What follows belongs to an exercise in optimizing a design on an open flow for small area; a production flow would make more cautious choices. Function was checked by simulation only, so behaviour that the tests miss may differ from the original. The series may have gaps, and a smaller design here may also do less where the tests do not look. Power and IR drop assume default switching activity.

**flow/config.mk**
```make
export PLATFORM = sky130hd
export DESIGN_NAME = twiddle_rom
export DESIGN_NICKNAME = twiddle_rom
export VERILOG_FILES = /design/flow/design.v
export SDC_FILE = /design/flow/constraint.sdc
export NUM_CORES = 4
export LEC_CHECK = 0
export CAP_MARGIN = 20
export CORE_MARGIN = 2
export CORE_UTILIZATION = 25
export SLEW_MARGIN = 20
```
**flow/constraint.sdc**
```tcl
create_clock -name core_clock -period 5.0 [get_ports {clk}]
set_input_delay 1.0000 -clock core_clock [delete_from_list [all_inputs] [get_ports {clk}]]
set_output_delay 1.0000 -clock core_clock [all_outputs]
set_load 0.01 [all_outputs]
```
**flow/design.v**
```verilog
module twiddle_rom #(
    parameter DATA_WIDTH = 12,
    parameter ADDR_WIDTH = 8
)(
    input  wire                      clk,
    input  wire [ADDR_WIDTH-1:0]     addr_forward,
    input  wire [ADDR_WIDTH-1:0]     addr_backward,
    input  wire [6:0]                addr_pwm,
    output reg  [DATA_WIDTH-1:0]     data_forward,
    output reg  [DATA_WIDTH-1:0]     data_backward,
    output reg  [DATA_WIDTH-1:0]     data_pwm
);
    function [DATA_WIDTH-1:0] rom_forward_lo(input [6:0] a);
        case (a)
            7'd0: rom_forward_lo = 12'd1;
            7'd1: rom_forward_lo = 12'd3328;
            7'd2: rom_forward_lo = 12'd1729;
            7'd3: rom_forward_lo = 12'd1600;
            7'd4: rom_forward_lo = 12'd2580;
            7'd5: rom_forward_lo = 12'd749;
            7'd6: rom_forward_lo = 12'd3289;
            7'd7: rom_forward_lo = 12'd40;
            7'd8: rom_forward_lo = 12'd2642;
            7'd9: rom_forward_lo = 12'd687;
            7'd10: rom_forward_lo = 12'd630;
            7'd11: rom_forward_lo = 12'd2699;
            7'd12: rom_forward_lo = 12'd1897;
            7'd13: rom_forward_lo = 12'd1432;
            7'd14: rom_forward_lo = 12'd848;
            7'd15: rom_forward_lo = 12'd2481;
            7'd16: rom_forward_lo = 12'd1062;
            7'd17: rom_forward_lo = 12'd2267;
            7'd18: rom_forward_lo = 12'd1919;
            7'd19: rom_forward_lo = 12'd1410;
            7'd20: rom_forward_lo = 12'd193;
            7'd21: rom_forward_lo = 12'd3136;
            7'd22: rom_forward_lo = 12'd797;
            7'd23: rom_forward_lo = 12'd2532;
            7'd24: rom_forward_lo = 12'd2786;
            7'd25: rom_forward_lo = 12'd543;
            7'd26: rom_forward_lo = 12'd3260;
            7'd27: rom_forward_lo = 12'd69;
            7'd28: rom_forward_lo = 12'd569;
            7'd29: rom_forward_lo = 12'd2760;
            7'd30: rom_forward_lo = 12'd1746;
            7'd31: rom_forward_lo = 12'd1583;
            7'd32: rom_forward_lo = 12'd296;
            7'd33: rom_forward_lo = 12'd3033;
            7'd34: rom_forward_lo = 12'd2447;
            7'd35: rom_forward_lo = 12'd882;
            7'd36: rom_forward_lo = 12'd1339;
            7'd37: rom_forward_lo = 12'd1990;
            7'd38: rom_forward_lo = 12'd1476;
            7'd39: rom_forward_lo = 12'd1853;
            7'd40: rom_forward_lo = 12'd3046;
            7'd41: rom_forward_lo = 12'd283;
            7'd42: rom_forward_lo = 12'd56;
            7'd43: rom_forward_lo = 12'd3273;
            7'd44: rom_forward_lo = 12'd2240;
            7'd45: rom_forward_lo = 12'd1089;
            7'd46: rom_forward_lo = 12'd1333;
            7'd47: rom_forward_lo = 12'd1996;
            7'd48: rom_forward_lo = 12'd1426;
            7'd49: rom_forward_lo = 12'd1903;
            7'd50: rom_forward_lo = 12'd2094;
            7'd51: rom_forward_lo = 12'd1235;
            7'd52: rom_forward_lo = 12'd535;
            7'd53: rom_forward_lo = 12'd2794;
            7'd54: rom_forward_lo = 12'd2882;
            7'd55: rom_forward_lo = 12'd447;
            7'd56: rom_forward_lo = 12'd2393;
            7'd57: rom_forward_lo = 12'd936;
            7'd58: rom_forward_lo = 12'd2879;
            7'd59: rom_forward_lo = 12'd450;
            7'd60: rom_forward_lo = 12'd1974;
            7'd61: rom_forward_lo = 12'd1355;
            7'd62: rom_forward_lo = 12'd821;
            7'd63: rom_forward_lo = 12'd2508;
            7'd64: rom_forward_lo = 12'd289;
            7'd65: rom_forward_lo = 12'd3040;
            7'd66: rom_forward_lo = 12'd331;
            7'd67: rom_forward_lo = 12'd2998;
            7'd68: rom_forward_lo = 12'd3253;
            7'd69: rom_forward_lo = 12'd76;
            7'd70: rom_forward_lo = 12'd1756;
            7'd71: rom_forward_lo = 12'd1573;
            7'd72: rom_forward_lo = 12'd1197;
            7'd73: rom_forward_lo = 12'd2132;
            7'd74: rom_forward_lo = 12'd2304;
            7'd75: rom_forward_lo = 12'd1025;
            7'd76: rom_forward_lo = 12'd2277;
            7'd77: rom_forward_lo = 12'd1052;
            7'd78: rom_forward_lo = 12'd2055;
            7'd79: rom_forward_lo = 12'd1274;
            7'd80: rom_forward_lo = 12'd650;
            7'd81: rom_forward_lo = 12'd2679;
            7'd82: rom_forward_lo = 12'd1977;
            7'd83: rom_forward_lo = 12'd1352;
            7'd84: rom_forward_lo = 12'd2513;
            7'd85: rom_forward_lo = 12'd816;
            7'd86: rom_forward_lo = 12'd632;
            7'd87: rom_forward_lo = 12'd2697;
            7'd88: rom_forward_lo = 12'd2865;
            7'd89: rom_forward_lo = 12'd464;
            7'd90: rom_forward_lo = 12'd33;
            7'd91: rom_forward_lo = 12'd3296;
            7'd92: rom_forward_lo = 12'd1320;
            7'd93: rom_forward_lo = 12'd2009;
            7'd94: rom_forward_lo = 12'd1915;
            7'd95: rom_forward_lo = 12'd1414;
            7'd96: rom_forward_lo = 12'd2319;
            7'd97: rom_forward_lo = 12'd1010;
            7'd98: rom_forward_lo = 12'd1435;
            7'd99: rom_forward_lo = 12'd1894;
            7'd100: rom_forward_lo = 12'd807;
            7'd101: rom_forward_lo = 12'd2522;
            7'd102: rom_forward_lo = 12'd452;
            7'd103: rom_forward_lo = 12'd2877;
            7'd104: rom_forward_lo = 12'd1438;
            7'd105: rom_forward_lo = 12'd1891;
            7'd106: rom_forward_lo = 12'd2868;
            7'd107: rom_forward_lo = 12'd461;
            7'd108: rom_forward_lo = 12'd1534;
            7'd109: rom_forward_lo = 12'd1795;
            7'd110: rom_forward_lo = 12'd2402;
            7'd111: rom_forward_lo = 12'd927;
            7'd112: rom_forward_lo = 12'd2647;
            7'd113: rom_forward_lo = 12'd682;
            7'd114: rom_forward_lo = 12'd2617;
            7'd115: rom_forward_lo = 12'd712;
            7'd116: rom_forward_lo = 12'd1481;
            7'd117: rom_forward_lo = 12'd1848;
            7'd118: rom_forward_lo = 12'd648;
            7'd119: rom_forward_lo = 12'd2681;
            7'd120: rom_forward_lo = 12'd2474;
            7'd121: rom_forward_lo = 12'd855;
            7'd122: rom_forward_lo = 12'd3110;
            7'd123: rom_forward_lo = 12'd219;
            7'd124: rom_forward_lo = 12'd1227;
            7'd125: rom_forward_lo = 12'd2102;
            7'd126: rom_forward_lo = 12'd910;
            7'd127: rom_forward_lo = 12'd2419;
            default: rom_forward_lo = 12'd0;
        endcase
    endfunction
    function [DATA_WIDTH-1:0] rom_forward_hi(input [6:0] a);
        case (a)
            7'd0: rom_forward_hi = 12'd17;
            7'd1: rom_forward_hi = 12'd3312;
            7'd2: rom_forward_hi = 12'd2761;
            7'd3: rom_forward_hi = 12'd568;
            7'd4: rom_forward_hi = 12'd583;
            7'd5: rom_forward_hi = 12'd2746;
            7'd6: rom_forward_hi = 12'd2649;
            7'd7: rom_forward_hi = 12'd680;
            7'd8: rom_forward_hi = 12'd1637;
            7'd9: rom_forward_hi = 12'd1692;
            7'd10: rom_forward_hi = 12'd723;
            7'd11: rom_forward_hi = 12'd2606;
            7'd12: rom_forward_hi = 12'd2288;
            7'd13: rom_forward_hi = 12'd1041;
            7'd14: rom_forward_hi = 12'd1100;
            7'd15: rom_forward_hi = 12'd2229;
            7'd16: rom_forward_hi = 12'd1409;
            7'd17: rom_forward_hi = 12'd1920;
            7'd18: rom_forward_hi = 12'd2662;
            7'd19: rom_forward_hi = 12'd667;
            7'd20: rom_forward_hi = 12'd3281;
            7'd21: rom_forward_hi = 12'd48;
            7'd22: rom_forward_hi = 12'd233;
            7'd23: rom_forward_hi = 12'd3096;
            7'd24: rom_forward_hi = 12'd756;
            7'd25: rom_forward_hi = 12'd2573;
            7'd26: rom_forward_hi = 12'd2156;
            7'd27: rom_forward_hi = 12'd1173;
            7'd28: rom_forward_hi = 12'd3015;
            7'd29: rom_forward_hi = 12'd314;
            7'd30: rom_forward_hi = 12'd3050;
            7'd31: rom_forward_hi = 12'd279;
            7'd32: rom_forward_hi = 12'd1703;
            7'd33: rom_forward_hi = 12'd1626;
            7'd34: rom_forward_hi = 12'd1651;
            7'd35: rom_forward_hi = 12'd1678;
            7'd36: rom_forward_hi = 12'd2789;
            7'd37: rom_forward_hi = 12'd540;
            7'd38: rom_forward_hi = 12'd1789;
            7'd39: rom_forward_hi = 12'd1540;
            7'd40: rom_forward_hi = 12'd1847;
            7'd41: rom_forward_hi = 12'd1482;
            7'd42: rom_forward_hi = 12'd952;
            7'd43: rom_forward_hi = 12'd2377;
            7'd44: rom_forward_hi = 12'd1461;
            7'd45: rom_forward_hi = 12'd1868;
            7'd46: rom_forward_hi = 12'd2687;
            7'd47: rom_forward_hi = 12'd642;
            7'd48: rom_forward_hi = 12'd939;
            7'd49: rom_forward_hi = 12'd2390;
            7'd50: rom_forward_hi = 12'd2308;
            7'd51: rom_forward_hi = 12'd1021;
            7'd52: rom_forward_hi = 12'd2437;
            7'd53: rom_forward_hi = 12'd892;
            7'd54: rom_forward_hi = 12'd2388;
            7'd55: rom_forward_hi = 12'd941;
            7'd56: rom_forward_hi = 12'd733;
            7'd57: rom_forward_hi = 12'd2596;
            7'd58: rom_forward_hi = 12'd2337;
            7'd59: rom_forward_hi = 12'd992;
            7'd60: rom_forward_hi = 12'd268;
            7'd61: rom_forward_hi = 12'd3061;
            7'd62: rom_forward_hi = 12'd641;
            7'd63: rom_forward_hi = 12'd2688;
            7'd64: rom_forward_hi = 12'd1584;
            7'd65: rom_forward_hi = 12'd1745;
            7'd66: rom_forward_hi = 12'd2298;
            7'd67: rom_forward_hi = 12'd1031;
            7'd68: rom_forward_hi = 12'd2037;
            7'd69: rom_forward_hi = 12'd1292;
            7'd70: rom_forward_hi = 12'd3220;
            7'd71: rom_forward_hi = 12'd109;
            7'd72: rom_forward_hi = 12'd375;
            7'd73: rom_forward_hi = 12'd2954;
            7'd74: rom_forward_hi = 12'd2549;
            7'd75: rom_forward_hi = 12'd780;
            7'd76: rom_forward_hi = 12'd2090;
            7'd77: rom_forward_hi = 12'd1239;
            7'd78: rom_forward_hi = 12'd1645;
            7'd79: rom_forward_hi = 12'd1684;
            7'd80: rom_forward_hi = 12'd1063;
            7'd81: rom_forward_hi = 12'd2266;
            7'd82: rom_forward_hi = 12'd319;
            7'd83: rom_forward_hi = 12'd3010;
            7'd84: rom_forward_hi = 12'd2773;
            7'd85: rom_forward_hi = 12'd556;
            7'd86: rom_forward_hi = 12'd757;
            7'd87: rom_forward_hi = 12'd2572;
            7'd88: rom_forward_hi = 12'd2099;
            7'd89: rom_forward_hi = 12'd1230;
            7'd90: rom_forward_hi = 12'd561;
            7'd91: rom_forward_hi = 12'd2768;
            7'd92: rom_forward_hi = 12'd2466;
            7'd93: rom_forward_hi = 12'd863;
            7'd94: rom_forward_hi = 12'd2594;
            7'd95: rom_forward_hi = 12'd735;
            7'd96: rom_forward_hi = 12'd2804;
            7'd97: rom_forward_hi = 12'd525;
            7'd98: rom_forward_hi = 12'd1092;
            7'd99: rom_forward_hi = 12'd2237;
            7'd100: rom_forward_hi = 12'd403;
            7'd101: rom_forward_hi = 12'd2926;
            7'd102: rom_forward_hi = 12'd1026;
            7'd103: rom_forward_hi = 12'd2303;
            7'd104: rom_forward_hi = 12'd1143;
            7'd105: rom_forward_hi = 12'd2186;
            7'd106: rom_forward_hi = 12'd2150;
            7'd107: rom_forward_hi = 12'd1179;
            7'd108: rom_forward_hi = 12'd2775;
            7'd109: rom_forward_hi = 12'd554;
            7'd110: rom_forward_hi = 12'd886;
            7'd111: rom_forward_hi = 12'd2443;
            7'd112: rom_forward_hi = 12'd1722;
            7'd113: rom_forward_hi = 12'd1607;
            7'd114: rom_forward_hi = 12'd1212;
            7'd115: rom_forward_hi = 12'd2117;
            7'd116: rom_forward_hi = 12'd1874;
            7'd117: rom_forward_hi = 12'd1455;
            7'd118: rom_forward_hi = 12'd1029;
            7'd119: rom_forward_hi = 12'd2300;
            7'd120: rom_forward_hi = 12'd2110;
            7'd121: rom_forward_hi = 12'd1219;
            7'd122: rom_forward_hi = 12'd2935;
            7'd123: rom_forward_hi = 12'd394;
            7'd124: rom_forward_hi = 12'd885;
            7'd125: rom_forward_hi = 12'd2444;
            7'd126: rom_forward_hi = 12'd2154;
            7'd127: rom_forward_hi = 12'd1175;
            default: rom_forward_hi = 12'd0;
        endcase
    endfunction
    function [DATA_WIDTH-1:0] rom_backward_lo(input [6:0] a);
        case (a)
            7'd0: rom_backward_lo = 12'd1;
            7'd1: rom_backward_lo = 12'd3328;
            7'd2: rom_backward_lo = 12'd1600;
            7'd3: rom_backward_lo = 12'd1729;
            7'd4: rom_backward_lo = 12'd40;
            7'd5: rom_backward_lo = 12'd3289;
            7'd6: rom_backward_lo = 12'd749;
            7'd7: rom_backward_lo = 12'd2580;
            7'd8: rom_backward_lo = 12'd2481;
            7'd9: rom_backward_lo = 12'd848;
            7'd10: rom_backward_lo = 12'd1432;
            7'd11: rom_backward_lo = 12'd1897;
            7'd12: rom_backward_lo = 12'd2699;
            7'd13: rom_backward_lo = 12'd630;
            7'd14: rom_backward_lo = 12'd687;
            7'd15: rom_backward_lo = 12'd2642;
            7'd16: rom_backward_lo = 12'd1583;
            7'd17: rom_backward_lo = 12'd1746;
            7'd18: rom_backward_lo = 12'd2760;
            7'd19: rom_backward_lo = 12'd569;
            7'd20: rom_backward_lo = 12'd69;
            7'd21: rom_backward_lo = 12'd3260;
            7'd22: rom_backward_lo = 12'd543;
            7'd23: rom_backward_lo = 12'd2786;
            7'd24: rom_backward_lo = 12'd2532;
            7'd25: rom_backward_lo = 12'd797;
            7'd26: rom_backward_lo = 12'd3136;
            7'd27: rom_backward_lo = 12'd193;
            7'd28: rom_backward_lo = 12'd1410;
            7'd29: rom_backward_lo = 12'd1919;
            7'd30: rom_backward_lo = 12'd2267;
            7'd31: rom_backward_lo = 12'd1062;
            7'd32: rom_backward_lo = 12'd2508;
            7'd33: rom_backward_lo = 12'd821;
            7'd34: rom_backward_lo = 12'd1355;
            7'd35: rom_backward_lo = 12'd1974;
            7'd36: rom_backward_lo = 12'd450;
            7'd37: rom_backward_lo = 12'd2879;
            7'd38: rom_backward_lo = 12'd936;
            7'd39: rom_backward_lo = 12'd2393;
            7'd40: rom_backward_lo = 12'd447;
            7'd41: rom_backward_lo = 12'd2882;
            7'd42: rom_backward_lo = 12'd2794;
            7'd43: rom_backward_lo = 12'd535;
            7'd44: rom_backward_lo = 12'd1235;
            7'd45: rom_backward_lo = 12'd2094;
            7'd46: rom_backward_lo = 12'd1903;
            7'd47: rom_backward_lo = 12'd1426;
            7'd48: rom_backward_lo = 12'd1996;
            7'd49: rom_backward_lo = 12'd1333;
            7'd50: rom_backward_lo = 12'd1089;
            7'd51: rom_backward_lo = 12'd2240;
            7'd52: rom_backward_lo = 12'd3273;
            7'd53: rom_backward_lo = 12'd56;
            7'd54: rom_backward_lo = 12'd283;
            7'd55: rom_backward_lo = 12'd3046;
            7'd56: rom_backward_lo = 12'd1853;
            7'd57: rom_backward_lo = 12'd1476;
            7'd58: rom_backward_lo = 12'd1990;
            7'd59: rom_backward_lo = 12'd1339;
            7'd60: rom_backward_lo = 12'd882;
            7'd61: rom_backward_lo = 12'd2447;
            7'd62: rom_backward_lo = 12'd3033;
            7'd63: rom_backward_lo = 12'd296;
            7'd64: rom_backward_lo = 12'd2419;
            7'd65: rom_backward_lo = 12'd910;
            7'd66: rom_backward_lo = 12'd2102;
            7'd67: rom_backward_lo = 12'd1227;
            7'd68: rom_backward_lo = 12'd219;
            7'd69: rom_backward_lo = 12'd3110;
            7'd70: rom_backward_lo = 12'd855;
            7'd71: rom_backward_lo = 12'd2474;
            7'd72: rom_backward_lo = 12'd2681;
            7'd73: rom_backward_lo = 12'd648;
            7'd74: rom_backward_lo = 12'd1848;
            7'd75: rom_backward_lo = 12'd1481;
            7'd76: rom_backward_lo = 12'd712;
            7'd77: rom_backward_lo = 12'd2617;
            7'd78: rom_backward_lo = 12'd682;
            7'd79: rom_backward_lo = 12'd2647;
            7'd80: rom_backward_lo = 12'd927;
            7'd81: rom_backward_lo = 12'd2402;
            7'd82: rom_backward_lo = 12'd1795;
            7'd83: rom_backward_lo = 12'd1534;
            7'd84: rom_backward_lo = 12'd461;
            7'd85: rom_backward_lo = 12'd2868;
            7'd86: rom_backward_lo = 12'd1891;
            7'd87: rom_backward_lo = 12'd1438;
            7'd88: rom_backward_lo = 12'd2877;
            7'd89: rom_backward_lo = 12'd452;
            7'd90: rom_backward_lo = 12'd2522;
            7'd91: rom_backward_lo = 12'd807;
            7'd92: rom_backward_lo = 12'd1894;
            7'd93: rom_backward_lo = 12'd1435;
            7'd94: rom_backward_lo = 12'd1010;
            7'd95: rom_backward_lo = 12'd2319;
            7'd96: rom_backward_lo = 12'd1414;
            7'd97: rom_backward_lo = 12'd1915;
            7'd98: rom_backward_lo = 12'd2009;
            7'd99: rom_backward_lo = 12'd1320;
            7'd100: rom_backward_lo = 12'd3296;
            7'd101: rom_backward_lo = 12'd33;
            7'd102: rom_backward_lo = 12'd464;
            7'd103: rom_backward_lo = 12'd2865;
            7'd104: rom_backward_lo = 12'd2697;
            7'd105: rom_backward_lo = 12'd632;
            7'd106: rom_backward_lo = 12'd816;
            7'd107: rom_backward_lo = 12'd2513;
            7'd108: rom_backward_lo = 12'd1352;
            7'd109: rom_backward_lo = 12'd1977;
            7'd110: rom_backward_lo = 12'd2679;
            7'd111: rom_backward_lo = 12'd650;
            7'd112: rom_backward_lo = 12'd1274;
            7'd113: rom_backward_lo = 12'd2055;
            7'd114: rom_backward_lo = 12'd1052;
            7'd115: rom_backward_lo = 12'd2277;
            7'd116: rom_backward_lo = 12'd1025;
            7'd117: rom_backward_lo = 12'd2304;
            7'd118: rom_backward_lo = 12'd2132;
            7'd119: rom_backward_lo = 12'd1197;
            7'd120: rom_backward_lo = 12'd1573;
            7'd121: rom_backward_lo = 12'd1756;
            7'd122: rom_backward_lo = 12'd76;
            7'd123: rom_backward_lo = 12'd3253;
            7'd124: rom_backward_lo = 12'd2998;
            7'd125: rom_backward_lo = 12'd331;
            7'd126: rom_backward_lo = 12'd3040;
            7'd127: rom_backward_lo = 12'd289;
            default: rom_backward_lo = 12'd0;
        endcase
    endfunction
    function [DATA_WIDTH-1:0] rom_backward_hi(input [6:0] a);
        case (a)
            7'd0: rom_backward_hi = 12'd1175;
            7'd1: rom_backward_hi = 12'd2154;
            7'd2: rom_backward_hi = 12'd2444;
            7'd3: rom_backward_hi = 12'd885;
            7'd4: rom_backward_hi = 12'd394;
            7'd5: rom_backward_hi = 12'd2935;
            7'd6: rom_backward_hi = 12'd1219;
            7'd7: rom_backward_hi = 12'd2110;
            7'd8: rom_backward_hi = 12'd2300;
            7'd9: rom_backward_hi = 12'd1029;
            7'd10: rom_backward_hi = 12'd1455;
            7'd11: rom_backward_hi = 12'd1874;
            7'd12: rom_backward_hi = 12'd2117;
            7'd13: rom_backward_hi = 12'd1212;
            7'd14: rom_backward_hi = 12'd1607;
            7'd15: rom_backward_hi = 12'd1722;
            7'd16: rom_backward_hi = 12'd2443;
            7'd17: rom_backward_hi = 12'd886;
            7'd18: rom_backward_hi = 12'd554;
            7'd19: rom_backward_hi = 12'd2775;
            7'd20: rom_backward_hi = 12'd1179;
            7'd21: rom_backward_hi = 12'd2150;
            7'd22: rom_backward_hi = 12'd2186;
            7'd23: rom_backward_hi = 12'd1143;
            7'd24: rom_backward_hi = 12'd2303;
            7'd25: rom_backward_hi = 12'd1026;
            7'd26: rom_backward_hi = 12'd2926;
            7'd27: rom_backward_hi = 12'd403;
            7'd28: rom_backward_hi = 12'd2237;
            7'd29: rom_backward_hi = 12'd1092;
            7'd30: rom_backward_hi = 12'd525;
            7'd31: rom_backward_hi = 12'd2804;
            7'd32: rom_backward_hi = 12'd735;
            7'd33: rom_backward_hi = 12'd2594;
            7'd34: rom_backward_hi = 12'd863;
            7'd35: rom_backward_hi = 12'd2466;
            7'd36: rom_backward_hi = 12'd2768;
            7'd37: rom_backward_hi = 12'd561;
            7'd38: rom_backward_hi = 12'd1230;
            7'd39: rom_backward_hi = 12'd2099;
            7'd40: rom_backward_hi = 12'd2572;
            7'd41: rom_backward_hi = 12'd757;
            7'd42: rom_backward_hi = 12'd556;
            7'd43: rom_backward_hi = 12'd2773;
            7'd44: rom_backward_hi = 12'd3010;
            7'd45: rom_backward_hi = 12'd319;
            7'd46: rom_backward_hi = 12'd2266;
            7'd47: rom_backward_hi = 12'd1063;
            7'd48: rom_backward_hi = 12'd1684;
            7'd49: rom_backward_hi = 12'd1645;
            7'd50: rom_backward_hi = 12'd1239;
            7'd51: rom_backward_hi = 12'd2090;
            7'd52: rom_backward_hi = 12'd780;
            7'd53: rom_backward_hi = 12'd2549;
            7'd54: rom_backward_hi = 12'd2954;
            7'd55: rom_backward_hi = 12'd375;
            7'd56: rom_backward_hi = 12'd109;
            7'd57: rom_backward_hi = 12'd3220;
            7'd58: rom_backward_hi = 12'd1292;
            7'd59: rom_backward_hi = 12'd2037;
            7'd60: rom_backward_hi = 12'd1031;
            7'd61: rom_backward_hi = 12'd2298;
            7'd62: rom_backward_hi = 12'd1745;
            7'd63: rom_backward_hi = 12'd1584;
            7'd64: rom_backward_hi = 12'd2688;
            7'd65: rom_backward_hi = 12'd641;
            7'd66: rom_backward_hi = 12'd3061;
            7'd67: rom_backward_hi = 12'd268;
            7'd68: rom_backward_hi = 12'd992;
            7'd69: rom_backward_hi = 12'd2337;
            7'd70: rom_backward_hi = 12'd2596;
            7'd71: rom_backward_hi = 12'd733;
            7'd72: rom_backward_hi = 12'd941;
            7'd73: rom_backward_hi = 12'd2388;
            7'd74: rom_backward_hi = 12'd892;
            7'd75: rom_backward_hi = 12'd2437;
            7'd76: rom_backward_hi = 12'd1021;
            7'd77: rom_backward_hi = 12'd2308;
            7'd78: rom_backward_hi = 12'd2390;
            7'd79: rom_backward_hi = 12'd939;
            7'd80: rom_backward_hi = 12'd642;
            7'd81: rom_backward_hi = 12'd2687;
            7'd82: rom_backward_hi = 12'd1868;
            7'd83: rom_backward_hi = 12'd1461;
            7'd84: rom_backward_hi = 12'd2377;
            7'd85: rom_backward_hi = 12'd952;
            7'd86: rom_backward_hi = 12'd1482;
            7'd87: rom_backward_hi = 12'd1847;
            7'd88: rom_backward_hi = 12'd1540;
            7'd89: rom_backward_hi = 12'd1789;
            7'd90: rom_backward_hi = 12'd540;
            7'd91: rom_backward_hi = 12'd2789;
            7'd92: rom_backward_hi = 12'd1678;
            7'd93: rom_backward_hi = 12'd1651;
            7'd94: rom_backward_hi = 12'd1626;
            7'd95: rom_backward_hi = 12'd1703;
            7'd96: rom_backward_hi = 12'd279;
            7'd97: rom_backward_hi = 12'd3050;
            7'd98: rom_backward_hi = 12'd314;
            7'd99: rom_backward_hi = 12'd3015;
            7'd100: rom_backward_hi = 12'd1173;
            7'd101: rom_backward_hi = 12'd2156;
            7'd102: rom_backward_hi = 12'd2573;
            7'd103: rom_backward_hi = 12'd756;
            7'd104: rom_backward_hi = 12'd3096;
            7'd105: rom_backward_hi = 12'd233;
            7'd106: rom_backward_hi = 12'd48;
            7'd107: rom_backward_hi = 12'd3281;
            7'd108: rom_backward_hi = 12'd667;
            7'd109: rom_backward_hi = 12'd2662;
            7'd110: rom_backward_hi = 12'd1920;
            7'd111: rom_backward_hi = 12'd1409;
            7'd112: rom_backward_hi = 12'd2229;
            7'd113: rom_backward_hi = 12'd1100;
            7'd114: rom_backward_hi = 12'd1041;
            7'd115: rom_backward_hi = 12'd2288;
            7'd116: rom_backward_hi = 12'd2606;
            7'd117: rom_backward_hi = 12'd723;
            7'd118: rom_backward_hi = 12'd1692;
            7'd119: rom_backward_hi = 12'd1637;
            7'd120: rom_backward_hi = 12'd680;
            7'd121: rom_backward_hi = 12'd2649;
            7'd122: rom_backward_hi = 12'd2746;
            7'd123: rom_backward_hi = 12'd583;
            7'd124: rom_backward_hi = 12'd568;
            7'd125: rom_backward_hi = 12'd2761;
            7'd126: rom_backward_hi = 12'd3312;
            7'd127: rom_backward_hi = 12'd17;
            default: rom_backward_hi = 12'd0;
        endcase
    endfunction
    function [DATA_WIDTH-1:0] rom_pwm_lo(input [5:0] a);
        case (a)
            6'd0: rom_pwm_lo = 12'd17;
            6'd1: rom_pwm_lo = 12'd3312;
            6'd2: rom_pwm_lo = 12'd2761;
            6'd3: rom_pwm_lo = 12'd568;
            6'd4: rom_pwm_lo = 12'd583;
            6'd5: rom_pwm_lo = 12'd2746;
            6'd6: rom_pwm_lo = 12'd2649;
            6'd7: rom_pwm_lo = 12'd680;
            6'd8: rom_pwm_lo = 12'd1637;
            6'd9: rom_pwm_lo = 12'd1692;
            6'd10: rom_pwm_lo = 12'd723;
            6'd11: rom_pwm_lo = 12'd2606;
            6'd12: rom_pwm_lo = 12'd2288;
            6'd13: rom_pwm_lo = 12'd1041;
            6'd14: rom_pwm_lo = 12'd1100;
            6'd15: rom_pwm_lo = 12'd2229;
            6'd16: rom_pwm_lo = 12'd1409;
            6'd17: rom_pwm_lo = 12'd1920;
            6'd18: rom_pwm_lo = 12'd2662;
            6'd19: rom_pwm_lo = 12'd667;
            6'd20: rom_pwm_lo = 12'd3281;
            6'd21: rom_pwm_lo = 12'd48;
            6'd22: rom_pwm_lo = 12'd233;
            6'd23: rom_pwm_lo = 12'd3096;
            6'd24: rom_pwm_lo = 12'd756;
            6'd25: rom_pwm_lo = 12'd2573;
            6'd26: rom_pwm_lo = 12'd2156;
            6'd27: rom_pwm_lo = 12'd1173;
            6'd28: rom_pwm_lo = 12'd3015;
            6'd29: rom_pwm_lo = 12'd314;
            6'd30: rom_pwm_lo = 12'd3050;
            6'd31: rom_pwm_lo = 12'd279;
            6'd32: rom_pwm_lo = 12'd1703;
            6'd33: rom_pwm_lo = 12'd1626;
            6'd34: rom_pwm_lo = 12'd1651;
            6'd35: rom_pwm_lo = 12'd1678;
            6'd36: rom_pwm_lo = 12'd2789;
            6'd37: rom_pwm_lo = 12'd540;
            6'd38: rom_pwm_lo = 12'd1789;
            6'd39: rom_pwm_lo = 12'd1540;
            6'd40: rom_pwm_lo = 12'd1847;
            6'd41: rom_pwm_lo = 12'd1482;
            6'd42: rom_pwm_lo = 12'd952;
            6'd43: rom_pwm_lo = 12'd2377;
            6'd44: rom_pwm_lo = 12'd1461;
            6'd45: rom_pwm_lo = 12'd1868;
            6'd46: rom_pwm_lo = 12'd2687;
            6'd47: rom_pwm_lo = 12'd642;
            6'd48: rom_pwm_lo = 12'd939;
            6'd49: rom_pwm_lo = 12'd2390;
            6'd50: rom_pwm_lo = 12'd2308;
            6'd51: rom_pwm_lo = 12'd1021;
            6'd52: rom_pwm_lo = 12'd2437;
            6'd53: rom_pwm_lo = 12'd892;
            6'd54: rom_pwm_lo = 12'd2388;
            6'd55: rom_pwm_lo = 12'd941;
            6'd56: rom_pwm_lo = 12'd733;
            6'd57: rom_pwm_lo = 12'd2596;
            6'd58: rom_pwm_lo = 12'd2337;
            6'd59: rom_pwm_lo = 12'd992;
            6'd60: rom_pwm_lo = 12'd268;
            6'd61: rom_pwm_lo = 12'd3061;
            6'd62: rom_pwm_lo = 12'd641;
            6'd63: rom_pwm_lo = 12'd2688;
            default: rom_pwm_lo = 12'd0;
        endcase
    endfunction
    function [DATA_WIDTH-1:0] rom_pwm_hi(input [5:0] a);
        case (a)
            6'd0: rom_pwm_hi = 12'd1584;
            6'd1: rom_pwm_hi = 12'd1745;
            6'd2: rom_pwm_hi = 12'd2298;
            6'd3: rom_pwm_hi = 12'd1031;
            6'd4: rom_pwm_hi = 12'd2037;
            6'd5: rom_pwm_hi = 12'd1292;
            6'd6: rom_pwm_hi = 12'd3220;
            6'd7: rom_pwm_hi = 12'd109;
            6'd8: rom_pwm_hi = 12'd375;
            6'd9: rom_pwm_hi = 12'd2954;
            6'd10: rom_pwm_hi = 12'd2549;
            6'd11: rom_pwm_hi = 12'd780;
            6'd12: rom_pwm_hi = 12'd2090;
            6'd13: rom_pwm_hi = 12'd1239;
            6'd14: rom_pwm_hi = 12'd1645;
            6'd15: rom_pwm_hi = 12'd1684;
            6'd16: rom_pwm_hi = 12'd1063;
            6'd17: rom_pwm_hi = 12'd2266;
            6'd18: rom_pwm_hi = 12'd319;
            6'd19: rom_pwm_hi = 12'd3010;
            6'd20: rom_pwm_hi = 12'd2773;
            6'd21: rom_pwm_hi = 12'd556;
            6'd22: rom_pwm_hi = 12'd757;
            6'd23: rom_pwm_hi = 12'd2572;
            6'd24: rom_pwm_hi = 12'd2099;
            6'd25: rom_pwm_hi = 12'd1230;
            6'd26: rom_pwm_hi = 12'd561;
            6'd27: rom_pwm_hi = 12'd2768;
            6'd28: rom_pwm_hi = 12'd2466;
            6'd29: rom_pwm_hi = 12'd863;
            6'd30: rom_pwm_hi = 12'd2594;
            6'd31: rom_pwm_hi = 12'd735;
            6'd32: rom_pwm_hi = 12'd2804;
            6'd33: rom_pwm_hi = 12'd525;
            6'd34: rom_pwm_hi = 12'd1092;
            6'd35: rom_pwm_hi = 12'd2237;
            6'd36: rom_pwm_hi = 12'd403;
            6'd37: rom_pwm_hi = 12'd2926;
            6'd38: rom_pwm_hi = 12'd1026;
            6'd39: rom_pwm_hi = 12'd2303;
            6'd40: rom_pwm_hi = 12'd1143;
            6'd41: rom_pwm_hi = 12'd2186;
            6'd42: rom_pwm_hi = 12'd2150;
            6'd43: rom_pwm_hi = 12'd1179;
            6'd44: rom_pwm_hi = 12'd2775;
            6'd45: rom_pwm_hi = 12'd554;
            6'd46: rom_pwm_hi = 12'd886;
            6'd47: rom_pwm_hi = 12'd2443;
            6'd48: rom_pwm_hi = 12'd1722;
            6'd49: rom_pwm_hi = 12'd1607;
            6'd50: rom_pwm_hi = 12'd1212;
            6'd51: rom_pwm_hi = 12'd2117;
            6'd52: rom_pwm_hi = 12'd1874;
            6'd53: rom_pwm_hi = 12'd1455;
            6'd54: rom_pwm_hi = 12'd1029;
            6'd55: rom_pwm_hi = 12'd2300;
            6'd56: rom_pwm_hi = 12'd2110;
            6'd57: rom_pwm_hi = 12'd1219;
            6'd58: rom_pwm_hi = 12'd2935;
            6'd59: rom_pwm_hi = 12'd394;
            6'd60: rom_pwm_hi = 12'd885;
            6'd61: rom_pwm_hi = 12'd2444;
            6'd62: rom_pwm_hi = 12'd2154;
            6'd63: rom_pwm_hi = 12'd1175;
            default: rom_pwm_hi = 12'd0;
        endcase
    endfunction
    wire [DATA_WIDTH-1:0] fwd_lo = rom_forward_lo(addr_forward[6:0]);
    wire [DATA_WIDTH-1:0] fwd_hi = rom_forward_hi(addr_forward[6:0]);
    wire [DATA_WIDTH-1:0] bwd_lo = rom_backward_lo(addr_backward[6:0]);
    wire [DATA_WIDTH-1:0] bwd_hi = rom_backward_hi(addr_backward[6:0]);
    wire [DATA_WIDTH-1:0] pwm_lo = rom_pwm_lo(addr_pwm[5:0]);
    wire [DATA_WIDTH-1:0] pwm_hi = rom_pwm_hi(addr_pwm[5:0]);
    always @(posedge clk) begin
        data_forward  <= addr_forward[7] ? fwd_hi : fwd_lo;
        data_backward <= addr_backward[7] ? bwd_hi : bwd_lo;
        data_pwm      <= addr_pwm[6] ? pwm_hi : pwm_lo;
    end
endmodule
```
**flow/run.sh**
```bash
#!/bin/bash
# synth_recipe.tcl (not shown) runs the flow's synth.tcl, then flattens the netlist and writes it again
# the make line also repeats each setting of config.mk as NAME=value (left out here)
make -C /OpenROAD-flow-scripts/flow DESIGN_CONFIG=/design/flow/config.mk WORK_HOME=/design/flow/orfs CLKGATE_MAP_FILE= SYNTH_SCRIPT=/design/flow/synth_recipe.tcl finish
```
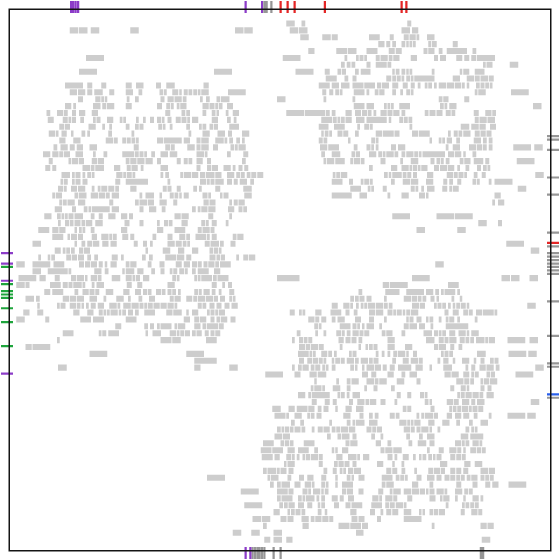
Figure 1: run 1, I/O pins on the die edge.
Pins as bars across the die edge, other pins in gray.
- blue: clk (pins 1; direction input; edge right)
- purple: data_backward (pins 12; direction output; edge 6 top, 4 left, 2 bottom)
- red: addr_pwm (pins 7; direction input; edge 6 top, 1 right)
- green: addr_backward (pins 8; direction input; edge left)
- all pins by edge: 21 right, 15 top, 12 left, 12 bottom
port bufs: 59
die height: 213 um

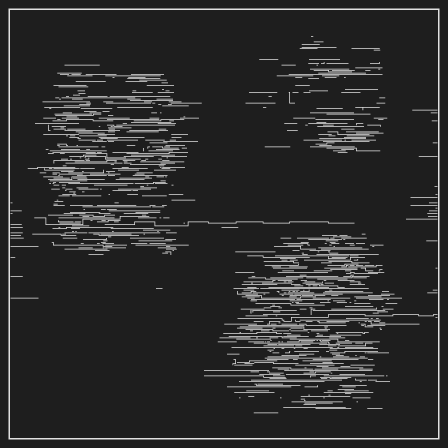
Figure 2: run 1, met3 routing.
- wire length on this layer: 7720 um
- share of all routed wire: 13%
- nets with wire on the layer: 371

==> results by group, run 1 <==
Run status
  • Status: complete, no violations

Synth
  • Syn nets: 1833
  • Syn_area_per_cell: 6.27 um2
  • Top FF cell, synth: dfxtp_1
  • Flops & latches, synth: 36
  • Unique cell type count in the Yosys netlist: 81
  • Cells after Synth: 1749
  • Ranking of synthesized cells by area: o21ai_0, a21oi_1, ha_1, dfxtp_1, nand2_1
  • Sequential cell area fraction in the yosys report: 6.57%
  • Share of the synthesized area in the top cell type: 7.81%

Timing
  • Setup TNS: 0 ns
  • Final hold viol count: 0
  • Max Slew Vio Count: 0
  • Final setup fails: 0
  • Part of the cycle the worst path needs: 79.9%
  • RSZ-0062 raised after global routing: false
  • Worst slew pin tran: 0.982 ns

Routing
  • Post-Route WL: 57600 um
  • Via count: 15213
  • # DRC: 0
  • Vias/cell: 6.74

Run
  • Max Cap Violations: 0

Place
  • Post-Place Cell Area: 11800 um2
  • Placed Cells: 2248
  • GP Congestion: 1.09
  • DP Wirelength: 38700 um

Clock network
  • Hold buffer count at CTS: 0
  • Max Root-Sink Buffers: 2
  • TritonCTS clock tree: yes

Finish
  • Fin area: 12000 um2
  • Multi-input gate area: 9160 um2
  • Sequential Area: 721 um2
  • Final core occ: 27.7%

Global routing
  • Total gr overflow: 0
  • Vias in the first global route: 13617
  • Largest net degree at the start of global routing: 131
  • Antenna violations before repair: 1

Floorplanning
  • Initial Util: 25.4%
  • Total Die Area: 45500 um2
  • Row count: 76

Critical path
  • Kind of critical path: in -> reg
  • CP max stage cell: a2111oi_0
  • CP Max Fanout: 29
  • Critical path's top delay family: compound AO/OA/AOI/OAI gates
  • Critical path startpoint category: primary input

Worst hold path
  • Class of the worst hold path: in -> reg

Power
  • PwrDens: 172 nW/um2
  • Total power: 2.06 mW
  • Lkg Pwr: 4.17 nW
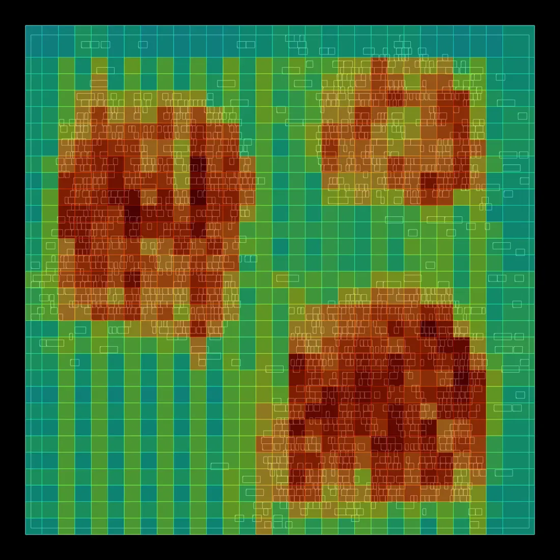
Figure 3: run 1, routing congestion.
WL per Instance: 25.5 um
M1 GR Usage: 32.8%
met2 Resource Use GR: 36.3%
gr usage total: 24.5%
busiest grt layer: met2

==> run 1: metal layers <==
metal / up-vias / wire, um / track usage (%)
met3: 332 / 7720 / 5.73
met5: - / 0 / 0
li1: 6489 / - / -
met2: 1410 / 24100 / 36.3
met1: 6982 / 22100 / 32.8
met4: 0 / 3790 / 12.6
==> run 1: kinds of logic (layout without fill, tap and decap cells) <==
logic type | Yosys count | count (layout) | share of synthesized area, %
DFF | 36 | 36 | 6.57
and+or+nand+nor | 626 | 626 | 27.1
other | 0 | 1 | 0
xor gates and xnor gates | 9 | 9 | 0.787
buffers and inverters | 242 | 164 | 9.85
muxes | 22 | 22 | 2.73
AOI/OAI and AO/OA | 754 | 754 | 46.1
adders and majority gates | 60 | 60 | 6.85
==> run 1: flip-flops by register name (all words and copies together), names as in the netlist <==
signal,cells
data_forward,12
data_backward,12
data_pwm,12
==> run 1: worst max-delay path by stage <==
stage / start / end / slack (ns) / cells after the start
2_1_floorplan: addr_forward[0] / data_forward[0] / 1.67 / 12
3_3_place_gp: addr_pwm[1] / data_pwm[11] / 0.95 / 10
3_5_place_dp: addr_forward[0] / data_forward[11] / 1.0 / 10
4_1_cts: addr_forward[0] / data_forward[11] / 1.34 / 10
5_1_grt: addr_forward[0] / data_forward[11] / 0.98 / 10
6_report: addr_forward[0] / data_forward[11] / 1.00 / 10
==> run 1: placed cells by master (no fill, tap or decap), types with 45 or more instances in the layout <==
| cell | n |
|---|---|
| clkdlybuf4s50_1 | 47 |
| o21ai_0 | 171 |
| a21oi_1 | 168 |
| nor3_1 | 66 |
| nand3_1 | 71 |
| a211oi_1 | 46 |
| o211ai_1 | 45 |
| buf_4 | 73 |
| nand2b_1 | 52 |
| nand2_1 | 162 |
| nor2_1 | 161 |
| ha_1 | 60 |
==> run 1: tightest hold or removal path: cells and delay by family <==
family	cells	cell delay (ns)
compound gates	2	0.32
buf+inv	1	0.25
==> run 1: where the power goes <==
| group | switching, mW | internal, mW |
|---|---|---|
| combinational | 0.870 | 0.453 |
| clock | 0.191 | 0.201 |
| sequential | 0.0177 | 0.329 |
| total | 1.08 | 0.983 |
==> run 1: layout make-up <==
class                      instances  share of cell area (%)
antenna                            1                  0.0209
clock inverter                     1                  0.0627
clock buffer                       7                    1.19
multi-input combinational       1471                    76.6
tap                              585                    6.12
sequential                        36                    6.02
inverter                          27                   0.847
timing repair buffer             129                    9.14
--- run 2: outline of the changes from run 1 ---
flow/design.v: 694 -> 961 lines; modules unchanged: 0
  twiddle_rom: edited, 694 -> 961 lines
==> flow/flow/run.sh (new file) <==
#!/bin/bash
# Own flow: the standard layout (standard.sh) with two changes:
#  1. Yosys's ABC call maps the logic for area (abc_map.script: strash; dch; map -a) instead
#     of ORFS's script, which also buffers and resizes; OpenROAD repairs timing later.
#  2. Port buffers are sky130_fd_sc_hd__buf_1 (every port still gets one).
# Everything else, including the synthesis script itself, is the standard flow's.
set -euo pipefail
W=$(pwd)
{
  echo "proc abc {args} {"
  echo "  set i [lsearch -exact \$args -script]"
  echo "  if {\$i >= 0} { lset args [expr {\$i + 1}] $W/flow/abc_map.script }"
  echo "  yosys abc {*}\$args"
  echo "}"
  cat "$W/synth_recipe.tcl"
} > "$W/flow_synth.tcl"
bash "$W/standard.sh" "SYNTH_SCRIPT=$W/flow_synth.tcl" \
  "BUFFER_PORTS_ARGS=-buffer_cell sky130_fd_sc_hd__buf_1" finish > "$W/orfs_make.log" 2>&1
==> flow/flow/abc_map.script (new file) <==
strash
dch
map -a
topo
==> flow/standard.sh (new file) <==
#!/bin/bash
# synth_recipe.tcl (not shown) runs the flow's synth.tcl, then flattens the netlist and writes it again
# the make line also repeats each setting of config.mk as NAME=value (left out here)
make -C /OpenROAD-flow-scripts/flow DESIGN_CONFIG=/design/flow/config.mk WORK_HOME=/design/flow/orfs CLKGATE_MAP_FILE= SYNTH_SCRIPT=/design/flow/synth_recipe.tcl "${@:-finish}"
--- a/flow/config.mk
+++ b/flow/config.mk
@@ -6,6 +6,7 @@
 export NUM_CORES = 4
 export LEC_CHECK = 0
+export ABC_AREA = 1
 export CAP_MARGIN = 20
 export CORE_MARGIN = 2
-export CORE_UTILIZATION = 25
+export CORE_UTILIZATION = 40
 export SLEW_MARGIN = 20
removed: flow/run.sh
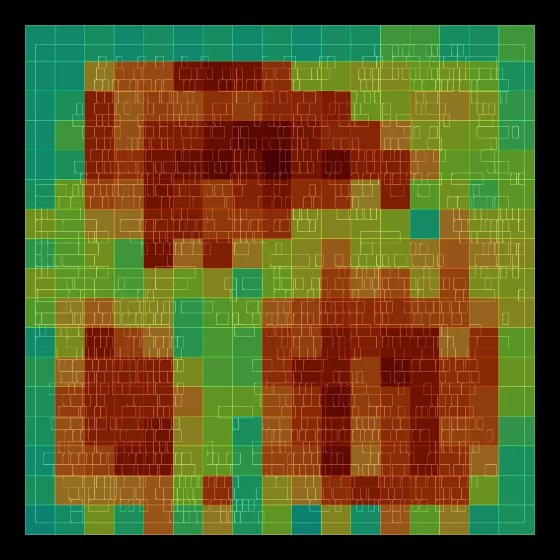
Figure 4: run 2, routing congestion.
met2 Resource Use GR: 51.7%
M1 GR Usage: 48.5%
routing usage on met3: 15.7%
gr usage total: 36.1%
final core occ: 49.7%

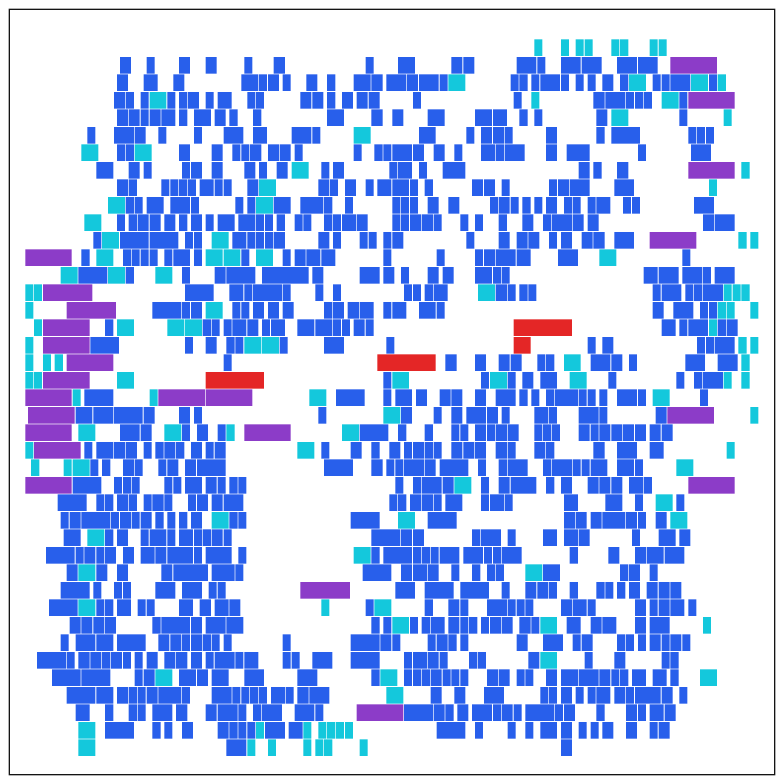
Figure 5: run 2, cell classes on the final placement.
- red: clock drivers and dummy loads (cells 4; share of their area 1.4%)
- blue: all other logic (cells 905; share of their area 79%)
- cyan: other buffers and delay cells (cells 124; share of their area 12%)
- purple: flip-flops (cells 23; share of their area 7.6%)

==> run 2 against run 1 <==
  * Cell count down 46%
  * Largest power group unchanged
  * Power fell by 44%
  * Global-route usage up 12 points
  * Sequential share of layout area up 1.3 points
  * Critical path type is now reg -> out
  * Setup slack got worse by 0.75 ns
  * Synthesized cell count decreased by 47%
  * Still clean
  * Clock-buffer cell count fell by 4
==> results by group, run 2 <==
Synth
  • Syn_area_per_cell: 5.67 um2 (-9.5%)
  • Top FF cell, synth: dfxtp_1
  • Unique cell type count in the Yosys netlist: 37 (-54%)
  • Ranking of synthesized cells by area: nor2_1, clkinv_1, ha_1, a21oi_1, dfxtp_1
  • Syn nets: 993 (-46%)
  • Cells after Synth: 928 (-47%)

Clock network
  • Hold buffer count at CTS: 0 (unchanged)
  • Max Root-Sink Buffers: 2 (unchanged)

Floorplanning
  • Row count: 41 (-46%)
  • Initial Util: 41.4% (+16 points)
  • Total Die Area: 14100 um2 (-69%)

Place
  • Port bufs: 59 (unchanged)
  • DP Wirelength: 20600 um (-47%)
  • GP Congestion: 1.11 (+2.1%)

Global routing
  • Vias in the first global route: 7262 (-47%)
  • Largest net degree at the start of global routing: 31 (-76%)

Critical path
  • Critical path startpoint category: flop
  • CP Max Fanout: 8 (-72%)

Finish
  • Multi-input gate area: 4330 um2 (-53%)
  • Diodes inserted: 0 (-1)
  • Sequential Area: 464 um2 (-36%)

Run status
  • Status: complete, no violations

Timing
  • Final hold viol count: 0 (unchanged)
  • Part of the cycle the worst path needs: 95.0% (+15 points)
  • Worst slew pin tran: 0.725 ns (-0.257 ns)
  • Setup TNS: 0 ns (unchanged)

Routing
  • # DRC: 0 (unchanged)
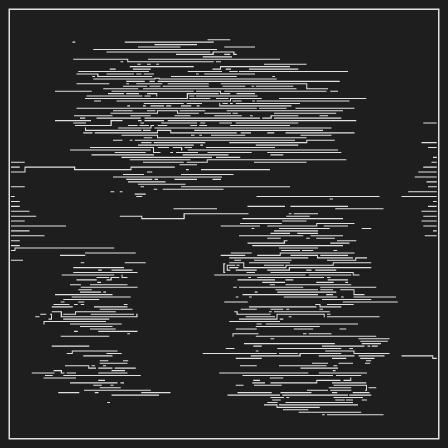
Figure 6: run 2, met3 routing.
- nets with wire on the layer: 309
- share of all routed wire: 17%
- longest straight run: 52.0 um
- wire length on this layer: 4660 um
- main direction: horizontal
Post-Route WL: 26800 um
via count: 8167

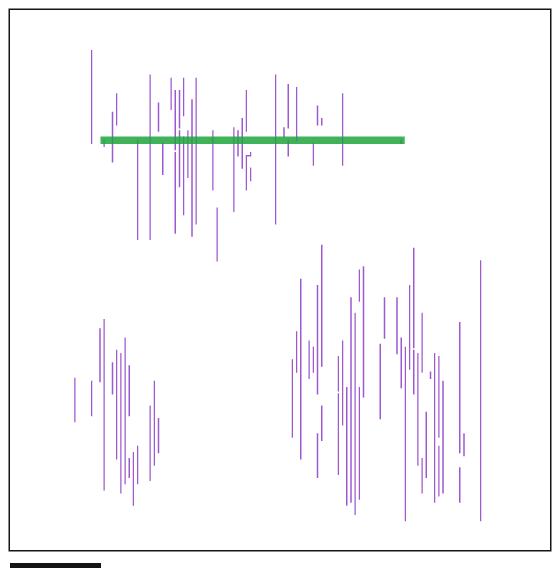
Figure 7: run 2, wiring by layer.
Scale bar: 20 um. Only two layers are drawn.
- green: met5 (wire length 65.3 um)
- purple: met4 (wire length 1410 um)
WL per Instance: 21.8 um

[run 2: final timing paths]
check	endpoint	slack [ns]	cells past startpoint	start
setup / recovery	data_backward[11]	0.25	19	ra_b[7]
hold / removal	ra_f[6]	0.82	1	addr_forward[6]
[run 2: cell type report]
class	count	area share (%)
Inverter	135	8.19
Tap cell	172	3.40
Multi-Input combinational cell	770	68.5
Timing Repair Buffer	124	11.2
Clock inverter	1	0.119
Clock buffer	3	1.19
Sequential cell	23	7.34
[run 2: power breakdown]
group,internal [mW],total (mW),switching (mW)
clock,0.109,0.190,0.0811
combinational,0.247,0.756,0.510
sequential,0.194,0.209,0.0152
total,0.549,1.16,0.606
[run 2: kinds of logic after synthesis]
kind of cell	count (synthesis)	share of synthesized area, %
and+or+nand+nor	379	29.3
buffers and inverters	135	9.62
DFF	23	8.74
AOI/OAI and AO/OA	317	36.9
adders and majority gates	41	9.88
xor gates and xnor gates	33	5.49
[run 2: per-stage QoR]
step | area (um2) | setup slack (ns) | instances | total power, mW
final | 6320 | 0.252 | 1228 | 1.16
after global placement | 6120 | 0.447 | 1214 | 0.934
after CTS | 6200 | 0.0306 | 1218 | 1.11
after detailed placement | 6120 | 0.343 | 1214 | 0.912
after global routing | 6320 | 0.00160 | 1228 | 1.21
after floorplan | 5270 | 0.522 | 928 | 0.656
[run 2: repair_timing]
item | in CTS | in global routing
setup endpoints to repair | 0 | 8
setup buffers | 0 | 10
gates resized for setup | 0 | 21
[run 2: critical path, cell delays in order (launching register included)]
cell        delay [ns]
dfxtp_2           0.43
clkinvlp_4        0.20
buf_4             0.18
ha_1              0.35
clkinv_1          0.11
o21ai_0           0.08
a21oi_1           0.24
o21ai_0           0.18
o21ai_0           0.34
nand2_1           0.12
nor2_1            0.13
nand2_1           0.11
nor3b_2           0.20
nand2_1           0.09
nand2_1           0.10
nand2_1           0.05
nor2_1            0.17
a21oi_1           0.07
xnor2_1           0.16
buf_1             0.17
[run 2: layer usage]
metal,track usage [%],wire (um),up-vias
met5,3.68,65,-
met4,10.7,1410,2
met3,15.7,4660,193
met2,51.7,10500,842
met1,48.5,10200,3555
li1,-,-,3575
==> run 3, diff against run 2 <==
==> flow/run.sh (new file) <==
#!/bin/bash
# synth_recipe.tcl (not shown) runs the flow's synth.tcl, then flattens the netlist and writes it again
# the make line also repeats each setting of config.mk as NAME=value (left out here)
make -C /OpenROAD-flow-scripts/flow DESIGN_CONFIG=/design/flow/config.mk WORK_HOME=/design/flow/orfs CLKGATE_MAP_FILE= SYNTH_SCRIPT=/design/flow/synth_recipe.tcl finish
--- a/flow/config.mk
+++ b/flow/config.mk
@@ -10,3 +10,3 @@
 export CORE_MARGIN = 2
-export CORE_UTILIZATION = 40
+export CORE_UTILIZATION = 25
 export SLEW_MARGIN = 20
removed: flow/flow/run.sh
removed: flow/flow/abc_map.script
removed: flow/standard.sh
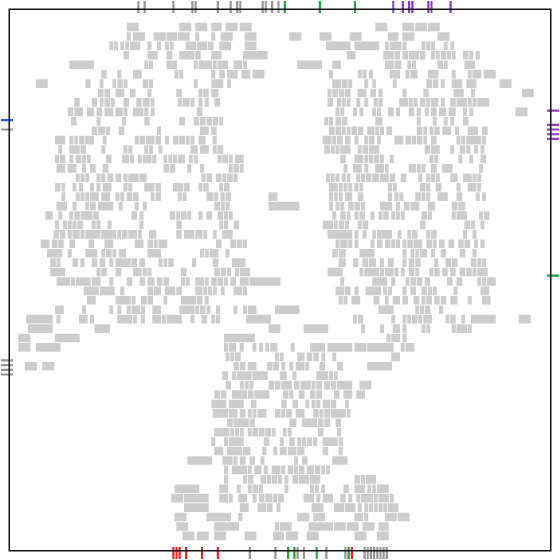
Figure 8: run 3, I/O pins on the die edge.
Pins as bars across the die edge, other pins in gray.
- green: addr_backward (pins 8; direction input; edge 4 bottom, 3 top, 1 right)
- purple: data_backward (pins 12; direction output; edge 7 top, 5 right)
- red: addr_pwm (pins 7; direction input; edge bottom)
- blue: clk (pins 1; direction input; edge left)
- all pins by edge: 25 bottom, 23 top, 6 right, 6 left

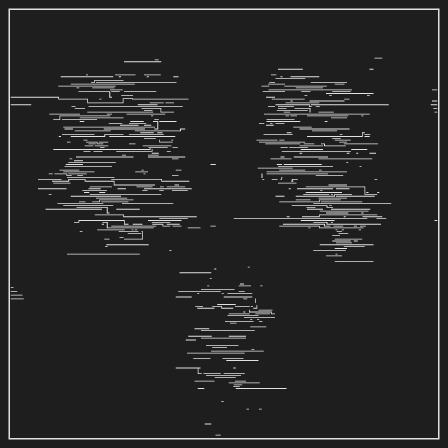
Figure 9: run 3, met3 routing.
- longest straight run: 48.3 um
- nets with wire on the layer: 242
- share of all routed wire: 11%

==> run 3 against run 2 <==
  * Still clean on timing, DRC and antenna
  * Global-route usage down 13 points
  * Utilization down 19 points
  * Synthesized cell count up 14%
  * Power rose by 6.8%
  * Combinational power grew about 10%
  * Die area rose by 72%
  * Area after synthesis grew 9.5%
  * Clock-buffer cell count unchanged
  * Setup slack better by 0.16 ns
  * First-iteration DRC count fell by 25%
  * Critical path depth is 2 lower
  * Worst hold slack improved by 0.34 ns
  * Critical path type unchanged
  * Largest power group unchanged
==> results by group, run 3 <==
Timing
  • Part of the cycle the worst path needs: 91.8% (-3.1 points)
  • Worst slew pin tran: 0.655 ns (-0.0692 ns)

Synth
  • Mux share of post-synthesis cell area: 0% (unchanged)
  • Syn nets: 1124 (+13%)
  • Cells after Synth: 1059 (+14%)
  • Xor/xnor cell area share of the yosys netlist: 4.40% (-1.1 points)
  • Largest family of logic cells by synthesized area: simple AND/OR/NAND/NOR gates
  • Simple-gate share of the synthesized area: 40.4% (+11 points)
  • Unique cell type count in the Yosys netlist: 53 (+43%)
  • Top FF cell, synth: dfxtp_1
  • Syn_area_per_cell: 5.45 um2 (-4.0%)

Power
  • Switching Share: 49.7% (-2.7 points)
  • Clock power frac: 15.8% (-0.7 points)
  • Sw Pwr: 0.614 mW (+1.3%)
  • Int Power: 0.620 mW (+13%)

Finish
  • Cell Count, Final, Fillers Out: 1412 (+15%)
  • Sequential Area: 463 um2 (-0.27%)

Worst hold path
  • Hold EP: ra_b[1]
  • Hold path startpoint: addr_backward[1]
  • Hold depth: 1 (unchanged)

Floorplanning
  • Row count: 55 (+34%)
  • Initial Util: 25.5% (-16 points)
  • Total Die Area: 24300 um2 (+72%)

Place
  • Placed Cells: 1407 (+16%)
  • GP Congestion: 1.10 (-0.58%)
  • DP Wirelength: 22300 um (+8.1%)
  • Port bufs: 59 (unchanged)

Run status
  • Status: complete, no violations

Critical path
  • CP Max Fanout: 10 (+2)
  • Critical path startpoint category: flop

Routing
  • WL per Instance: 20.4 um (-6.4%)
  • # DRC: 0 (unchanged)
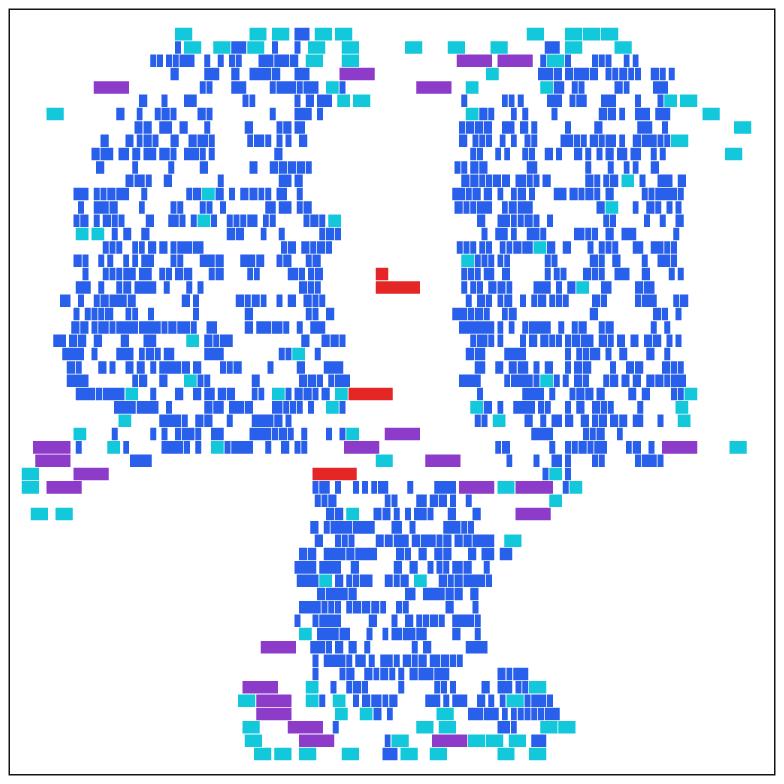
Figure 10: run 3, cell classes on the final placement.
- blue: all other logic (cells 993; share of their area 77%)
- cyan: other buffers and delay cells (cells 106; share of their area 14%)
- red: clock drivers and dummy loads (cells 4; share of their area 1.3%)
- purple: flip-flops (cells 23; share of their area 7.1%)

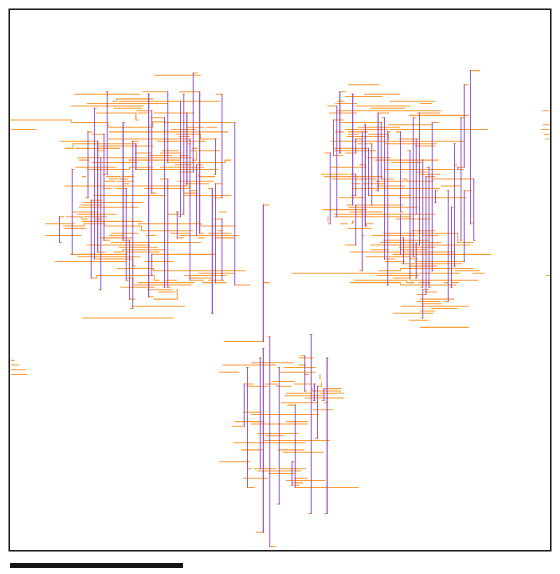
Figure 11: run 3, wiring by layer.
Scale bar: 50 um. Only two layers are drawn.
- orange: met3 (wire length 3140 um)
- purple: met4 (wire length 2330 um)
Post-Route WL: 28900 um
gr usage total: 23.6%
via count: 8311

[run 3: cell types whose count changed after synthesis, moves of 8 or more]
cell and delta:
nand2_1 +157, clkinv_1 -131, inv_1 +108, nor2_1 -68
nand3_1 +67, a21oi_1 -36, buf_2 +17, clkbuf_1 +15
nor3_1 -14, a31oi_1 -12, inv_2 +12, o21ai_0 +10
nand4_1 +8
[run 3: worst max path at each step]
stage	startpoint	end	slack [ns]	depth (start not counted)
3_5_place_dp	ra_b[1]	data_backward[8]	0.59	17
4_1_cts	ra_b[1]	data_backward[8]	0.27	17
2_1_floorplan	ra_f[6]	data_forward[10]	1.64	15
5_1_grt	ra_b[2]	data_backward[11]	0.10	20
6_report	ra_b[2]	data_backward[8]	0.41	17
3_3_place_gp	ra_b[1]	data_backward[8]	0.41	17
[run 3: cells by family after synthesis]
group                      after synthesis
adders and majority gates               41
and+or+nand+nor                        545
AOI/OAI and AO/OA                      253
xor gates and xnor gates                29
buffers and inverters                  168
DFF                                     23
[run 3: final cells by class]
class	count	area share, %
antenna	1	0.0362
clock buffer	3	1.08
clock inverter	1	0.108
inverter	125	6.82
multi-input combinational	868	66.5
sequential	23	6.69
tap	285	5.15
timing repair buffer	106	13.6
[run 3: worst max-delay path: stages, from the launching register on]
cell and delay (ns):
dfxtp_1 0.46, inv_2 0.18, ha_1 0.29, inv_1 0.27, nand3_1 0.24, nand2_1 0.11, inv_1 0.06, o21ai_0 0.07
nand2_1 0.10, nand2_1 0.08, nand2_1 0.06, nand2_2 0.11, nand4_1 0.14, nor2_2 0.15, nand3_1 0.12, nor2_1 0.14
xor2_1 0.17, clkdlybuf4s50_1 0.57
[run 3: routing by layer]
| metal | share of wire (%) | up-vias | track usage, % |
|---|---|---|---|
| li1 | - | 3719 | - |
| met1 | 37 | 3729 | 30.0 |
| met2 | 44 | 678 | 37.4 |
| met3 | 11 | 185 | 3.36 |
| met4 | 8.1 | 0 | 15.0 |
| met5 | 0 | - | 0 |
[run 3: power groups by stage]
| stage | combinational (mW) | clock, mW | sequential, mW |
|---|---|---|---|
| 3_3_place_gp | 0.839 | 0 | 0.210 |
| 3_5_place_dp | 0.803 | 0 | 0.210 |
| 5_1_grt | 0.894 | 0.220 | 0.209 |
| 6_report | 0.833 | 0.194 | 0.207 |
| 2_1_floorplan | 0.476 | 0 | 0.209 |
| 4_1_cts | 0.806 | 0.211 | 0.206 |
[run 3: timing repair]
| item | 4_1_cts | 5_1_grt |
|---|---|---|
| setup endpoints to repair | 0 | 3 |
| buffers inserted | 0 | 0 |
| hold buffers | 0 | 0 |
| resized for setup | 0 | 2 |
[run 3: per-stage QoR]
stage                     hold WS (ns)  worst slack [ns]  area [um2]  util (%)  power, mW
after floorplan                   1.03              1.64        5770         -      0.684
after global placement            1.45             0.413        6830      30.2       1.05
after detailed placement          1.45             0.588        6830      30.2       1.01
after CTS                         1.15             0.275        6910      30.5       1.22
after global routing              1.15             0.101        6920      30.6       1.32
final                             1.16             0.408        6920      30.6       1.23
==> run 4: too many edits to list; what changed since run 3 <==
flow/design.v: 961 -> 911 lines; modules unchanged: 0
  twiddle_rom: edited, 961 -> 911 lines
==> flow/flow/run.sh (new file) <==
#!/bin/bash
# Own flow: the standard layout (standard.sh) with these changes:
#  1. Yosys's ABC call maps the logic with flow/abc_map.script (strash; dch; map -D 1500)
#     instead of ORFS's script, which also buffers and resizes; OpenROAD repairs timing later.
#  2. ADDER_MAP_FILE is empty, so synthesis does not extract half/full adders ahead of ABC.
#  3. Port buffers are sky130_fd_sc_hd__buf_1 (every port still gets one).
# Everything else, including the synthesis script itself, is the standard flow's.
set -euo pipefail
W=$(pwd)
{
  echo "proc abc {args} {"
  echo "  set i [lsearch -exact \$args -script]"
  echo "  if {\$i >= 0} { lset args [expr {\$i + 1}] $W/flow/abc_map.script }"
  echo "  yosys abc {*}\$args"
  echo "}"
  cat "$W/synth_recipe.tcl"
} > "$W/flow_synth.tcl"
bash "$W/standard.sh" "SYNTH_SCRIPT=$W/flow_synth.tcl" "ADDER_MAP_FILE=" \
  "BUFFER_PORTS_ARGS=-buffer_cell sky130_fd_sc_hd__buf_1" finish > "$W/orfs_make.log" 2>&1
==> flow/flow/abc_map.script (new file) <==
strash
dch
map -D 1500
topo
==> flow/standard.sh (new file) <==
#!/bin/bash
# synth_recipe.tcl (not shown) runs the flow's synth.tcl, then flattens the netlist and writes it again
# the make line also repeats each setting of config.mk as NAME=value (left out here)
make -C /OpenROAD-flow-scripts/flow DESIGN_CONFIG=/design/flow/config.mk WORK_HOME=/design/flow/orfs CLKGATE_MAP_FILE= SYNTH_SCRIPT=/design/flow/synth_recipe.tcl "${@:-finish}"
--- a/flow/config.mk
+++ b/flow/config.mk
@@ -9,4 +9,6 @@
 export CAP_MARGIN = 20
 export CORE_MARGIN = 2
-export CORE_UTILIZATION = 25
+export CORE_UTILIZATION = 40
+export GPL_TIMING_DRIVEN = 0
+export SETUP_SLACK_MARGIN = 0.05
 export SLEW_MARGIN = 20
removed: flow/run.sh
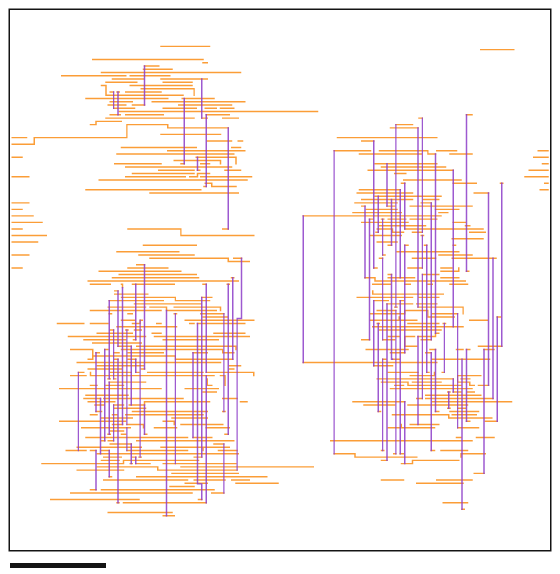
Figure 12: run 4, wiring by layer.
Scale bar: 20 um. Only two layers are drawn.
- orange: met3 (wire length 3040 um)
- purple: met4 (wire length 1730 um)
Post-Route WL: 23500 um
WL per Instance: 21.2 um
gr usage total: 36.0%
via count: 7441

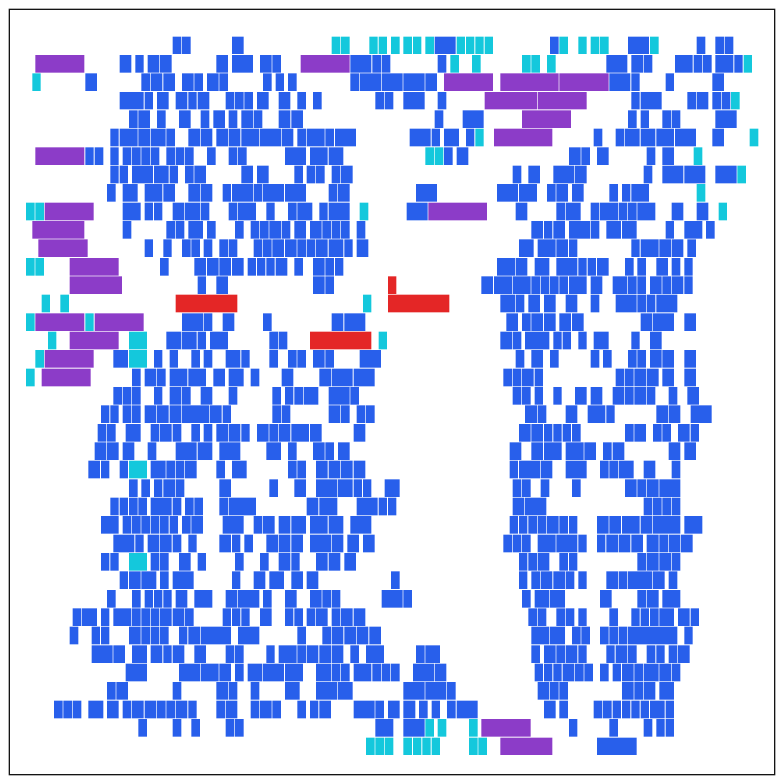
Figure 13: run 4, cell classes on the final placement.
- red: clock drivers and dummy loads (cells 4; share of their area 1.5%)
- purple: flip-flops (cells 23; share of their area 9.3%)
- blue: all other logic (cells 873; share of their area 84%)
- cyan: other buffers and delay cells (cells 63; share of their area 4.9%)

==> run 4 against run 3 <==
  * Non-clock buffer count decreased by 43
  * Routed wire length is 19% lower
  * Synthesized cell count down 15%
  * Critical endpoint unchanged
  * Setup slack worse by 0.19 ns
  * Flip-flop and latch count unchanged
  * Maximum frequency down 3.9%
  * Utilization up 16 points
  * First-iteration DRC count increased by 11%
  * Power fell by 17%
==> results by group, run 4 <==
Run status
  • Status: complete, no violations

Timing
  • Worst slew pin tran: 0.829 ns (+0.174 ns)
  • Final Worst Setup Slack: 0.222 ns (-0.187 ns)
  • Part of the cycle the worst path needs: 95.6% (+3.7 points)
  • Max Clk Rate: 209 MHz
  • Rel. slew slack: 44.6%

Floorplanning
  • Total Die Area: 12700 um2 (-48%)
  • Row count: 39 (-29%)
  • Initial Util: 41.2% (+16 points)

Worst hold path
  • Hold path startpoint: addr_forward[6]
  • Hold depth: 1 (unchanged)
  • Hold EP: ra_f[6]

Power
  • Lkg Pwr: 1.99 nW
  • Clock power frac: 17.4% (+1.6 points)
  • Int Power: 0.488 mW (-21%)
  • Sw Pwr: 0.538 mW (-12%)
  • Switching Share: 52.4% (+2.7 points)

Finish
  • Fin area: 5300 um2 (-23%)
  • Diodes inserted: 0 (-1)
  • Cell Count, Final, Fillers Out: 1106 (-22%)
  • Most frequent cells in the layout: nand2_1, nor2_1, clkinv_1, nand3_1, a21oi_1
  • Share of layout cells above drive strength 1: 3.53%

Global routing
  • Met2 Resource Use GR: 58.9% (+22 points)
  • Busiest grt layer: met2
  • M1 GR Usage: 44.9% (+15 points)
  • Total gr overflow: 0

Synth
  • Syn_area_per_cell: 5.27 um2 (-3.2%)
  • Syn nets: 920 (-18%)
  • Count leader, synth: nand2_1
  • Top FF cell, synth: dfxtp_1
  • Cells after Synth: 896 (-15%)

Clock network
  • Hold buffer count at CTS: 0 (unchanged)

Critical path
  • CP Max Fanout: 11 (+1)
  • Critical path startpoint category: flop

Place
  • Port bufs: 59 (unchanged)
  • GP Congestion: 1.09 (-1.2%)
  • Pre-CTS setup slack: -0.342 ns (-0.929 ns)
  • Placed Cells: 1098 (-22%)

Routing
  • # DRC: 0 (unchanged)
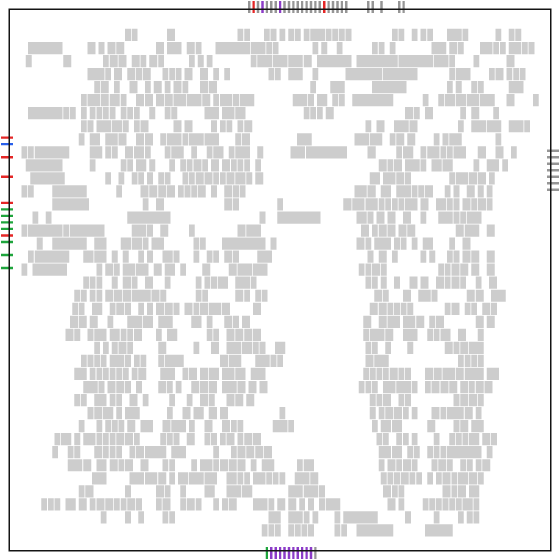
Figure 14: run 4, I/O pins on the die edge.
Pins as bars across the die edge, other pins in gray.
- blue: clk (pins 1; direction input; edge left)
- red: addr_pwm (pins 7; direction input; edge 5 left, 2 top)
- green: addr_backward (pins 8; direction input; edge 7 left, 1 bottom)
- purple: data_backward (pins 12; direction output; edge 10 bottom, 2 top)
- all pins by edge: 28 top, 13 left, 12 bottom, 7 right
Die Wd: 113 um
die height: 113 um

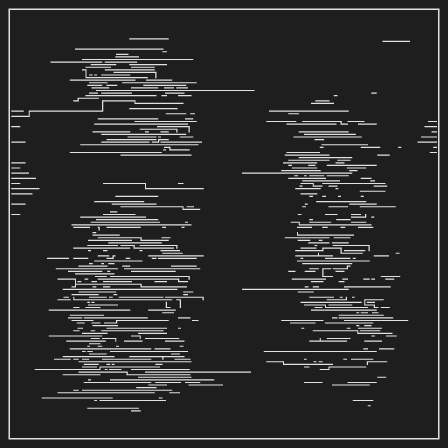
Figure 15: run 4, met3 routing.
- share of all routed wire: 13%
- wire length on this layer: 3040 um
- main direction: horizontal
routing usage on met3: 7.56%

[run 4: cell types whose count changed after synthesis, moves of 17 or more]
cell	change
nand2_1	-77
inv_1	-108
ha_1	-40
o21ai_0	-31
clkinv_1	+113
buf_2	-17
nor2_1	+34
nand3_1	-36
[run 4: cell type report]
type                            instances  area, um2  area share, %
Inverter                              117        457           8.61
Tap cell                              143        179           3.37
Sequential cell                        23        477           8.99
Timing Repair Buffer                   63        251           4.74
Clock buffer                            4       78.8           1.49
Multi-Input combinational cell        756       3860           72.8
[run 4: layer usage]
layer	wire, um	part of all wire [%]
met4	1730	7.4
met5	0	0
met2	10500	45
met3	3040	13
met1	8190	35
[run 4: repair_timing]
action | 4_1_cts | 5_1_grt
buffers inserted | 0 | 4
setup endpoints to repair | 15 | 14
gates resized for setup | 8 | 19
[run 4: cells by family after synthesis]
family          Yosys count  share of synthesized area (%)
compound gates          263                           34.9
xor+xnor                 29                           5.38
flops                    23                           9.75
simple gates            464                           40.7
buf+inv                 117                           9.30
[run 4: stage by stage]
step / utilization, % / hold slack (ns) / power (mW)
detailed placement: 44.7 / 1.09 / 0.809
global route: 46.3 / 0.816 / 1.09
CTS: 45.5 / 0.821 / 0.991
finish: 46.3 / 0.824 / 1.03
floorplan: - / 1.03 / 0.619
global placement: 44.7 / 1.09 / 0.831
[run 4: worst max-delay path by stage]
stage	from	endpoint	slack, ns	cells after the start
2_1_floorplan	ra_f[2]	data_forward[8]	1.05	13
3_3_place_gp	ra_f[2]	data_forward[10]	-0.50	13
3_5_place_dp	ra_f[2]	data_forward[10]	-0.34	13
4_1_cts	ra_f[3]	data_forward[10]	0.04	13
5_1_grt	ra_f[2]	data_forward[11]	0.05	15
6_report	ra_b[1]	data_backward[8]	0.22	13
[run 4: power by group through the flow]
stage,logic [mW],clock network [mW],registers (mW)
2_1_floorplan,0.395,0,0.223
3_3_place_gp,0.589,0,0.242
3_5_place_dp,0.570,0,0.240
4_1_cts,0.572,0.183,0.236
5_1_grt,0.655,0.189,0.242
6_report,0.607,0.179,0.241
[run 4: worst max-delay path, cell delays in order, from the launching register on]
cell and delay [ns]:
dfxtp_1 0.62, clkinv_1 0.48, nand2_1 0.29, nand2_1 0.24, nor2_1 0.43, a211oi_1 0.21
nand3_1 0.14, o311ai_0 0.17, nand4_1 0.15, nand2_1 0.11, nor2_1 0.18, nand3_1 0.11
o31ai_1 0.21, buf_1 0.17
==> run 5, diff against run 4 <==
--- a/flow/config.mk
+++ b/flow/config.mk
@@ -10,3 +10,3 @@
 export CORE_MARGIN = 2
-export CORE_UTILIZATION = 40
+export CORE_UTILIZATION = 55
 export GPL_TIMING_DRIVEN = 0
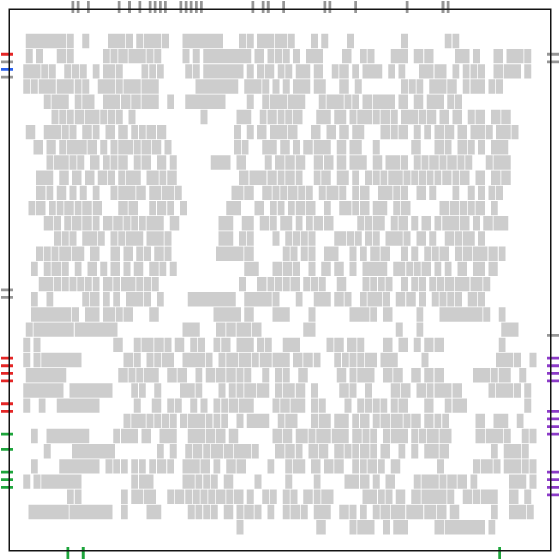
Figure 16: run 5, I/O pins on the die edge.
Pins as bars across the die edge, other pins in gray.
- blue: clk (pins 1; direction input; edge left)
- green: addr_backward (pins 8; direction input; edge 5 left, 3 bottom)
- red: addr_pwm (pins 7; direction input; edge left)
- purple: data_backward (pins 12; direction output; edge right)
- all pins by edge: 25 top, 17 left, 15 right, 3 bottom
die height: 96.7 um
Die Wd: 96.7 um

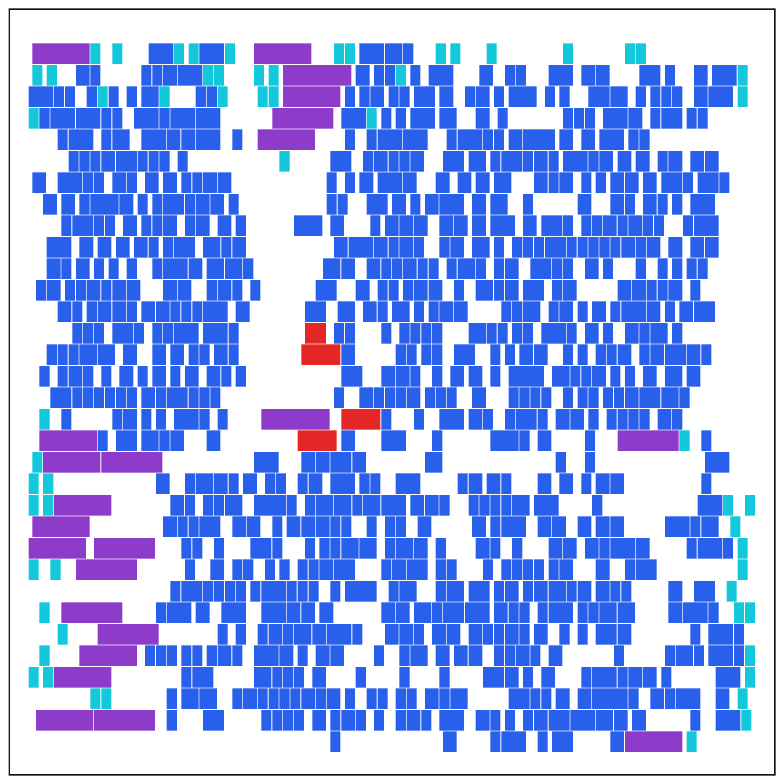
Figure 17: run 5, cell classes on the final placement.
- red: clock drivers and dummy loads (cells 4; share of their area 0.96%)
- cyan: other buffers and delay cells (cells 59; share of their area 4.4%)
- blue: all other logic (cells 874; share of their area 85%)
- purple: flip-flops (cells 23; share of their area 9.4%)

==> run 5 against run 4 <==
  * Global-route usage is 7.7 points higher
  * Sequential share of layout area is 0.21 points higher
  * Routed wire length is 8.8% lower
  * Worst hold slack worse by 0.025 ns
  * Area after synthesis stayed put
  * Die area is 26% lower
  * Critical endpoint is now data_forward[11]
  * Clock-buffer cell count is 1 lower
  * Cell count is 3.7% lower
  * Clock power is 27% lower
  * First-iteration DRC count is 35% higher
==> results by group, run 5 <==
Synth
  • Simple-gate share of the synthesized area: 40.7% (unchanged)
  • Synth Area in Compound Gates: 34.9% (unchanged)
  • Mux share of post-synthesis cell area: 0% (unchanged)
  • Syn nets: 920 (unchanged)
  • Syn_area_per_cell: 5.27 um2 (unchanged)
  • Top FF cell, synth: dfxtp_1
  • Synth Area in Adders: 0% (unchanged)
  • Cells after Synth: 896 (unchanged)

Timing
  • Rel. slew slack: 40.3% (-4.3 points)
  • WHS: 0.799 ns (-0.0250 ns)
  • Final Worst Setup Slack: 0.169 ns (-0.0526 ns)
  • Max Clk Rate: 207 MHz (-1.1%)
  • Part of the cycle the worst path needs: 96.6% (+1.1 points)

Place
  • Port bufs: 59 (unchanged)
  • GP Congestion: 1.22 (+12%)
  • Placed Cells: 1060 (-3.5%)

Floorplanning
  • Total Die Area: 9340 um2 (-26%)
  • Row count: 33 (-15%)
  • Initial Util: 57.2% (+16 points)

Finish
  • Share of layout cells above drive strength 1: 3.96% (+0.43 points)
  • Cell Count, Final, Fillers Out: 1065 (-3.7%)
  • Diodes inserted: 0 (unchanged)
  • Final core occ: 63.0% (+17 points)
  • Fin area: 5200 um2 (-2.0%)
  • Most frequent cells in the layout: nand2_1, nor2_1, clkinv_1, nand3_1, a21oi_1

Worst hold path
  • Hold path startpoint: addr_backward[5]
  • Hold depth: 1 (unchanged)

Critical path
  • Critical path startpoint category: flop
  • CP Max Fanout: 21 (+10)
  • Cell Chain, Critical Path: clkinv_1 > nor2_1 > nand2_1 > a22oi_1 > o21a_1 > nor3b_1 > nand4_1 > a21oi_1 > o21bai_1 > nand2_1 > buf_1
  • CP max stage cell: dfxtp_1
  • Most used cell, CP: nand2_1

Power
  • Lkg Pwr: 1.95 nW (-2.2%)
  • Total power: 0.963 mW (-6.2%)
  • Int Power: 0.434 mW (-11%)
  • Comb pwr share: 61.5%
  • Clock power frac: 13.5% (-3.9 points)
  • Switching Share: 54.9% (+2.5 points)

Routing
  • # DRC: 0 (unchanged)
  • WL per Instance: 20.1 um (-5.3%)

Clock network
  • Clk sinks: 23

Run status
  • Status: complete, no violations

Global routing
  • Total gr overflow: 0 (unchanged)
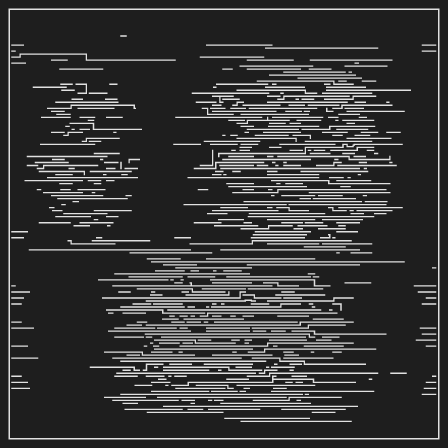
Figure 18: run 5, met3 routing.
- share of all routed wire: 19%
- main direction: horizontal
- nets with wire on the layer: 285
- wire length on this layer: 4040 um
routing usage on met3: 17.8%
Post-Route WL: 21400 um
via count: 7639

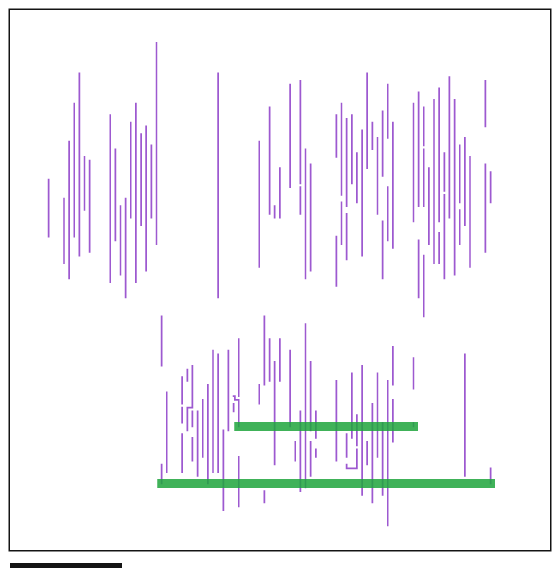
Figure 19: run 5, wiring by layer.
Scale bar: 20 um. Only two layers are drawn.
- green: met5 (wire length 90.2 um)
- purple: met4 (wire length 1560 um)

run 5: layout make-up:
| cell class | instances | area (um2) |
|---|---|---|
| Inverter | 117 | 467 |
| Tap cell | 105 | 131 |
| Sequential cell | 23 | 478 |
| Timing Repair Buffer | 59 | 221 |
| Multi-Input combinational cell | 756 | 3850 |
| Timing Repair inverter | 1 | 5.00 |
| Clock inverter | 1 | 7.51 |
| Clock buffer | 3 | 41.3 |
| Fill cell | 855 | 3060 |
run 5: kinds of logic after synthesis:
| family | count (synthesis) |
|---|---|
| AOI/OAI and AO/OA | 263 |
| xor gates and xnor gates | 29 |
| buffers and inverters | 117 |
| DFF | 23 |
| and+or+nand+nor | 464 |
run 5: worst max-delay path, delay by kind of cell, from the launching register on:
kind	cells	cell delay, ns
compound gates	4	0.76
buf+inv	2	0.89
flops	1	0.92
simple gates	5	0.99
run 5: repair_timing:
item                       CTS  global route
setup endpoints to repair   13            17
gates cloned                 0             1
hold endpoints to repair     0             0
setup buffers                0             0
gates resized for setup      8            23
run 5: final timing paths:
| path | endpoint | slack, ns |
|---|---|---|
| hold / removal | ra_b[5] | 0.80 |
| setup / recovery | data_forward[11] | 0.17 |
run 5: per-layer routing:
layer,share of wire (%),GRT usage (%)
met1,35,57.6
met2,39,63.1
met3,19,17.8
met4,7.3,17.2
met5,0.42,4.95
run 5: power by group through the flow:
stage	sequential [mW]	combinational [mW]	clock (mW)
floorplan	0.223	0.395	0
global route	0.242	0.638	0.141
global placement	0.239	0.549	0
detailed placement	0.238	0.552	0
CTS	0.235	0.555	0.133
finish	0.241	0.593	0.130

==> screenshots <==
Routing congestion.
image #1
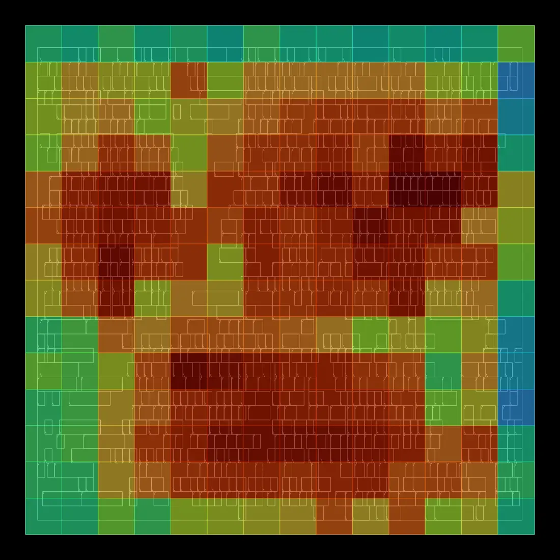
image #2
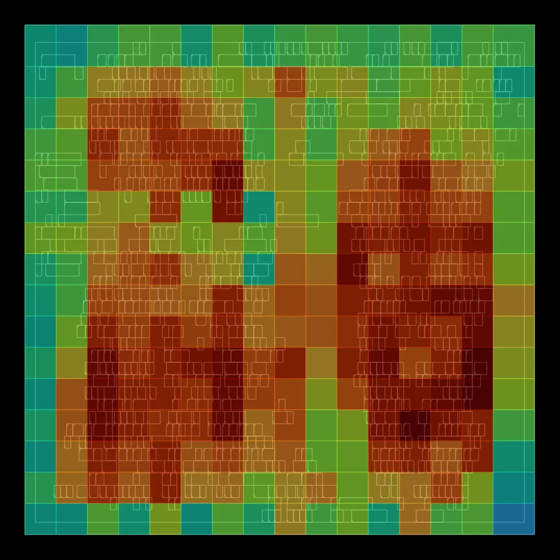
image #3
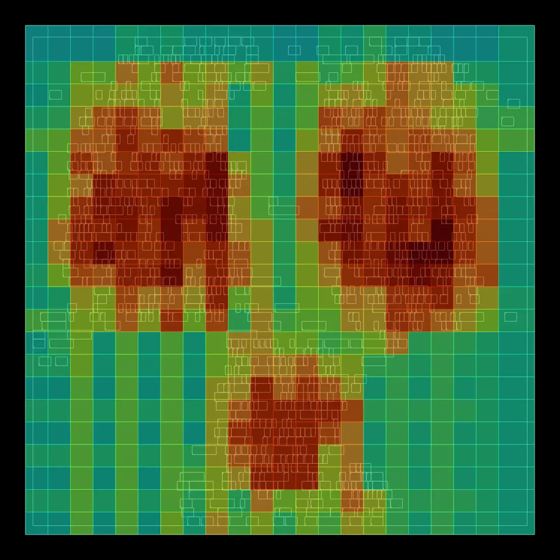
Of these, highest utilization: image #1
Of these, highest track usage: image #1
For run 3, see image #3.
For run 5, see image #1.
For run 4, see image #2.

-- re-timing with driven ports --
The flow's constraints put no driver on any port. The routed layouts listed below were extracted and timed again, unchanged, in two steps.
Step 1 assumes that a clkbuf_16 drives the clock port and a buf_2 every other input.
Step 2 moves the port delays by t, midway between the first and last clock arrival at a register: inputs arrive t later, outputs are due t later. That takes back most of the time a late clock gives input paths.
Slacks: ideal / step 1 / step 2; pairs: ideal / step 1.
run | t, ns | setup WS [ns] | hold slack, ns | worst setup path at the end
run 1 | 0.376 | 1.003 / 1.035 / 0.659 | 1.311 / 1.279 / 1.655 | input to register
run 2 | 0.299 | 0.252 / 0.218 / 0.517 | 0.815 / 0.811 / 1.110 | register to output
run 3 | 0.315 | 0.408 / 0.363 / 0.677 | 1.159 / 1.138 / 1.453 | register to output
run 4 | 0.293 | 0.222 / 0.185 / 0.478 | 0.824 / 0.812 / 1.106 | register to output
run 5 | 0.303 | 0.169 / 0.137 / 0.440 | 0.799 / 0.789 / 1.092 | register to output
After both steps every run listed still meets setup and hold. The setup slack of run 1, which loses most, moves by +0.032 ns with the drivers and by -0.344 ns with both steps.
